Source: an optimization exercise on an open RTL-to-GDS flow (aim: small area and a short achievable clock period). Production flows keep margins and buffers that such runs may drop. RTL that was checked went through simulation tests only; none was proved equivalent to the original. Not every run is shown, and edits may drop behaviour that the tests do not exercise. Function not checked in runs 2 to 5: the RTL went through the layout flow alone.

===== design/flow/config.mk =====
export PLATFORM = sky130hd
export DESIGN_NAME = cpu_top
export DESIGN_NICKNAME = cpu_top
export VERILOG_FILES = /design/flow/design.v
export SDC_FILE = /design/flow/constraint.sdc
export NUM_CORES = 4
export LEC_CHECK = 0
export CAP_MARGIN = 30
export CORE_MARGIN = 2
export CORE_UTILIZATION = 60
export CTS_CLUSTER_DIAMETER = 60
export CTS_CLUSTER_SIZE = 30
export PLACE_DENSITY = 0.7
export SLEW_MARGIN = 20
export SYNTH_HIERARCHICAL = 1

===== design/flow/constraint.sdc =====
create_clock -name core_clock -period 28.0 [get_ports {clk}]
set_input_delay 5.6000 -clock core_clock [delete_from_list [all_inputs] [get_ports {clk}]]
set_output_delay 5.6000 -clock core_clock [all_outputs]
set_load 0.01 [all_outputs]

===== design/flow/design.v =====
module cpu_top(
    input wire clk,
    input wire rst,
    output wire [63:0] imem_addr,
    input wire [31:0] imem_rdata,
    output wire [63:0] dmem_addr,
    output wire [63:0] dmem_wdata,
    output wire dmem_re,
    output wire dmem_we,
    input wire [63:0] dmem_rdata
);
    integer i, l;
    genvar gi;
    reg [63:0] pc;
    reg        id_valid;
    reg [31:0] id_ins;
    reg [31:1] id_oh1, id_oh2;      
    reg [63:0] ex_a, ex_b;
    reg [6:0]  ex_immhi;
    reg [4:0]  ex_immlo;
    reg        ex_alusrc;
    reg        ex_fa_mem, ex_fa_wb, ex_fb_mem, ex_fb_wb;
    reg        ex_sub, ex_sel_add, ex_sel_slt, ex_sel_sltu;
    reg        ex_sel_xor, ex_sel_or, ex_sel_and;
    reg        ex_sel_sh, ex_sh_left, ex_sh_arith;
    reg        ex_mr, ex_mw, ex_rw;
    reg [4:0]  ex_rd;
    reg [63:0] mem_alu, mem_wd;
    reg        mem_mr, mem_mw, mem_rw;
    reg [4:0]  mem_rd;
    reg [63:0] wb_data;
    reg        wb_rw;
    reg [4:0]  wb_rd;
    wire [6:0] opc = id_ins[6:0];
    wire [2:0] f3  = id_ins[14:12];
    wire [6:0] f7  = id_ins[31:25];
    wire [4:0] rs1 = id_ins[19:15];
    wire [4:0] rs2 = id_ins[24:20];
    wire [4:0] rd  = id_ins[11:7];
    wire is_r  = id_valid & (opc == 7'b0110011);
    wire is_i  = id_valid & (opc == 7'b0010011);
    wire is_ld = id_valid & (opc == 7'b0000011);
    wire is_st = id_valid & (opc == 7'b0100011);
    wire is_br = id_valid & (opc == 7'b1100011);
    wire d_rw  = is_r | is_i | is_ld;
    wire f7_zero = (f7 == 7'b0000000);
    wire f7_alt  = (f7 == 7'b0100000);
    wire d_add  = (f3 == 3'b000) & f7_zero;
    wire d_sub  = (f3 == 3'b000) & f7_alt;
    wire d_sll  = (f3 == 3'b001) & f7_zero;
    wire d_slt  = (f3 == 3'b010) & f7_zero;
    wire d_sltu = (f3 == 3'b011) & f7_zero;
    wire d_xor  = (f3 == 3'b100) & f7_zero;
    wire d_srl  = (f3 == 3'b101) & f7_zero;
    wire d_sra  = (f3 == 3'b101) & f7_alt;
    wire d_or   = (f3 == 3'b110) & f7_zero;
    wire d_and  = (f3 == 3'b111) & f7_zero;
    reg  [31:1] rf_valid;
    wire [63:0] rf_q [1:31];
    wire [31:1] sel1, sel2;
    generate
        for (gi = 1; gi < 32; gi = gi + 1) begin : rf
            reg [63:0] q;
            wire we = wb_rw & (wb_rd == gi);
            always @(posedge clk) begin
                if (we) q <= wb_data;
                if (rst) rf_valid[gi] <= 1'b0;
                else if (we) rf_valid[gi] <= 1'b1;
            end
            assign rf_q[gi] = q;
            assign sel1[gi] = rf_valid[gi] & id_oh1[gi];
            assign sel2[gi] = rf_valid[gi] & id_oh2[gi];
        end
    endgenerate
    wire [63:0] rv1, rv2;
    generate
        for (gi = 0; gi < 64; gi = gi + 1) begin : rdp
            wire [10:0] t1, t2;
            genvar k;
            for (k = 0; k < 10; k = k + 1) begin : g
                rf_aoi3 u1 (.a(rf_q[3*k+1][gi]), .b(rf_q[3*k+2][gi]), .c(rf_q[3*k+3][gi]),
                            .sa(sel1[3*k+1]), .sb(sel1[3*k+2]), .sc(sel1[3*k+3]), .y(t1[k]));
                rf_aoi3 u2 (.a(rf_q[3*k+1][gi]), .b(rf_q[3*k+2][gi]), .c(rf_q[3*k+3][gi]),
                            .sa(sel2[3*k+1]), .sb(sel2[3*k+2]), .sc(sel2[3*k+3]), .y(t2[k]));
            end
            assign t1[10] = ~(rf_q[31][gi] & sel1[31]);
            assign t2[10] = ~(rf_q[31][gi] & sel2[31]);
            assign rv1[gi] = ~&t1;
            assign rv2[gi] = ~&t2;
        end
    endgenerate
    wire ex_rd_nz = (ex_rd != 5'b0);
    wire hit1 = ex_rd_nz & (ex_rd == rs1);
    wire hit2 = ex_rd_nz & (ex_rd == rs2);
    wire stall = id_valid & (hit1 | hit2) & (ex_mr | is_br);
    wire eq = (rv1 == rv2);
    wire taken = is_br & (f3[2:1] == 2'b00) & (eq ^ f3[0]);
    wire [11:0] v12 = {id_ins[31], id_ins[7], id_ins[30:25], id_ins[11:8]};
    wire [12:0] w13 = {v12[11], v12} - 13'd4;
    wire        ws  = w13[12];
    wire [13:0] tlo = {1'b0, pc[12:0]} + {1'b0, w13};
    wire        tc  = tlo[13];
    reg [63:13] pinc, pdec;
    always @(*) begin
        pinc = 51'b0;
        pdec = 51'b0;
        for (i = 13; i < 64; i = i + 1) begin
            pinc[i] = 1'b1;
            pdec[i] = 1'b1;
            for (l = 13; l < i; l = l + 1) begin
                pinc[i] = pinc[i] & pc[l];
                pdec[i] = pdec[i] & ~pc[l];
            end
        end
    end
    wire        lo_all = &pc[12:2];
    wire [10:0] inc_lo = pc[12:2] + 11'd1;
    wire        t_inc = tc & ~ws;
    wire        t_dec = ~tc & ws;
    wire [63:0] tgt, pc4;
    assign tgt[12:0] = tlo[12:0];
    assign pc4[12:0] = {inc_lo, pc[1:0]};
    generate
        for (gi = 13; gi < 64; gi = gi + 1) begin : npc
            if (gi == 63)
                assign tgt[gi] = pc[gi] ^ ((pinc[gi] & t_inc) | (pdec[gi] & t_dec)) ^ id_ins[31];
            else
                assign tgt[gi] = pc[gi] ^ ((pinc[gi] & t_inc) | (pdec[gi] & t_dec));
            assign pc4[gi] = pc[gi] ^ (pinc[gi] & lo_all);
        end
    endgenerate
    wire [63:0] next_pc = taken ? tgt : pc4;
    always @(posedge clk) begin
        if (rst) pc <= 64'b0;
        else if (!stall) pc <= next_pc;
        if (rst | taken) id_valid <= 1'b0;
        else if (!stall) id_valid <= 1'b1;
        if (!stall) begin
            id_ins <= imem_rdata;
            for (i = 1; i < 32; i = i + 1) begin
                id_oh1[i] <= (imem_rdata[19:15] == i);
                id_oh2[i] <= (imem_rdata[24:20] == i);
            end
        end
    end
    wire flush = rst | stall | taken;
    always @(posedge clk) begin
        ex_a <= rv1;
        ex_b <= rv2;
        ex_immhi <= id_ins[31:25];
        ex_immlo <= is_st ? id_ins[11:7] : id_ins[24:20];
        ex_alusrc <= is_i | is_ld | is_st;
        ex_fa_mem <= ex_rw & ex_rd_nz & (ex_rd == rs1);
        ex_fb_mem <= ex_rw & ex_rd_nz & (ex_rd == rs2);
        ex_fa_wb  <= mem_rw & (mem_rd != 5'b0) & (mem_rd == rs1) & (ex_rd != rs1);
        ex_fb_wb  <= mem_rw & (mem_rd != 5'b0) & (mem_rd == rs2) & (ex_rd != rs2);
        ex_sub      <= d_sub | d_slt;
        ex_sel_add  <= d_add | d_sub;
        ex_sel_slt  <= d_slt;
        ex_sel_sltu <= d_sltu;
        ex_sel_xor  <= d_xor;
        ex_sel_or   <= d_or;
        ex_sel_and  <= d_and;
        ex_sel_sh   <= d_sll | d_srl | d_sra;
        ex_sh_left  <= d_sll;
        ex_sh_arith <= d_sra;
        if (flush) begin
            ex_mr <= 1'b0;
            ex_mw <= 1'b0;
            ex_rw <= 1'b0;
            ex_rd <= 5'b0;
        end else begin
            ex_mr <= is_ld;
            ex_mw <= is_st;
            ex_rw <= d_rw;
            ex_rd <= id_valid ? rd : 5'b0;
        end
    end
    wire [63:0] opa = ex_fa_mem ? mem_alu : (ex_fa_wb ? wb_data : ex_a);
    wire [63:0] opbf = ex_fb_mem ? mem_alu : (ex_fb_wb ? wb_data : ex_b);
    wire [63:0] imm = {{52{ex_immhi[6]}}, ex_immhi, ex_immlo};
    wire [63:0] opb = ex_alusrc ? imm : opbf;
    wire [63:0] bx = opb ^ {64{ex_sub}};
    wire [63:0] pp = opa ^ bx;
    wire [63:0] gg = opa & bx;
    reg  [63:0] G, P;
    always @(*) begin
        G = gg;
        P = pp;
        G[0] = gg[0] | (pp[0] & ex_sub);
        for (l = 0; l < 6; l = l + 1)
            for (i = 0; i < 64; i = i + 1)
                if (((i + 1) % (2 << l)) == 0) begin
                    G[i] = G[i] | (P[i] & G[i - (1 << l)]);
                    P[i] = P[i] & P[i - (1 << l)];
                end
        for (l = 4; l >= 0; l = l - 1)
            for (i = 0; i < 64; i = i + 1)
                if ((i >= (3 << l) - 1) && (((i + 1 - (1 << l)) % (2 << l)) == 0)) begin
                    G[i] = G[i] | (P[i] & G[i - (1 << l)]);
                    P[i] = P[i] & P[i - (1 << l)];
                end
    end
    wire [63:0] sum = pp ^ {G[62:0], ex_sub};
    wire slt  = (opa[63] & ~opb[63]) | (~(opa[63] ^ opb[63]) & ~G[63]);
    wire sltu = ~opa[0] & opb[0];
    reg [63:0] sh_in, sh_t, sh_out;
    wire sh_fill = ex_sh_arith & opa[63];
    always @(*) begin
        for (i = 0; i < 64; i = i + 1)
            sh_in[i] = ex_sh_left ? opa[63 - i] : opa[i];
        sh_t = sh_in;
        for (l = 0; l < 6; l = l + 1)
            if (opb[l])
                for (i = 0; i < 64; i = i + 1)
                    sh_t[i] = (i + (1 << l) < 64) ? sh_t[i + (1 << l)] : sh_fill;
        if (|opb[63:6]) sh_t = {64{sh_fill}};
        for (i = 0; i < 64; i = i + 1)
            sh_out[i] = ex_sh_left ? sh_t[63 - i] : sh_t[i];
    end
    wire [63:0] alu_res =
          ({64{ex_sel_add}} & sum)
        | ({64{ex_sel_sh}}  & sh_out)
        | ({64{ex_sel_xor}} & pp)
        | ({64{ex_sel_and}} & gg)
        | ({64{ex_sel_or}}  & (pp | gg))
        | {63'b0, (ex_sel_slt & slt) | (ex_sel_sltu & sltu)};
    always @(posedge clk) begin
        mem_alu <= alu_res;
        mem_wd  <= opbf;
        mem_rd  <= ex_rd;
        if (rst) begin
            mem_mr <= 1'b0;
            mem_mw <= 1'b0;
            mem_rw <= 1'b0;
        end else begin
            mem_mr <= ex_mr;
            mem_mw <= ex_mw;
            mem_rw <= ex_rw;
        end
        wb_data <= mem_mr ? dmem_rdata : mem_alu;
        wb_rd   <= mem_rd;
        if (rst) wb_rw <= 1'b0;
        else wb_rw <= mem_rw;
    end
    assign imem_addr  = pc;
    assign dmem_addr  = mem_alu;
    assign dmem_wdata = mem_wd;
    assign dmem_re    = mem_mr;
    assign dmem_we    = mem_mw;
endmodule
module rf_aoi3(input wire a, input wire b, input wire c,
               input wire sa, input wire sb, input wire sc, output wire y);
    assign y = ~((a & sa) | (b & sb) | (c & sc));
endmodule

===== design/flow/flow/run.sh =====
#!/bin/bash
# Standard ORFS layout, with repair_timing asked to leave 21 ns of setup slack
# at the design's period (the SDC is unchanged).
set -o pipefail
bash standard.sh SETUP_SLACK_MARGIN=21 finish > orfs_flow.log 2>&1

===== design/flow/standard.sh =====
#!/bin/bash
# synth_recipe.tcl (not shown) runs the flow's synth.tcl, then flattens the netlist and writes it again
# the make line also repeats each setting of config.mk as NAME=value (left out here)
make -C /OpenROAD-flow-scripts/flow DESIGN_CONFIG=/design/flow/config.mk WORK_HOME=/design/flow/orfs CLKGATE_MAP_FILE= SYNTH_SCRIPT=/design/flow/synth_recipe.tcl "${@:-finish}"

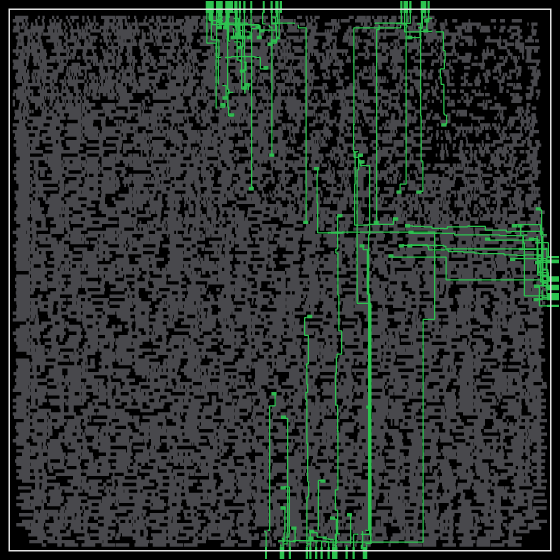
Figure 1: run 1, port wiring.
legend:
  green:
    port: dmem_rdata
    direction: input
    edge: 33 top, 17 bottom, 14 right
    end_cells: 64
    buffers: 64
    wire: 6,270 um

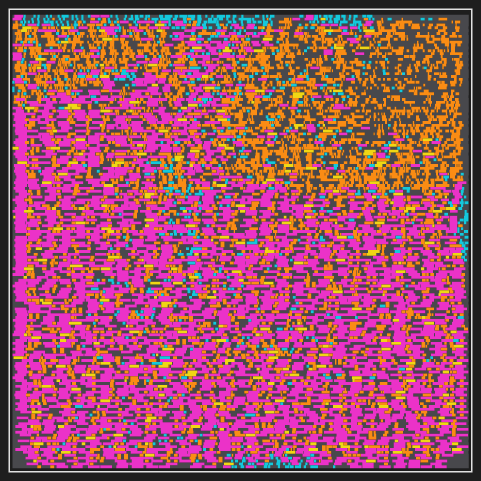
Figure 2: run 1, placed cells, one colour a class.
Fill, decap, tap and diode cells in grey.
legend:
  orange:
    class: all other logic
    cells: 5,039
    share_of_their_area: 32%
  cyan:
    class: other buffers and delay cells
    cells: 762
    share_of_their_area: 5.2%
  yellow:
    class: clock drivers and dummy loads
    cells: 288
    share_of_their_area: 4.5%
  magenta:
    class: flip-flops
    cells: 2,543
    share_of_their_area: 58%

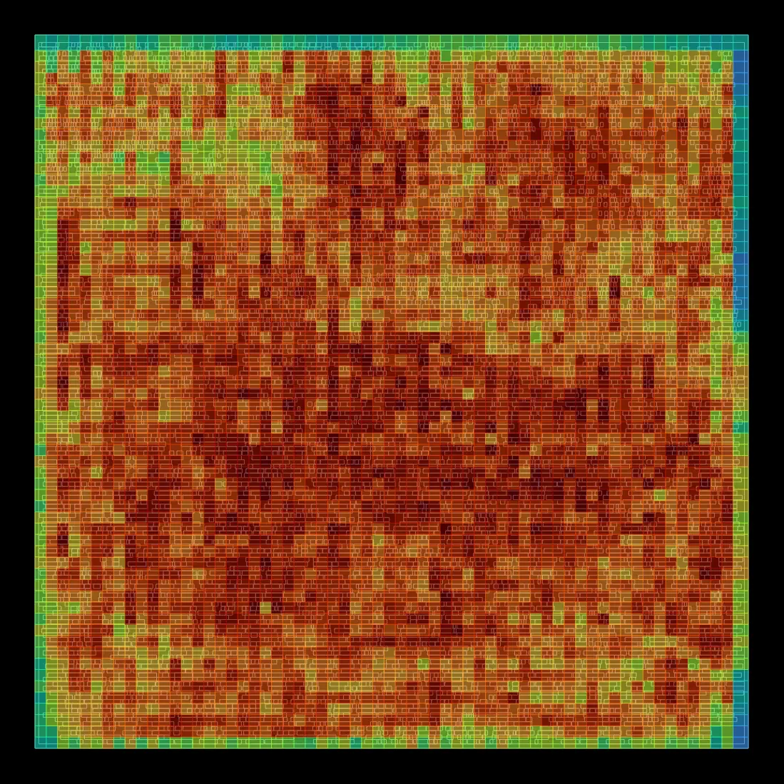
Figure 3: run 1, routing congestion.
global routing usage on met2: 0.698
drt wl/cell: 45.2 um
busiest metal layer after global routing: met2
GR Util met3: 0.229

==> impl_metrics.csv, run 1 <==
group,metric,value,unit
final_layout,final_area,128000,sq um
final_layout,design.seq.count,2543,
final_layout,n_all_inverters,227,
placement,portBuffers,291,
logic_synthesis,post_synth_instance_area,113000,sq um
floorplan,core_area,186000,sq um
clock_tree,cts_tree,"built",
final_layout,clk_share,0.0436,
critical_path,cp-endpoint,"dmem_addr[26]",
sta,holdWs,419,ps
global_routing,grt_max_degree,101,
final_layout,drive_above_1_share,0.184,
logic_synthesis,yosysMostFrequentCell,"edfxtp_1",
detailed_routing,detail-route-antenna-nets,0,
critical_path,worstReg2RegStart,"rf_valid[16]$_SDFFE_PP0P_",
sta,min_period_over_period,0.254,
global_routing,grt_pass1_vias,88000,
sta,rsz0062_at_grt,"true",
final_layout,ff_latch_area,72200,sq um
sta,fin_skew,93.0,ps
sta,finalSetupViolCount,0,
critical_path,r2r_slack,20900,ps
final_layout,diodes,53,
sta,drv_slew,0,
floorplan,nWellTaps,2480,
detailed_routing,drc,0,
final_layout,sh_seq_area,0.565,
critical_path,cp.required,22400,ps
global_routing,overflow,0,
clock_tree,cts_hold_buf,0,
floorplan,fp-row-count,158,
outcome,outcome,"timing/DRC/antenna clean",
detailed_routing,wl,505000,um
min_path,hold_end,"wb_rd[4]$_DFF_P_",
sta,fin_crit,7120,ps
logic_synthesis,synth-seq-cells,2543,
global_routing,gr-usage-met1,0.629,
final_layout,signal_buffers,762,
logic_synthesis,yosys_warnings,7,
sta,hold_violations,0,
final_layout,layout_commonest_cell,"edfxtp_1",
final_layout,final_nets,8776,
critical_path,reg2reg_to,"pc[26]$_SDFFE_PP0N_",
detailed_routing,top_layer_used,"met5",
critical_path,crit_arrival,1520,ps
clock_tree,ctsResizeCount,1113,
logic_synthesis,ys_seq_area_frac,0.637,
logic_synthesis,synth.area.top_cells,"edfxtp_1 55%, a222oi_1 11%, dfxtp_1 8.3%",
flow_run,maxCapViolCount,0,
floorplan,die_area,191000,sq um
logic_synthesis,synth_top_area_share,0.554,
final_layout,multiInputGateArea,39500,sq um
final_layout,num-multi-input-gates,4812,
logic_synthesis,synth_common_cells,"2,078 x edfxtp_1, 1,280 x a222oi_1, 465 x dfxtp_1, 464 x nand2_1, 391 x nor2_1",
final_layout,largest_cell_class,"flip-flops and latches",
min_path,holdCritStartpoint,"mem_rd[4]$_DFF_P_",
critical_path,end_kind,"primary output",
sta,fin_ws,20880,ps
clock_tree,cts-buffers-inserted,153,
floorplan,start_util,0.606,
critical_path,crit_type,"flop to primary output",
placement,dp.final_hpwl,320000,um
logic_synthesis,yosys.area.top_type,"edfxtp_1",
critical_path,critPathLaunchType,"flop",
detailed_routing,vias,94200,
critical_path,critPathMaxFanout,6,
min_path,whs_path_depth,0,
final_layout,final_cells,11200,
detailed_routing,dr.pass1.iters,23,
floorplan,die_h,437,um
critical_path,rr_worst_depth,16,
detailed_routing,route.met3.wl,91900,um
final_layout,multi_input_area_share,0.309,
clock_tree,insertion_delay,930,ps
global_routing,antenna_found_initial,49,
min_path,hp-class,"flop to flop",
clock_tree,cts_max_level,4,
logic_synthesis,ys_types,88,
final_layout,final.clkbuf_count,164,
detailed_routing,drt_iter0_markers,27700,
final_layout,layout_common_cells,"2,078 x edfxtp_1, 1,280 x a222oi_1, 462 x nand2_1",
sta,setup_tns,0,ps
sta,fmax,141,MHz
logic_synthesis,syn_area_per_cell,14.3,sq um
placement,placedCellCount,10700,
placement,globalplace.congestion,1.05,
clock_tree,root_buffer,"clkbuf_16",
logic_synthesis,synthArstFlopShare,0,
logic_synthesis,ys.flop_type,"edfxtp_1",
final_layout,nonClkBufAreaFrac,0.0506,
final_layout,syn2layout_area_growth,13.6,%
final_layout,final_core_util,0.688,
placement,detailed_place.area,121000,sq um
detailed_routing,met2_length,203000,um
logic_synthesis,synth_cells,7852,
clock_tree,post_cts_buffers,121,
clock_tree,cts.reportedPaths.clkPinSlew,100,ps
sta,worstMarginPinSlew,1190,ps
floorplan,pin_count,292,
==> run 1: kinds of logic (layout without fill, tap and decap cells) <==
group,count (synthesis),count (layout),share of synthesized area
AO/OA/AOI/OAI,2184,2184,0.174
XOR/XNOR,191,191,0.0149
adder cells (fa/ha/maj),179,179,0.0221
buffers and inverters,497,1277,0.0168
flip-flops,2543,2543,0.637
multiplexers,553,553,0.0603
other,0,53,0
AND/OR/NAND/NOR,1705,1705,0.0753
==> run 1: modules after synthesis (local to each module, per instance) <==
module,copies in the design,flops+latches,area (sq um),cells
cpu_top,1,2543,99700,6572
rf_aoi3,1280,0,10.0,1
==> run 1: registers in the layout, summed over array words and instances (netlist names), 7 cells and up <==
name      flops
ex_a         64
ex_b         64
ex_immhi      7
id_ins       32
id_oh1       31
id_oh2       31
mem_alu      64
mem_wd       64
pc           64
rf.q       1984
rf_valid     31
wb_data      64
==> run 1: worst max-delay path, cell delays in order (launching register included) <==
cell and delay, ps:
dfxtp_2 360, buf_12 160, buf_6 120
==> inputs of run 2 (changes only) <==
--- a/design/flow/design.v
+++ b/design/flow/design.v
@@ -75,2 +75,4 @@
     wire [63:0] rv1, rv2;
+    wire [32:0] sel1x = {1'b0, sel1, 1'b0};
+    wire [32:0] sel2x = {1'b0, sel2, 1'b0};
     generate
@@ -79,10 +81,9 @@
             genvar k;
-            for (k = 0; k < 10; k = k + 1) begin : g
-                rf_aoi3 u1 (.a(rf_q[3*k+1][gi]), .b(rf_q[3*k+2][gi]), .c(rf_q[3*k+3][gi]),
-                            .sa(sel1[3*k+1]), .sb(sel1[3*k+2]), .sc(sel1[3*k+3]), .y(t1[k]));
-                rf_aoi3 u2 (.a(rf_q[3*k+1][gi]), .b(rf_q[3*k+2][gi]), .c(rf_q[3*k+3][gi]),
-                            .sa(sel2[3*k+1]), .sb(sel2[3*k+2]), .sc(sel2[3*k+3]), .y(t2[k]));
-            end
-            assign t1[10] = ~(rf_q[31][gi] & sel1[31]);
-            assign t2[10] = ~(rf_q[31][gi] & sel2[31]);
+            for (k = 0; k < 11; k = k + 1) begin : g
+                wire qa = (k == 0) ? 1'b0 : rf_q[(k == 0) ? 1 : 3*k][gi];
+                wire qb = rf_q[3*k+1][gi];
+                wire qc = (k == 10) ? 1'b0 : rf_q[(k == 10) ? 1 : 3*k+2][gi];
+                rf_aoi3 u1 (.a(qa), .b(qb), .c(qc), .sa(sel1x[3*k]), .sb(sel1x[3*k+1]), .sc(sel1x[3*k+2]), .y(t1[k]));
+                rf_aoi3 u2 (.a(qa), .b(qb), .c(qc), .sa(sel2x[3*k]), .sb(sel2x[3*k+1]), .sc(sel2x[3*k+2]), .y(t2[k]));
+            end
             assign rv1[gi] = ~&t1;
@@ -117,7 +118,6 @@
     wire [10:0] inc_lo = pc[12:2] + 11'd1;
-    wire        t_inc = tc & ~ws;
-    wire        t_dec = ~tc & ws;
-    wire [63:0] tgt, pc4;
-    assign tgt[12:0] = tlo[12:0];
-    assign pc4[12:0] = {inc_lo, pc[1:0]};
+    wire        g_inc  = taken ? (tc & ~ws) : lo_all;
+    wire        g_dec  = taken & ~tc & ws;
+    wire [63:0] next_pc;
+    assign next_pc[12:0] = taken ? tlo[12:0] : {inc_lo, pc[1:0]};
     generate
@@ -125,9 +125,8 @@
             if (gi == 63)
-                assign tgt[gi] = pc[gi] ^ ((pinc[gi] & t_inc) | (pdec[gi] & t_dec)) ^ id_ins[31];
+                assign next_pc[gi] = pc[gi] ^ ((pinc[gi] & g_inc) | (pdec[gi] & g_dec))
+                                     ^ (taken & id_ins[31]);
             else
-                assign tgt[gi] = pc[gi] ^ ((pinc[gi] & t_inc) | (pdec[gi] & t_dec));
-            assign pc4[gi] = pc[gi] ^ (pinc[gi] & lo_all);
+                assign next_pc[gi] = pc[gi] ^ ((pinc[gi] & g_inc) | (pdec[gi] & g_dec));
         end
     endgenerate
-    wire [63:0] next_pc = taken ? tgt : pc4;
     always @(posedge clk) begin
@@ -204,3 +203,3 @@
     wire [63:0] sum = pp ^ {G[62:0], ex_sub};
-    wire slt  = (opa[63] & ~opb[63]) | (~(opa[63] ^ opb[63]) & ~G[63]);
+    wire slt  = (opa[63] & ~opb[63]) | (~(opa[63] ^ opb[63]) & sum[63]);
     wire sltu = ~opa[0] & opb[0];
==> design/flow/run.sh (new file) <==
#!/bin/bash
# synth_recipe.tcl (not shown) runs the flow's synth.tcl, then flattens the netlist and writes it again
# the make line also repeats each setting of config.mk as NAME=value (left out here)
make -C /OpenROAD-flow-scripts/flow DESIGN_CONFIG=/design/flow/config.mk WORK_HOME=/design/flow/orfs CLKGATE_MAP_FILE= SYNTH_SCRIPT=/design/flow/synth_recipe.tcl finish
--- a/design/flow/config.mk
+++ b/design/flow/config.mk
@@ -9,6 +9,4 @@
 export CORE_MARGIN = 2
-export CORE_UTILIZATION = 60
-export CTS_CLUSTER_DIAMETER = 60
-export CTS_CLUSTER_SIZE = 30
-export PLACE_DENSITY = 0.7
+export CORE_UTILIZATION = 30
+export PLACE_DENSITY = 0.45
 export SLEW_MARGIN = 20
removed: design/flow/flow/run.sh
removed: design/flow/standard.sh
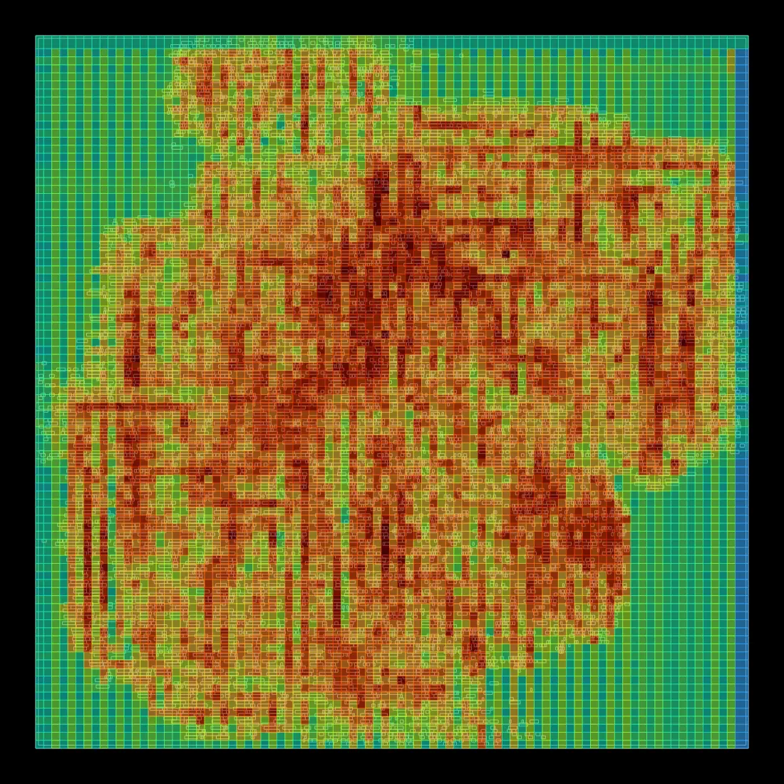
Figure 4: run 2, routing congestion.
gr usage total: 0.289
global routing usage on met2: 0.438
post-layout util: 0.363

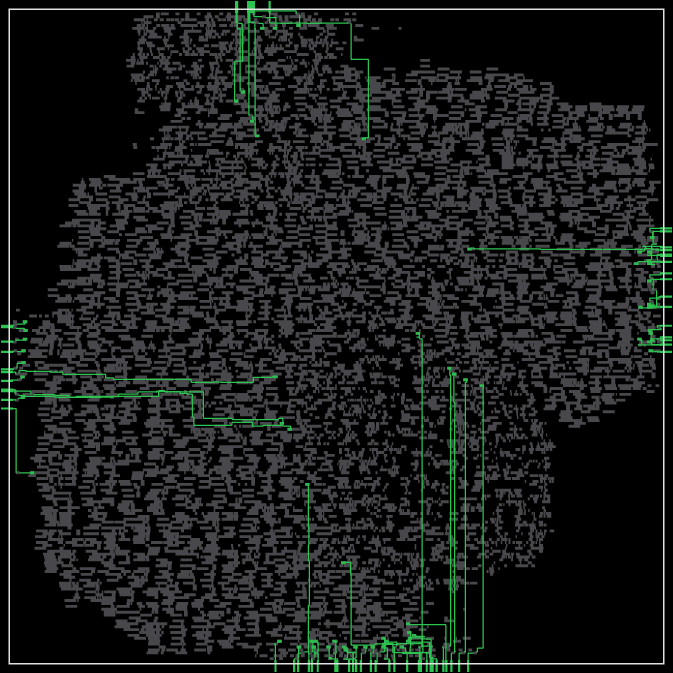
Figure 5: run 2, port wiring.
legend:
  green:
    port: dmem_rdata
    direction: input
    edge: 29 bottom, 16 right, 11 left, 8 top
    end_cells: 64
    buffers: 64
    wire: 4,720 um
IO Count: 292
I/O Buffers: 291

==> impl_metrics.csv, run 2 <==
group,metric,value,unit
outcome,outcome,"timing/DRC/antenna clean",
final_layout,layout_common_cells,"2,078 x edfxtp_1, 1,408 x a222oi_1, 512 x conb_1",
critical_path,reg2reg_to,"mem_alu[0]$_DFF_P_",
global_routing,overflow,0,
sta,fmax,122,MHz
critical_path,r2r_slack,19800,ps
detailed_routing,wl,565000,um
logic_synthesis,yosys_warnings,7,
critical_path,cp-endpoint,"mem_alu[0]$_DFF_P_",
logic_synthesis,yosysMostFrequentCell,"edfxtp_1",
critical_path,crit_arrival,9010,ps
sta,drv_slew,0,
detailed_routing,drt_iter0_markers,22100,
clock_tree,root_buffer,"clkbuf_16",
floorplan,die_area,374000,sq um
detailed_routing,drc,0,
critical_path,crit_top_cell,"o21ai_0",
logic_synthesis,synth.area.top_cells,"edfxtp_1 56%, a222oi_1 13%, dfxtp_1 8.4%",
final_layout,multiInputGateArea,39600,sq um
logic_synthesis,synth_top_family_by_area,"compound AO/OA/AOI/OAI gates",
critical_path,cp_slowest_cell,"dfxtp_4",
critical_path,rr_worst_depth,26,
critical_path,critPathLaunchType,"flop",
detailed_routing,detail-route-antenna-nets,0,
flow_run,maxCapViolCount,0,
floorplan,die_h,612,um
critical_path,critPathMaxFanout,35,
detailed_routing,dr.pass1.iters,14,
logic_synthesis,ys_seq_area_frac,0.648,
min_path,hold_end,"wb_rd[1]$_DFF_P_",
placement,globalplace.congestion,0.957,
min_path,holdCritStartpoint,"mem_rd[1]$_DFF_P_",
clock_tree,insertion_delay,940,ps
clock_tree,cts_hold_buf,0,
critical_path,worstReg2RegStart,"ex_fb_wb$_DFF_P_",
sta,worstMarginPinSlew,1220,ps
final_layout,final_area,134000,sq um
clock_tree,cts.reportedPaths.clkPinSlew,60,ps
floorplan,start_util,0.301,
sta,fin_skew,66.9,ps
[run 2: cell count changes after synthesis, sizes merged, moves of 63 or more]
cell    change
a2111o    -126
a222oi    +128
mux2      -138
mux2i      +63
nand2     -154
nand3      +96
or3       +124
[run 2: through the flow]
step | hold WS [ps] | utilization
after CTS | 402 | 0.362
after global routing | 418 | 0.363
after detailed placement | 400 | 0.337
after global placement | 403 | 0.336
final | 403 | 0.363
after floorplan | 378 | -
[run 2: worst max-delay path, delay by kind of cell, from the launching register on]
family / cells / cell delay, ps
AOI/OAI and AO/OA: 16 / 4480
xor gates and xnor gates: 2 / 390
adders and majority gates: 2 / 780
buffers and inverters: 3 / 1150
DFF: 1 / 730
muxes: 1 / 280
and+or+nand+nor: 2 / 260
[run 2: final cells by class]
cell class | instances | area share
sequential | 2543 | 0.537
clock inverter | 119 | 0.00774
clock buffer | 414 | 0.0625
timing repair buffer | 651 | 0.0431
multi-input combinational | 5148 | 0.297
tap | 4837 | 0.0453
antenna | 40 | 0.000750
inverter | 232 | 0.00654
[run 2: per-layer routing]
layer	up-vias	routed length, um	track usage
met5	-	70	0.000904
met4	10	36000	0.168
met3	1320	66700	0.0718
met2	7028	248000	0.438
met1	46500	214000	0.375
li1	35600	-	-
Figure 6. Placed cells, one colour a class (run 2).
Fill, decap, tap and diode cells in grey.
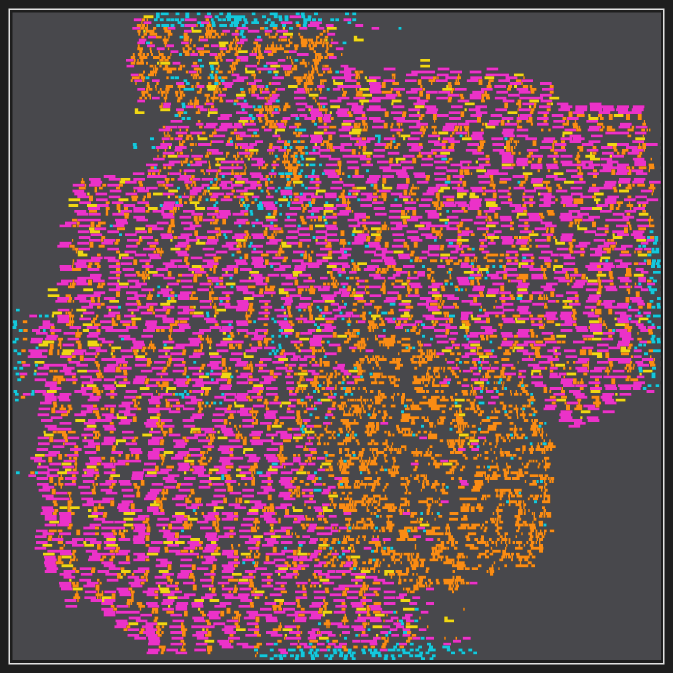

==> inputs of run 3 (changes only) <==
==> design/flow/flow/run.sh (new file) <==
#!/bin/bash
# Standard ORFS layout, with repair_timing asked to leave 20 ns of setup slack
# at the design's period (the SDC is unchanged).
set -o pipefail
bash standard.sh SETUP_SLACK_MARGIN=20 finish > orfs_flow.log 2>&1
==> design/flow/standard.sh (new file) <==
#!/bin/bash
# synth_recipe.tcl (not shown) runs the flow's synth.tcl, then flattens the netlist and writes it again
# the make line also repeats each setting of config.mk as NAME=value (left out here)
make -C /OpenROAD-flow-scripts/flow DESIGN_CONFIG=/design/flow/config.mk WORK_HOME=/design/flow/orfs CLKGATE_MAP_FILE= SYNTH_SCRIPT=/design/flow/synth_recipe.tcl "${@:-finish}"
removed: design/flow/run.sh
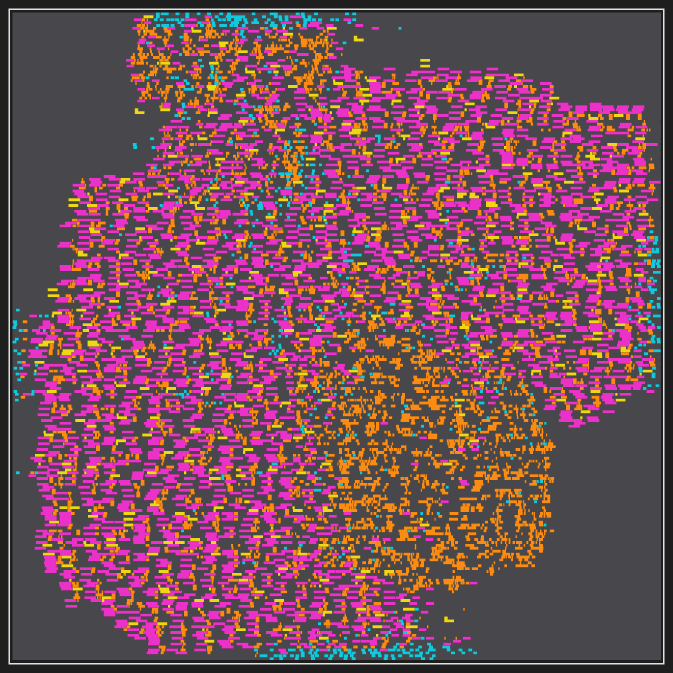
Figure 7: run 3, placed cells, one colour a class.
Fill, decap, tap and diode cells in grey.
legend:
  magenta:
    class: flip-flops
    cells: 2,543
    share_of_their_area: 56%
  cyan:
    class: other buffers and delay cells
    cells: 653
    share_of_their_area: 4.6%
  yellow:
    class: clock drivers and dummy loads
    cells: 533
    share_of_their_area: 7.4%
  orange:
    class: all other logic
    cells: 5,380
    share_of_their_area: 32%

==> impl_metrics.csv, run 3 <==
group,metric,value,unit
min_path,hp-class,"flop to flop",
critical_path,rr_worst_depth,26,
detailed_routing,detail-route-antenna-nets,0,
logic_synthesis,yosys_warnings,7,
global_routing,grt_max_degree,77,
detailed_routing,wl,566000,um
final_layout,design.seq.count,2543,
floorplan,start_util,0.301,
final_layout,layout_common_cells,"2,078 x edfxtp_1, 1,408 x a222oi_1, 512 x conb_1",
global_routing,track_usage,0.289,
clock_tree,cts_tree,"built",
placement,portBuffers,291,
logic_synthesis,synth_compound_area_frac,0.171,
critical_path,r2r_slack,20410,ps
sta,min_period_over_period,0.286,
sta,fin_ws,20000,ps
logic_synthesis,synth_common_cells,"2,078 x edfxtp_1, 1,408 x a222oi_1, 465 x dfxtp_1, 385 x nor2_1, 310 x nand2_1",
min_path,whs_path_depth,0,
logic_synthesis,ys_types,84,
logic_synthesis,syn_area_per_cell,14.5,sq um
final_layout,multi_input_area_share,0.297,
final_layout,num-multi-input-gates,5148,
global_routing,antenna_found_initial,51,
sta,setup_tns,0,ps
final_layout,final_nets,9150,
critical_path,reg2reg_to,"mem_alu[0]$_DFF_P_",
logic_synthesis,yosysMostFrequentCell,"edfxtp_1",
sta,finalSetupViolCount,0,
final_layout,n_all_inverters,232,
critical_path,critPathTopFamily,"buffers and inverters",
detailed_routing,drt_iter0_markers,22000,
sta,drv_slew,0,
logic_synthesis,synth_fa_ha_area_frac,0.0222,
final_layout,sh_seq_area,0.537,
critical_path,critPathLaunchType,"flop",
critical_path,cp_slowest_cell,"clkdlybuf4s50_1",
logic_synthesis,synth.area.top_cells,"edfxtp_1 56%, a222oi_1 13%, dfxtp_1 8.4%",
final_layout,diodes,42,
critical_path,crit_path_start,"mem_alu[0]$_DFF_P_",
logic_synthesis,synth-seq-cells,2543,
critical_path,crit_arrival,2400,ps
final_layout,nonClkBufAreaFrac,0.0435,
detailed_routing,vias,90400,
outcome,outcome,"timing/DRC/antenna clean",
floorplan,die_h,612,um
final_layout,ff_latch_area,71800,sq um
global_routing,gr-usage-met1,0.375,
critical_path,max_stage_delay,770,ps
final_layout,drive_above_1_share,0.124,
placement,globalplace.congestion,0.957,
clock_tree,insertion_delay,940,ps
clock_tree,cts-buffers-inserted,297,
critical_path,cp-endpoint,"dmem_addr[0]",
placement,placedCellCount,13400,
global_routing,grt_pass1_vias,85800,
floorplan,die_area,374000,sq um
sta,holdWs,404,ps
flow_run,maxCapViolCount,0,
critical_path,worstReg2RegStart,"ex_fb_wb$_DFF_P_",
floorplan,nWellTaps,4837,
sta,slew_headroom,0.163,
sta,fin_crit,8000,ps
sta,rsz0062_at_grt,"false",
logic_synthesis,ys_seq_area_frac,0.648,
clock_tree,cts_max_level,5,
logic_synthesis,synth_top_area_share,0.564,
floorplan,fp-row-count,223,
final_layout,final_cells,14000,
critical_path,crit_type,"flop to primary output",
critical_path,path_cells,"clkdlybuf4s50_1",
critical_path,crit_buf_inv,1,
sta,fin_skew,67.2,ps
logic_synthesis,synth_top_family_by_area,"compound AO/OA/AOI/OAI gates",
min_path,holdCritStartpoint,"mem_rd[1]$_DFF_P_",
logic_synthesis,ys.flop_type,"edfxtp_1",
floorplan,core_area,368000,sq um
critical_path,cp.required,22400,ps
final_layout,clk_share,0.0702,
critical_path,critPathMaxFanout,4,
global_routing,top_usage_layer,"met2",
global_routing,met2_usage,0.438,
floorplan,pin_count,292,
critical_path,critical_path_depth,1,
final_layout,layout_commonest_cell,"edfxtp_1",
logic_synthesis,synthArstFlopShare,0,
final_layout,signal_buffers,653,
sta,hold_violations,0,
final_layout,largest_reg_flops,1984,
sta,fmax,125,MHz
final_layout,largest_cell_class,"flip-flops and latches",
final_layout,syn2layout_area_growth,20.7,%
global_routing,overflow,0,
sta,worstMarginPinSlew,1250,ps
final_layout,final.clkbuf_count,414,
logic_synthesis,post_synth_instance_area,111000,sq um
logic_synthesis,synth_cells,7641,
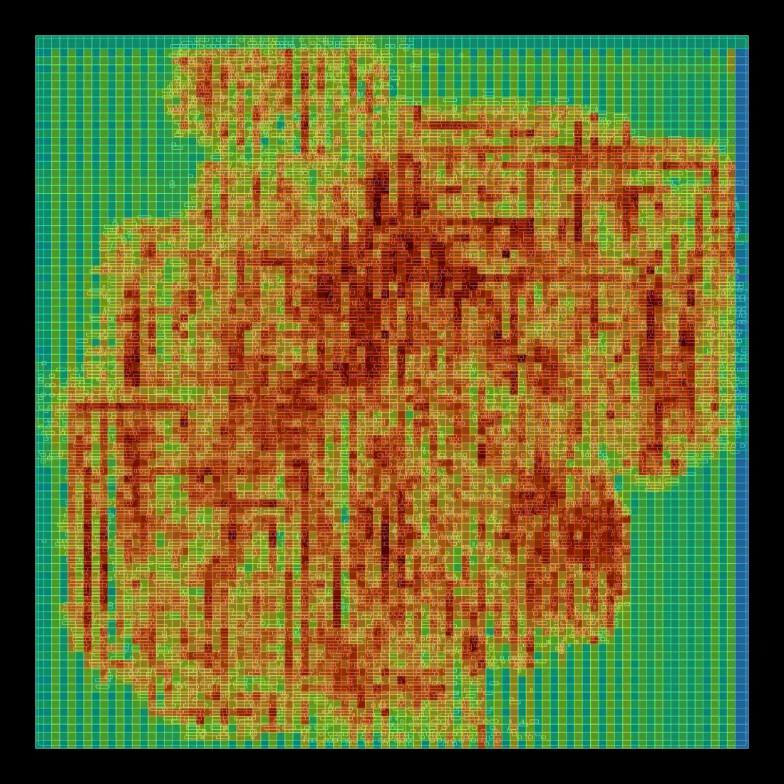
Figure 8: run 3, routing congestion.
drt wl/cell: 40.4 um
GR Util met3: 0.0718
post-layout util: 0.363

run 3: through the flow:
step | area, sq um
finish | 134000
detailed placement | 124000
global placement | 124000
floorplan | 113000
CTS | 133000
global route | 134000
run 3: cells by family after synthesis:
group                      after synthesis
AOI/OAI and AO/OA                     2150
xor gates and xnor gates               217
adders and majority gates              177
buffers and inverters                  461
DFF                                   2543
muxes                                  472
other                                    1
and+or+nand+nor                       1620
run 3: routing by layer:
| layer | vias to the layer above | share of wire |
|---|---|---|
| li1 | 35600 | - |
| met1 | 46400 | 0.38 |
| met2 | 7017 | 0.44 |
| met3 | 1368 | 0.12 |
| met4 | 16 | 0.065 |
| met5 | - | 0.00023 |
run 3: timing repair:
item	CTS	global route
resized for setup	9	3
hold buffers	0	0
setup endpoints to repair	10	3
gates cloned	0	0
buffers inserted	0	2
Figure 9. Port wiring (run 3).
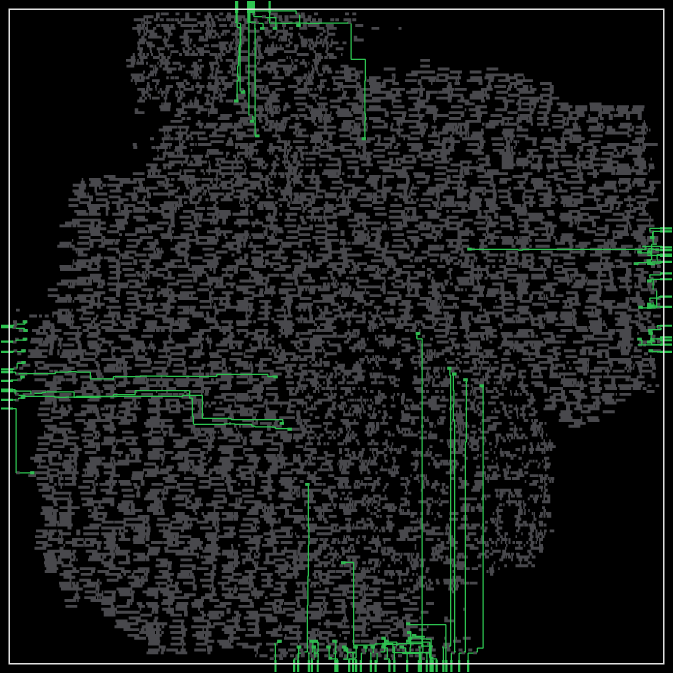

==> inputs of run 4 (changes only) <==
==> design/flow/flow/run.sh (replaced) <==
#!/bin/bash
# Standard ORFS layout, with repair_timing asked to leave 21 ns of setup slack
# at the design's period (the SDC is unchanged).
set -o pipefail
bash standard.sh SETUP_SLACK_MARGIN=21 finish > orfs_flow.log 2>&1
--- a/design/flow/config.mk
+++ b/design/flow/config.mk
@@ -9,4 +9,4 @@
 export CORE_MARGIN = 2
-export CORE_UTILIZATION = 30
-export PLACE_DENSITY = 0.45
+export CORE_UTILIZATION = 50
+export PLACE_DENSITY = 0.6
 export SLEW_MARGIN = 20
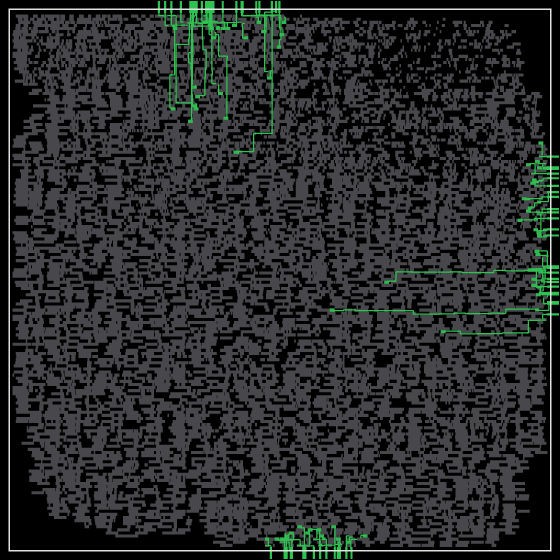
Figure 10: run 4, port wiring.
legend:
  green:
    port: dmem_rdata
    direction: input
    edge: 25 top, 24 right, 15 bottom
    end_cells: 64
    buffers: 64
    wire: 2,750 um

==> impl_metrics.csv, run 4 <==
group,metric,value,unit
final_layout,largest_reg_flops,1984,
final_layout,final_nets,9261,
sta,fin_ws,20760,ps
floorplan,fp-row-count,172,
sta,holdWs,402,ps
logic_synthesis,synth_top_area_share,0.564,
logic_synthesis,synth_fa_ha_area_frac,0.0222,
placement,portBuffers,291,
final_layout,layout_commonest_cell,"edfxtp_1",
detailed_routing,vias,93500,
final_layout,syn2layout_area_growth,19.8,%
final_layout,layout_common_cells,"2,078 x edfxtp_1, 1,408 x a222oi_1, 512 x conb_1",
min_path,holdCritStartpoint,"mem_rd[3]$_DFF_P_",
logic_synthesis,synth_top_family_by_area,"compound AO/OA/AOI/OAI gates",
floorplan,pin_count,292,
logic_synthesis,yosys.area.top_type,"edfxtp_1",
logic_synthesis,synth_cells,7641,
sta,fin_skew,72.2,ps
detailed_routing,top_layer_used,"met5",
logic_synthesis,synth_xor_area_frac,0.0172,
outcome,outcome,"timing/DRC/antenna clean",
global_routing,top_usage_layer,"met2",
sta,rsz0062_at_grt,"true",
sta,worstMarginPinSlew,1220,ps
min_path,whs_path_depth,0,
logic_synthesis,synth-seq-cells,2543,
logic_synthesis,syn_area_per_cell,14.5,sq um
clock_tree,cts_max_level,5,
logic_synthesis,ys.flop_type,"edfxtp_1",
sta,fin_crit,7240,ps
logic_synthesis,synth_common_cells,"2,078 x edfxtp_1, 1,408 x a222oi_1, 465 x dfxtp_1, 385 x nor2_1, 310 x nand2_1",
sta,hold_violations,0,
critical_path,critical_path_depth,1,
placement,placedCellCount,11500,
flow_run,maxCapViolCount,0,
critical_path,crit_arrival,1640,ps
critical_path,crit_path_start,"mem_alu[11]$_DFF_P_",
detailed_routing,drt_iter0_markers,26900,
clock_tree,cts-buffers-inserted,283,
critical_path,rr_worst_depth,17,
sta,finalSetupViolCount,0,
global_routing,met2_usage,0.642,
critical_path,max_stage_delay,540,ps
min_path,hold_end,"wb_rd[3]$_DFF_P_",
sta,min_period_over_period,0.258,
critical_path,r2r_slack,20910,ps
clock_tree,cts.reportedPaths.clkPinSlew,60,ps
critical_path,worstReg2RegStart,"id_oh2[23]$_DFFE_PN_",
logic_synthesis,synthArstFlopShare,0,
critical_path,cp_slowest_cell,"dfxtp_4",
critical_path,critPathMaxFanout,2,
logic_synthesis,ys_types,84,
logic_synthesis,synth.area.top_cells,"edfxtp_1 56%, a222oi_1 13%, dfxtp_1 8.4%",
logic_synthesis,ys_seq_area_frac,0.648,
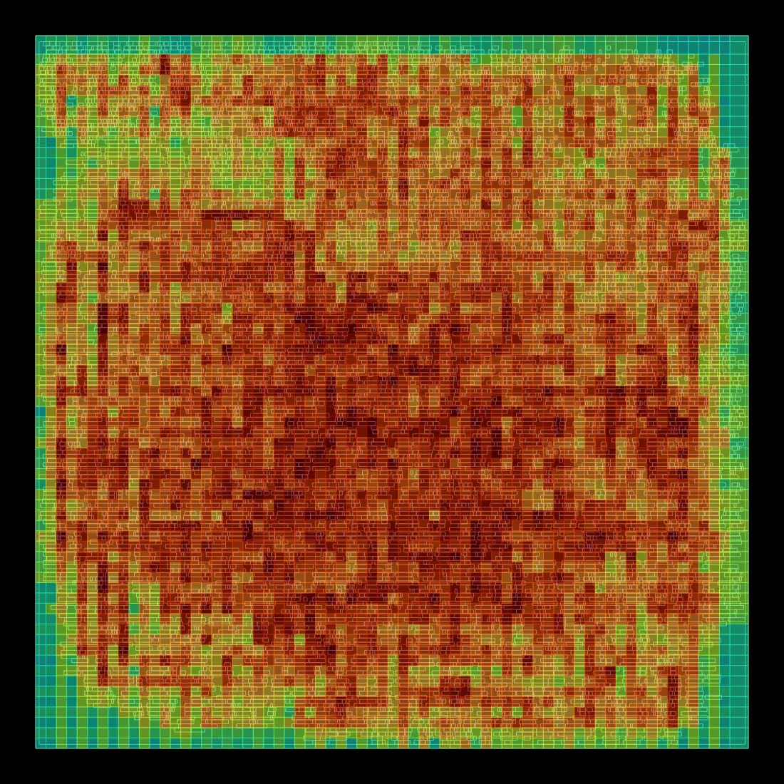
Figure 11: run 4, routing congestion.
gr usage total: 0.456
drt wl/cell: 43.4 um
GRT met1 Usage: 0.569

-- run 4: cell types whose count changed in the layout (fill, tap and decap cells not counted), sizes merged --
cell / previous run / this run
buf: 359 / 679
bufinv: 13 / 18
clkbuf: 418 / 384
clkdlybuf4s15: 0 / 1
clkdlybuf4s50: 290 / 96
clkinv: 94 / 74
clkinvlp: 3 / 13
diode: 42 / 33
inv: 241 / 237
-- run 4: per-stage QoR --
stage / instance area (sq um)
detailed placement: 122000
floorplan: 113000
global placement: 121000
finish: 133000
CTS: 132000
global route: 133000
-- run 4: repair_timing --
item / CTS / global route
hold endpoints to repair: 0 / 0
hold buffers: 0 / 0
setup buffers: 125 / 29
pin swaps: 0 / 5
setup endpoints to repair: 227 / 174
cloned: 0 / 0
resized for setup: 1288 / 29
-- run 4: area by class of cell --
type / count / area [sq um] / area share
diodes: 33 / 82.6 / 0.000622
clock buffers: 382 / 7820 / 0.0589
clock inverters: 110 / 1060 / 0.00798
inverters: 232 / 873 / 0.00658
multi-input cells: 5148 / 39800 / 0.300
flip-flops and latches: 2543 / 72200 / 0.544
well taps: 2958 / 3700 / 0.0279
repair buffers: 778 / 7150 / 0.0539
Figure 12. Placed cells, one colour a class (run 4).
Fill, decap, tap and diode cells in grey.
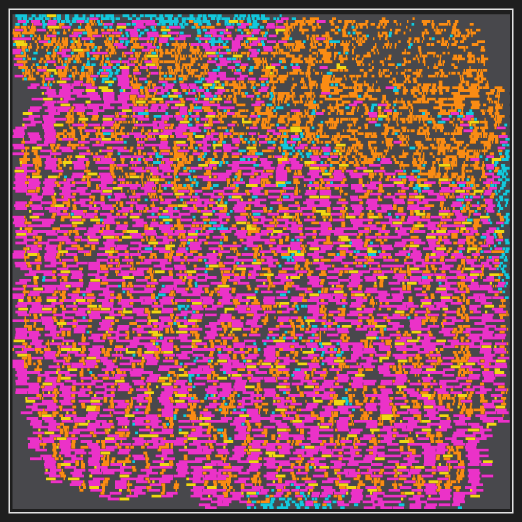

--- run 5 (changed files replaced; the others as in run 4) ---
removed: design/flow/flow/run.sh
removed: design/flow/standard.sh
==> design/flow/design.v <==
module full_adder(
    input a,
    input b,
    input cin,
    output sum,
    output cout
);
    wire temp1, temp2, temp3;
    xor(temp1, a, b);
    xor(sum, temp1, cin);
    and(temp2, a, b);
    and(temp3, cin, temp1);
    or(cout, temp2, temp3);
endmodule
module adder_64bit(
    input [63:0] a,
    input [63:0] b,
    input cin,
    output [63:0] sum,
    output cout
);
    wire [64:0] carry;  
    assign carry[0] = cin;
    genvar i;
    generate
        for(i = 0; i < 64; i = i +1) begin : adders
            full_adder fa(
                .a(a[i]),
                .b(b[i]),
                .cin(carry[i]),
                .sum(sum[i]),
                .cout(carry[i+1])
            );
        end
    endgenerate
    assign cout = carry[64];
endmodule
module subtractor_64bit(
    input [63:0] a,
    input [63:0] b,
    output [63:0] diff
);
    wire [63:0] b_complement;
    wire cout;
    genvar i;
    generate
        for(i = 0; i < 64; i = i + 1) begin : complement
            not(b_complement[i], b[i]);
        end
    endgenerate
    adder_64bit final_add(
        .a(a),
        .b(b_complement),
        .cin(1'b1),
        .sum(diff),
        .cout(cout)
    );
endmodule
module logical_operators(
    input [63:0] a,
    input [63:0] b,
    output [63:0] xor_final,
    output [63:0] and_final,
    output [63:0] or_final
);
    genvar i;
    generate
        for(i = 0; i < 64; i = i + 1) begin : bitwiseops
            or(or_final[i], a[i], b[i]);
            and(and_final[i], a[i], b[i]);
            xor(xor_final[i], a[i], b[i]);
        end
    endgenerate
endmodule
module shift_operators(
    input [63:0] a,
    input [63:0] b,  
    output reg [63:0] sll_final,
    output reg [63:0] srl_final,
    output reg [63:0] sra_final
);
    reg [63:0] temp_sll;
    reg [63:0] temp_srl;
    reg [63:0] temp_sra;
    always @(*) begin
        temp_sll = a;
        temp_srl = a;
        temp_sra = a;
        if (|b[63:6]) begin
            temp_sll = 64'b0;
            temp_srl = 64'b0;
            temp_sra = {64{a[63]}};
        end
        else begin
            if (b[0]) temp_sll = {temp_sll[62:0], 1'b0};
            if (b[1]) temp_sll = {temp_sll[61:0], 2'b0};
            if (b[2]) temp_sll = {temp_sll[59:0], 4'b0};
            if (b[3]) temp_sll = {temp_sll[55:0], 8'b0};
            if (b[4]) temp_sll = {temp_sll[47:0], 16'b0};
            if (b[5]) temp_sll = {temp_sll[31:0], 32'b0};
            if (b[0]) temp_srl = {1'b0, temp_srl[63:1]};
            if (b[1]) temp_srl = {2'b0, temp_srl[63:2]};
            if (b[2]) temp_srl = {4'b0, temp_srl[63:4]};
            if (b[3]) temp_srl = {8'b0, temp_srl[63:8]};
            if (b[4]) temp_srl = {16'b0, temp_srl[63:16]};
            if (b[5]) temp_srl = {32'b0, temp_srl[63:32]};
            if (b[0]) temp_sra = {temp_sra[63], temp_sra[63:1]};
            if (b[1]) temp_sra = {{2{temp_sra[63]}}, temp_sra[63:2]};
            if (b[2]) temp_sra = {{4{temp_sra[63]}}, temp_sra[63:4]};
            if (b[3]) temp_sra = {{8{temp_sra[63]}}, temp_sra[63:8]};
            if (b[4]) temp_sra = {{16{temp_sra[63]}}, temp_sra[63:16]};
            if (b[5]) temp_sra = {{32{temp_sra[63]}}, temp_sra[63:32]};
        end
        sll_final = temp_sll;
        srl_final = temp_srl;
        sra_final = temp_sra;
    end
endmodule
module comparator(
    input [63:0] a,
    input [63:0] b,
    output [63:0] slt_final,
    output [63:0] sltu_final
);
    wire [63:0] sub;
    wire is_less_s;
    wire is_less_u;
    wire [62:0] zeros;
    wire diff_sign;
    wire a_neg;
    wire [63:0] eq; 
    wire [63:0] gt;  
    wire [63:0] lt;   
    wire [64:0] prop; 
    wire [63:0] lt_temp;
    subtractor_64bit compare(
        .a(a),
        .b(b),
        .diff(sub)
    );
    xor sign_gate(diff_sign, a[63], b[63]);
    and neg_gate(a_neg, a[63], ~b[63]);
    genvar i;
    generate
        for(i = 0; i < 64; i = i + 1) begin : compare_each_bit
            xnor eq_gate(eq[i], a[i], b[i]);
            and  lt_gate(lt[i], ~a[i], b[i]);
            and  gt_gate(gt[i], a[i], ~b[i]);
        end
    endgenerate
    assign prop[64] = 1'b0;
    generate
        for(i = 0; i < 64; i = i + 1) begin : priority_chain
            and prop_gate(prop[i], eq[i], prop[i+1]);
            or  final_gate(lt_temp[i], lt[i], prop[i+1] & lt[i]);
        end
    endgenerate
    wire sub_neg;
    wire same_less;
    and sub_gate(sub_neg, sub[63], 1'b1);
    and same_gate(same_less, ~diff_sign, sub_neg);
    or less_gate(is_less_s, a_neg, same_less);
    assign is_less_u = lt_temp[0];
    assign zeros = 63'b0;
    assign slt_final = {zeros, is_less_s};
    assign sltu_final = {zeros, is_less_u};
endmodule
module alu(
    input [2:0] funct3,
    input [6:0] funct7,
    input [63:0] rs1,
    input [63:0] rs2,
    output reg [63:0] rd
);
    wire [63:0] add_final;
    wire [63:0] sub_final;
    wire [63:0] and_final;
    wire [63:0] or_final;
    wire [63:0] xor_final;
    wire [63:0] sll_final;
    wire [63:0] srl_final;
    wire [63:0] sra_final;
    wire [63:0] slt_final;
    wire [63:0] sltu_final;
    wire is_add = (funct3 == 3'b000) && (funct7 == 7'b0000000);
    wire is_sub = (funct3 == 3'b000) && (funct7 == 7'b0100000);
    wire is_xor = (funct3 == 3'b100) && (funct7 == 7'b0000000);
    wire is_or  = (funct3 == 3'b110) && (funct7 == 7'b0000000);
    wire is_and = (funct3 == 3'b111) && (funct7 == 7'b0000000);
    wire is_sll = (funct3 == 3'b001) && (funct7 == 7'b0000000);
    wire is_srl = (funct3 == 3'b101) && (funct7 == 7'b0000000);
    wire is_sra = (funct3 == 3'b101) && (funct7 == 7'b0100000);
    wire is_slt = (funct3 == 3'b010) && (funct7 == 7'b0000000);
    wire is_sltu = (funct3 == 3'b011) && (funct7 == 7'b0000000);
    always @(*) begin
        case (1'b1)
            is_add:  rd = add_final;
            is_sub:  rd = sub_final;
            is_xor:  rd = xor_final;
            is_or:   rd = or_final;
            is_and:  rd = and_final;
            is_sll:  rd = sll_final;
            is_srl:  rd = srl_final;
            is_sra:  rd = sra_final;
            is_slt:  rd = slt_final;
            is_sltu: rd = sltu_final;
            default: rd = 64'b0;
        endcase
    end
    adder_64bit add(
        .a(rs1),
        .b(rs2),
        .cin(1'b0),
        .sum(add_final),
        .cout()
    );
    subtractor_64bit sub(
        .a(rs1),
        .b(rs2),
        .diff(sub_final)
    );
    logical_operators logical_operations(
        .a(rs1),
        .b(rs2),
        .and_final(and_final),
        .or_final(or_final),
        .xor_final(xor_final)
    );
    shift_operators shift_operations(
        .a(rs1),
        .b(rs2),
        .sll_final(sll_final),
        .srl_final(srl_final),
        .sra_final(sra_final)
    );
    comparator comparison_operations(
        .a(rs1),
        .b(rs2),
        .slt_final(slt_final),
        .sltu_final(sltu_final)
    );
endmodule
module control_unit(
    input wire [6:0] opcode,
    input wire [2:0] funct3,
    input wire [6:0] funct7,
    output reg mem_read,
    output reg mem_write,
    output reg reg_write,
    output reg branch,
    output reg [2:0] alu_funct3,
    output reg [6:0] alu_funct7,
    output reg [2:0] imm_type,
    output reg alu_src_b_sel
);
    localparam R_TYPE    = 7'b0110011;  
    localparam I_TYPE    = 7'b0010011;  
    localparam I_TYPE_LD = 7'b0000011;  
    localparam S_TYPE    = 7'b0100011;  
    localparam B_TYPE    = 7'b1100011;  
    localparam IMM_I = 3'b000;
    localparam IMM_S = 3'b001;
    localparam IMM_B = 3'b010;
    always @(*) begin
        mem_read = 1'b0;
        mem_write = 1'b0;
        reg_write = 1'b0;
        branch = 1'b0;
        alu_funct3 = funct3;
        alu_funct7 = funct7;
        imm_type = IMM_I;
        alu_src_b_sel = 1'b0;
        case (opcode)
            R_TYPE: begin
                reg_write = 1'b1;
            end
            I_TYPE: begin
                reg_write = 1'b1;
                alu_src_b_sel = 1'b1;
            end
            I_TYPE_LD: begin
                mem_read = 1'b1;
                reg_write = 1'b1;
                alu_src_b_sel = 1'b1;
            end
            S_TYPE: begin
                mem_write = 1'b1;
                alu_src_b_sel = 1'b1;
                imm_type = IMM_S;
            end
            B_TYPE: begin
                branch = 1'b1;
                imm_type = IMM_B;
            end
            default: begin
                mem_read = 1'b0;
                mem_write = 1'b0;
                reg_write = 1'b0;
                branch = 1'b0;
            end
        endcase
    end
endmodule
module immediate_generator (
    input wire [31:0] instruction,
    input wire [2:0] imm_type,
    output reg [63:0] immediate
);
    localparam IMM_I = 3'b000;   
    localparam IMM_S = 3'b001;   
    localparam IMM_B = 3'b010;   
    wire [11:0] i_imm;
    wire [11:0] s_imm;
    wire [12:0] b_imm;
    assign i_imm = instruction[31:20];
    assign s_imm = {instruction[31:25], instruction[11:7]};
    assign b_imm = {instruction[31], instruction[7], instruction[30:25], instruction[11:8], 1'b0};
    always @(*) begin
        case (imm_type)
            IMM_I: immediate = {{52{instruction[31]}}, instruction[31:20]};
            IMM_S: immediate = {{52{instruction[31]}}, instruction[31:25], instruction[11:7]};
            IMM_B: immediate = {{52{instruction[31]}}, instruction[7], instruction[30:25], 
                               instruction[11:8]};
            default: immediate = 64'b0;
        endcase
    end
endmodule 
module register_file (
    input wire clk,
    input wire rst,
    input wire [4:0] rs1_addr,
    input wire [4:0] rs2_addr,
    input wire [4:0] rd_addr,
    input wire [63:0] rd_data,
    input wire reg_write,
    output reg [63:0] rs1_data,
    output reg [63:0] rs2_data
);
    reg [63:0] registers [0:31];   
    integer i;
    always @(*) begin
        if (rs1_addr == 5'b00000)
            rs1_data = 64'h0;
        else
            rs1_data = registers[rs1_addr];
        if (rs2_addr == 5'b00000)
            rs2_data = 64'h0;
        else
            rs2_data = registers[rs2_addr];
    end
    always @(posedge clk) begin
        if (rst) begin
            for (i = 0; i < 32; i = i + 1)
                registers[i] <= 64'h0;
        end
        else if (reg_write && rd_addr != 5'b0) begin   
            registers[rd_addr] <= rd_data;
        end
    end
endmodule
module branch_unit (
    input wire [63:0] rs1_data,         
    input wire [63:0] rs2_data,         
    input wire branch,                  
    input wire [2:0] funct3,           
    input wire [63:0] pc,              
    input wire [63:0] imm,             
    output reg take_branch,            
    output reg [63:0] branch_target    
);
    wire equal = (rs1_data == rs2_data);
    always @(*) begin
        take_branch = 1'b0;
        branch_target = pc + imm;   
        if (branch) begin
            case (funct3)
                3'b000: begin  
                    take_branch = equal;
                end
                3'b001: begin  
                    take_branch = !equal;
                end
                default: begin
                    take_branch = 1'b0;
                end
            endcase
        end
    end
endmodule
module forwarding_unit (
    input wire [4:0] ex_rs1_addr,
    input wire [4:0] ex_rs2_addr,
    input wire [4:0] mem_rd_addr,
    input wire [4:0] wb_rd_addr,
    input wire mem_reg_write,
    input wire wb_reg_write,
    output reg [1:0] forward_a,   
    output reg [1:0] forward_b    
);
    always @(*) begin
        forward_a = 2'b00;
        forward_b = 2'b00;
        if (mem_reg_write && (mem_rd_addr != 0)) begin
            if (mem_rd_addr == ex_rs1_addr) begin
                forward_a = 2'b10;
            end
            if (mem_rd_addr == ex_rs2_addr) begin
                forward_b = 2'b10;
            end
        end
        if (wb_reg_write && (wb_rd_addr != 0)) begin
            if ((wb_rd_addr == ex_rs1_addr) && (mem_rd_addr != ex_rs1_addr)) begin
                forward_a = 2'b01;
            end
            if ((wb_rd_addr == ex_rs2_addr) && (mem_rd_addr != ex_rs2_addr)) begin
                forward_b = 2'b01;
            end
        end
    end
endmodule
module hazard_detection_unit (
    input wire [4:0] id_rs1_addr,
    input wire [4:0] id_rs2_addr,
    input wire [4:0] ex_rd_addr,
    input wire [4:0] mem_rd_addr,
    input wire ex_mem_read,
    input wire id_branch,
    input wire branch_taken,
    output reg stall_if,
    output reg stall_id,
    output reg flush_ex
);
    always @(*) begin
        stall_if = 1'b0;
        stall_id = 1'b0;
        flush_ex = 1'b0;
        if (ex_mem_read && 
            ((ex_rd_addr == id_rs1_addr) || (ex_rd_addr == id_rs2_addr)) &&
            (ex_rd_addr != 5'b0)) begin
            stall_if = 1'b1;
            stall_id = 1'b1;
            flush_ex = 1'b1;
        end
        if (id_branch && ex_rd_addr != 5'b0 &&
            ((ex_rd_addr == id_rs1_addr) || (ex_rd_addr == id_rs2_addr))) begin
            stall_if = 1'b1;
            stall_id = 1'b1;
            flush_ex = 1'b1;
        end
        if (branch_taken) begin
            flush_ex = 1'b1;
        end
    end
endmodule
module pipeline_registers (
    input wire clk,
    input wire rst,
    input wire stall_if_id,
    input wire flush_if_id,
    input wire stall_id_ex,
    input wire flush_id_ex,
    input wire stall_ex_mem,
    input wire flush_ex_mem,
    input wire stall_mem_wb,
    input wire flush_mem_wb,
    input wire [63:0] if_pc,
    input wire [31:0] if_instruction,
    output reg [63:0] id_pc,
    output reg [31:0] id_instruction,
    input wire [63:0] id_rs1_data,
    input wire [63:0] id_rs2_data,
    input wire [63:0] id_immediate,
    input wire [4:0] id_rs1_addr,
    input wire [4:0] id_rs2_addr,
    input wire [4:0] id_rd_addr,
    input wire [2:0] id_funct3,
    input wire [6:0] id_funct7,
    input wire id_mem_read,
    input wire id_mem_write,
    input wire id_reg_write,
    input wire id_alu_src_b_sel,
    output reg [63:0] ex_rs1_data,
    output reg [63:0] ex_rs2_data,
    output reg [63:0] ex_immediate,
    output reg [4:0] ex_rs1_addr,
    output reg [4:0] ex_rs2_addr,
    output reg [4:0] ex_rd_addr,
    output reg [2:0] ex_funct3,
    output reg [6:0] ex_funct7,
    output reg ex_mem_read,
    output reg ex_mem_write,
    output reg ex_reg_write,
    output reg ex_alu_src_b_sel,
    input wire [63:0] ex_alu_result,
    input wire [63:0] ex_rs2_data_fwd,
    output reg [63:0] mem_alu_result,
    output reg [63:0] mem_write_data,
    output reg [4:0] mem_rd_addr,
    output reg mem_mem_read,
    output reg mem_mem_write,
    output reg mem_reg_write,
    input wire [63:0] mem_read_data,
    input wire [63:0] mem_alu_result_in,
    output reg [63:0] wb_read_data,
    output reg [63:0] wb_alu_result,
    output reg [4:0] wb_rd_addr,
    output reg wb_reg_write,
    output reg wb_mem_read
);
    always @(posedge clk) begin
        if (rst || flush_if_id) begin
            id_pc <= 64'b0;
            id_instruction <= 32'b0;
        end
        else if (!stall_if_id) begin
            id_pc <= if_pc;
            id_instruction <= if_instruction;
        end
    end
    always @(posedge clk) begin
        if (rst || flush_id_ex) begin
            ex_rs1_data <= 64'b0;
            ex_rs2_data <= 64'b0;
            ex_immediate <= 64'b0;
            ex_rs1_addr <= 5'b0;
            ex_rs2_addr <= 5'b0;
            ex_rd_addr <= 5'b0;
            ex_funct3 <= 3'b0;
            ex_funct7 <= 7'b0;
            ex_mem_read <= 1'b0;
            ex_mem_write <= 1'b0;
            ex_reg_write <= 1'b0;
            ex_alu_src_b_sel <= 1'b0;
        end
        else if (!stall_id_ex) begin
            ex_rs1_data <= id_rs1_data;
            ex_rs2_data <= id_rs2_data;
            ex_immediate <= id_immediate;
            ex_rs1_addr <= id_rs1_addr;
            ex_rs2_addr <= id_rs2_addr;
            ex_rd_addr <= id_rd_addr;
            ex_funct3 <= id_funct3;
            ex_funct7 <= id_funct7;
            ex_mem_read <= id_mem_read;
            ex_mem_write <= id_mem_write;
            ex_reg_write <= id_reg_write;
            ex_alu_src_b_sel <= id_alu_src_b_sel;
        end
    end
    always @(posedge clk) begin
        if (rst || flush_ex_mem) begin
            mem_alu_result <= 64'b0;
            mem_write_data <= 64'b0;
            mem_rd_addr <= 5'b0;
            mem_mem_read <= 1'b0;
            mem_mem_write <= 1'b0;
            mem_reg_write <= 1'b0;
        end
        else if (!stall_ex_mem) begin
            mem_alu_result <= ex_alu_result;
            mem_write_data <= ex_rs2_data_fwd;
            mem_rd_addr <= ex_rd_addr;
            mem_mem_read <= ex_mem_read;
            mem_mem_write <= ex_mem_write;
            mem_reg_write <= ex_reg_write;
        end
    end
    always @(posedge clk) begin
        if (rst || flush_mem_wb) begin
            wb_read_data <= 64'b0;
            wb_alu_result <= 64'b0;
            wb_rd_addr <= 5'b0;
            wb_reg_write <= 1'b0;
            wb_mem_read <= 1'b0;
        end
        else if (!stall_mem_wb) begin
            wb_read_data <= mem_read_data;
            wb_alu_result <= mem_alu_result_in;
            wb_rd_addr <= mem_rd_addr;
            wb_reg_write <= mem_reg_write;
            wb_mem_read <= mem_mem_read;
        end
    end
endmodule
module cpu_top(
    input wire clk,
    input wire rst,
    output wire [63:0] imem_addr,
    input wire [31:0] imem_rdata,
    output wire [63:0] dmem_addr,
    output wire [63:0] dmem_wdata,
    output wire dmem_re,
    output wire dmem_we,
    input wire [63:0] dmem_rdata
);
    wire [63:0] if_pc;
    wire [31:0] if_instruction;
    wire stall_if, stall_id, flush_ex;
    wire [1:0] forward_a, forward_b;
    reg [63:0] pc_reg;
    wire [63:0] next_pc;
    wire [63:0] branch_target;
    wire branch_taken;
    wire [63:0] id_pc;
    wire [31:0] id_instruction;
    wire [63:0] id_rs1_data, id_rs2_data, id_immediate;
    wire id_mem_read, id_mem_write, id_reg_write, id_alu_src_b_sel;
    wire [2:0] id_alu_funct3;
    wire [6:0] id_alu_funct7;
    wire [2:0] id_imm_type;
    wire id_branch;
    wire [63:0] ex_rs1_data_fwd, ex_rs2_data_fwd;
    wire [63:0] ex_alu_result;
    wire [63:0] mem_read_data;
    wire [63:0] wb_data;
    wire [63:0] ex_rs1_data, ex_rs2_data, ex_immediate;
    wire [4:0] ex_rs1_addr, ex_rs2_addr, ex_rd_addr;
    wire [2:0] ex_funct3;
    wire [6:0] ex_funct7;
    wire ex_mem_read, ex_mem_write, ex_reg_write, ex_alu_src_b_sel;
    wire [63:0] mem_alu_result, mem_write_data;
    wire [4:0] mem_rd_addr;
    wire mem_mem_read, mem_mem_write, mem_reg_write;
    wire [63:0] wb_read_data, wb_alu_result;
    wire [4:0] wb_rd_addr;
    wire wb_reg_write, wb_mem_read;
    assign if_pc = pc_reg;
    assign next_pc = (branch_taken) ? branch_target : (pc_reg + 4);
    always @(posedge clk) begin
        if (rst) begin
            pc_reg <= 64'h0;
        end else if (!stall_if) begin
            pc_reg <= next_pc;
        end
    end
    assign imem_addr = if_pc;
    assign if_instruction = imem_rdata;
    pipeline_registers pipe_regs (
        .clk(clk),
        .rst(rst),
        .stall_if_id(stall_if),
        .flush_if_id(branch_taken),
        .stall_id_ex(stall_id),
        .flush_id_ex(flush_ex),
        .stall_ex_mem(1'b0),
        .flush_ex_mem(1'b0),
        .stall_mem_wb(1'b0),
        .flush_mem_wb(1'b0),
        .if_pc(if_pc),
        .if_instruction(if_instruction),
        .id_pc(id_pc),
        .id_instruction(id_instruction),
        .ex_rs1_data(ex_rs1_data),
        .ex_rs2_data(ex_rs2_data),
        .ex_immediate(ex_immediate),
        .ex_rs1_addr(ex_rs1_addr),
        .ex_rs2_addr(ex_rs2_addr),
        .ex_rd_addr(ex_rd_addr),
        .ex_funct3(ex_funct3),
        .ex_funct7(ex_funct7),
        .ex_mem_read(ex_mem_read),
        .ex_mem_write(ex_mem_write),
        .ex_reg_write(ex_reg_write),
        .ex_alu_src_b_sel(ex_alu_src_b_sel),
        .id_rs1_data(id_rs1_data),
        .id_rs2_data(id_rs2_data),
        .id_immediate(id_immediate),
        .id_rs1_addr(id_instruction[19:15]),
        .id_rs2_addr(id_instruction[24:20]),
        .id_rd_addr(id_instruction[11:7]),
        .id_funct3(id_alu_funct3),
        .id_funct7(id_alu_funct7),
        .id_mem_read(id_mem_read),
        .id_mem_write(id_mem_write),
        .id_reg_write(id_reg_write),
        .id_alu_src_b_sel(id_alu_src_b_sel),
        .ex_alu_result(ex_alu_result),
        .ex_rs2_data_fwd(ex_rs2_data_fwd),
        .mem_alu_result(mem_alu_result),
        .mem_write_data(mem_write_data),
        .mem_rd_addr(mem_rd_addr),
        .mem_mem_read(mem_mem_read),
        .mem_mem_write(mem_mem_write),
        .mem_reg_write(mem_reg_write),
        .mem_read_data(mem_read_data),
        .mem_alu_result_in(mem_alu_result),
        .wb_read_data(wb_read_data),
        .wb_alu_result(wb_alu_result),
        .wb_rd_addr(wb_rd_addr),
        .wb_reg_write(wb_reg_write),
        .wb_mem_read(wb_mem_read)
    );
    assign ex_rs1_data_fwd = 
        (forward_a == 2'b10) ? mem_alu_result :   
        (forward_a == 2'b01) ? wb_data :                    
        ex_rs1_data;                             
    assign ex_rs2_data_fwd = 
        (forward_b == 2'b10) ? mem_alu_result :   
        (forward_b == 2'b01) ? wb_data :                    
        ex_rs2_data;                             
    hazard_detection_unit hazard_unit (
        .id_rs1_addr(id_instruction[19:15]),
        .id_rs2_addr(id_instruction[24:20]),
        .ex_rd_addr(ex_rd_addr),
        .mem_rd_addr(mem_rd_addr),
        .ex_mem_read(ex_mem_read),
        .id_branch(id_branch),
        .branch_taken(branch_taken),
        .stall_if(stall_if),
        .stall_id(stall_id),
        .flush_ex(flush_ex)
    );
    forwarding_unit forward_unit (
        .ex_rs1_addr(ex_rs1_addr),
        .ex_rs2_addr(ex_rs2_addr),
        .mem_rd_addr(mem_rd_addr),
        .wb_rd_addr(wb_rd_addr),
        .mem_reg_write(mem_reg_write),
        .wb_reg_write(wb_reg_write),
        .forward_a(forward_a),
        .forward_b(forward_b)
    );
    control_unit ctrl (
        .opcode(id_instruction[6:0]),
        .funct3(id_instruction[14:12]),
        .funct7(id_instruction[31:25]),
        .mem_read(id_mem_read),
        .mem_write(id_mem_write),
        .reg_write(id_reg_write),
        .branch(id_branch),
        .alu_funct3(id_alu_funct3),
        .alu_funct7(id_alu_funct7),
        .imm_type(id_imm_type),
        .alu_src_b_sel(id_alu_src_b_sel)
    );
    register_file regfile (
        .clk(clk),
        .rst(rst),
        .rs1_addr(id_instruction[19:15]),
        .rs2_addr(id_instruction[24:20]),
        .rd_addr(wb_rd_addr),
        .rd_data(wb_data),
        .reg_write(wb_reg_write),
        .rs1_data(id_rs1_data),
        .rs2_data(id_rs2_data)
    );
    immediate_generator imm_gen (
        .instruction(id_instruction),
        .imm_type(id_imm_type),
        .immediate(id_immediate)
    );
    alu alu_unit (
        .funct3(ex_funct3),
        .funct7(ex_funct7),
        .rs1(ex_rs1_data_fwd),
        .rs2(ex_alu_src_b_sel ? ex_immediate : ex_rs2_data_fwd),
        .rd(ex_alu_result)
    );
    branch_unit br_unit (
        .rs1_data(id_rs1_data),
        .rs2_data(id_rs2_data),
        .branch(id_branch),
        .funct3(id_alu_funct3),
        .pc(id_pc),
        .imm(id_immediate),
        .take_branch(branch_taken),
        .branch_target(branch_target)
    );
    assign dmem_addr = mem_alu_result;
    assign dmem_wdata = mem_write_data;
    assign dmem_re = mem_mem_read;
    assign dmem_we = mem_mem_write;
    assign mem_read_data = dmem_rdata;
    assign wb_data = wb_mem_read ? wb_read_data : wb_alu_result;
endmodule
==> design/flow/run.sh <==
#!/bin/bash
# synth_recipe.tcl (not shown) runs the flow's synth.tcl, then flattens the netlist and writes it again
# the make line also repeats each setting of config.mk as NAME=value (left out here)
make -C /OpenROAD-flow-scripts/flow DESIGN_CONFIG=/design/flow/config.mk WORK_HOME=/design/flow/orfs CLKGATE_MAP_FILE= SYNTH_SCRIPT=/design/flow/synth_recipe.tcl finish
==> design/flow/config.mk <==
export PLATFORM = sky130hd
export DESIGN_NAME = cpu_top
export DESIGN_NICKNAME = cpu_top
export VERILOG_FILES = /design/flow/design.v
export SDC_FILE = /design/flow/constraint.sdc
export NUM_CORES = 4
export LEC_CHECK = 0
export CAP_MARGIN = 30
export CORE_MARGIN = 2
export CORE_UTILIZATION = 30
export PLACE_DENSITY = 0.45
export SLEW_MARGIN = 20
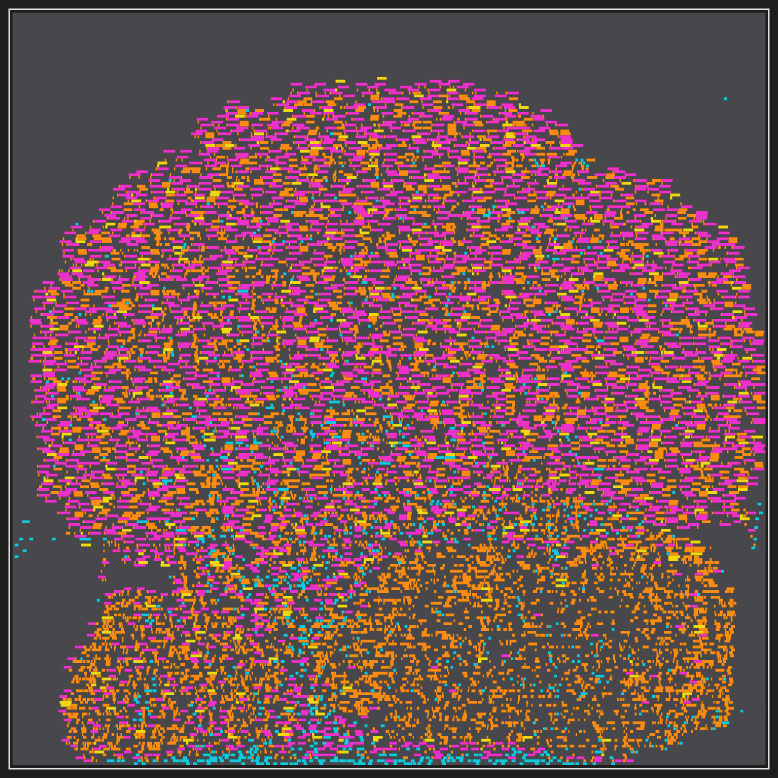
Figure 13: run 5, placed cells, one colour a class.
Fill, decap, tap and diode cells in grey.
legend:
  cyan:
    class: other buffers and delay cells
    cells: 984
    share_of_their_area: 5.2%
  orange:
    class: all other logic
    cells: 8,809
    share_of_their_area: 44%
  magenta:
    class: flip-flops
    cells: 2,659
    share_of_their_area: 45%
  yellow:
    class: clock drivers and dummy loads
    cells: 567
    share_of_their_area: 6.1%
post-layout util: 0.350
total core area: 493,000 sq um
fin area: 173,000 sq um
FP Rows: 258
Seq area share: 0.427

==> impl_metrics.csv, run 5 <==
group,metric,value,unit
floorplan,start_util,0.301,
final_layout,layout_commonest_cell,"nor2_1",
critical_path,r2r_slack,500,ps
final_layout,final_cells,19600,
clock_tree,cts.reportedPaths.clkPinSlew,60,ps
logic_synthesis,synth_top_area_share,0.415,
logic_synthesis,syn_area_per_cell,11.8,sq um
sta,rsz0062_at_grt,"false",
logic_synthesis,yosysMostFrequentCell,"nor2_1",
clock_tree,cts_hold_buf,0,
final_layout,fillers,48500,
min_path,holdCritStartpoint,"pipe_regs.id_pc[4]$_SDFFE_PP0N_",
global_routing,antenna_found_initial,98,
clock_tree,cts_max_level,5,
detailed_routing,vias,122000,
detailed_routing,wl,824000,um
min_path,hold_end,"pipe_regs.id_pc[4]$_SDFFE_PP0N_",
logic_synthesis,synth_compound_area_frac,0.0905,
clock_tree,cts_sinks,2659,
logic_synthesis,ys.flop_type,"edfxtp_1",
placement,globalplace.congestion,1.05,
logic_synthesis,synth_cells,12600,
placement,dp_slack,-749,ps
final_layout,layout_common_cells,"2,563 x nor2_1, 2,048 x edfxtp_1, 1,009 x mux4_2",
logic_synthesis,synth_top_family_by_area,"multiplexers",
flow_run,maxCapViolCount,0,
logic_synthesis,synth_xor_area_frac,0.00780,
placement,portBuffers,291,
sta,fmax,36.4,MHz
detailed_routing,drt_iter0_markers,19900,
detailed_routing,detail-route-antenna-nets,0,
logic_synthesis,post_synth_instance_area,148000,sq um
floorplan,die_area,500000,sq um
critical_path,critPathMaxFanout,8,
final_layout,multiInputGateArea,71300,sq um
outcome,outcome,"timing/DRC/antenna clean",
sta,worstMarginPinSlew,1270,ps
clock_tree,insertion_delay,1050,ps
global_routing,grt_pass1_wl,1090000,um
logic_synthesis,synth_fa_ha_area_frac,0.0385,
logic_synthesis,synth_common_cells,"2,584 x nor2_1, 2,048 x edfxtp_1, 1,009 x mux4_2, 794 x nand2_1, 704 x clkbuf_1",
sta,fin_crit,27500,ps
logic_synthesis,synth_edf_count,2048,
sta,holdWs,452,ps
detailed_routing,drc,0,
placement,detailed_place.area,162000,sq um
logic_synthesis,yosys.area.top_type,"edfxtp_1",
logic_synthesis,yosys.area_share.simple,0.125,
min_path,hp-class,"flop to flop",
sta,fin_ws,503,ps
global_routing,grt_max_degree,143,
sta,drv_slew,0,
final_layout,regMostFlops,"regfile.registers",
final_layout,ff_latch_area,73800,sq um
critical_path,crit_top_cell,"fa_2",
logic_synthesis,ys_seq_area_frac,0.497,
critical_path,cp_slowest_cell,"or4_4",
detailed_routing,dr.pass1.iters,6,
logic_synthesis,muxShareOfSynthArea,0.202,
clock_tree,cts-buffers-inserted,319,
critical_path,max_stage_delay,570,ps
critical_path,worstReg2RegStart,"pipe_regs.mem_rd_addr[1]$_SDFF_PP0_",
floorplan,pin_count,292,
critical_path,crit_path_start,"pipe_regs.mem_rd_addr[1]$_SDFF_PP0_",
logic_synthesis,yosys_warnings,10,
sta,fin_skew,107,ps
sta,hold_violations,0,
critical_path,reg2reg_to,"pipe_regs.mem_alu_result[62]$_SDFF_PP0_",
critical_path,cp.required,28890,ps
placement,placedCellCount,18900,
global_routing,grt_pass1_vias,115000,
logic_synthesis,synth-seq-cells,2659,
logic_synthesis,ys_types,94,
global_routing,overflow,0,
logic_synthesis,synthArstFlopShare,0,
critical_path,critPathLaunchType,"flop",
final_layout,largest_reg_flops,2048,
critical_path,crit_arrival,28390,ps
final_layout,drive_above_1_share,0.201,
critical_path,rr_worst_depth,75,
sta,setup_tns,0,ps
min_path,whs_path_depth,2,
sta,finalSetupViolCount,0,
final_layout,syn2layout_area_growth,16.4,%
sta,slew_headroom,0.154,
final_layout,final_nets,13300,
critical_path,end_kind,"flop",
critical_path,cp-endpoint,"pipe_regs.mem_alu_result[62]$_SDFF_PP0_",
logic_synthesis,synth.area.top_cells,"edfxtp_1 41%, mux4_2 15%, dfxtp_1 8.2%",
floorplan,die_h,707,um
clock_tree,root_buffer,"clkbuf_16",
clock_tree,cts_tree,"built",
placement,dp.final_hpwl,550000,um
sta,min_period_over_period,0.982,
critical_path,crit_type,"flop to flop",
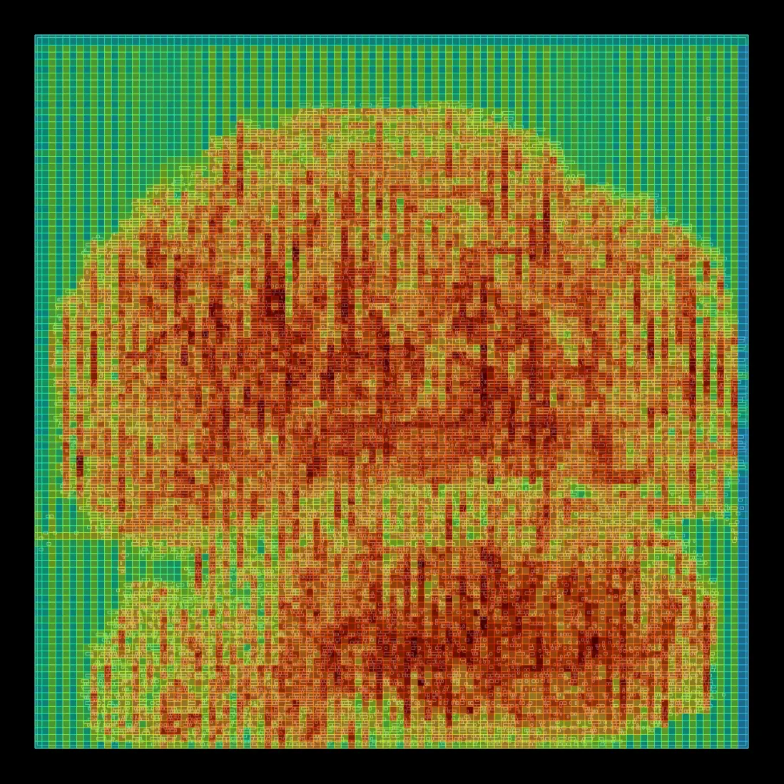
Figure 14: run 5, routing congestion.
drt wl/cell: 42.1 um
global routing usage on met2: 0.459
gr usage total: 0.319
GRT met1 Usage: 0.429
GR Util met3: 0.0835

-- run 5: final cells by class --
type | instances | area share
inverter | 161 | 0.00362
multi-input combinational | 8648 | 0.413
sequential | 2659 | 0.427
clock buffer | 428 | 0.0508
timing repair buffer | 984 | 0.0496
clock inverter | 139 | 0.00750
antenna | 66 | 0.000957
tap | 6500 | 0.0471
-- run 5: critical path, delay by kind of cell (launching register included) --
kind	cells	cell delay [ps]
adders and majority gates	63	24900
AOI/OAI and AO/OA	5	1100
and+or+nand+nor	3	730
buffers and inverters	4	360
DFF	1	320
-- run 5: per-layer routing --
metal | track usage | routed length [um] | vias up
met5 | 0.00231 | 453 | -
met4 | 0.196 | 59100 | 44
met3 | 0.0835 | 92300 | 1858
met2 | 0.459 | 347000 | 8622
met1 | 0.429 | 325000 | 63700
li1 | - | - | 47400
-- run 5: repair_timing --
action | 4_1_cts | 5_1_grt
setup buffers | 1 | 0
endpoints found under the setup margin | 4 | 4
pin swaps | 39 | 108
resized for setup | 10 | 11

port drivers added, routing unchanged:
How much do the figures lean on ideal ports? The routed layouts below were timed once more, with nothing changed but the port constraints.
Step 1 (the two cells are an assumption about what drives the block):
set clk [get_ports {clk}]
set_driving_cell -lib_cell sky130_fd_sc_hd__clkbuf_16 $clk
set_driving_cell -lib_cell sky130_fd_sc_hd__buf_2 [delete_from_list [all_inputs] $clk]
Step 2 also shifts input and output timing later by t, the mid clock arrival at the registers, as if the neighbouring blocks saw the same clock.
Slacks: ideal ports / drivers / drivers and shift; pairs: ideal ports / drivers.
run | shift t [ns] | slack for setup (ns) | worst setup path at the end
run 1 | 0.976 | 20.885 / 20.792 / 20.324 | input to register
run 2 | 1.020 | 19.802 / 19.802 / 19.802 | register to register
run 3 | 1.024 | 20.003 / 19.892 / 20.361 | input to register
run 4 | 1.025 | 20.764 / 20.658 / 20.381 | input to register
run 5 | 1.137 | 0.503 / 0.503 / 0.503 | register to register
After both steps every run listed still meets setup and hold. The setup slack of run 1, which loses most, moves by -0.093 ns with the drivers and by -0.561 ns with both steps.
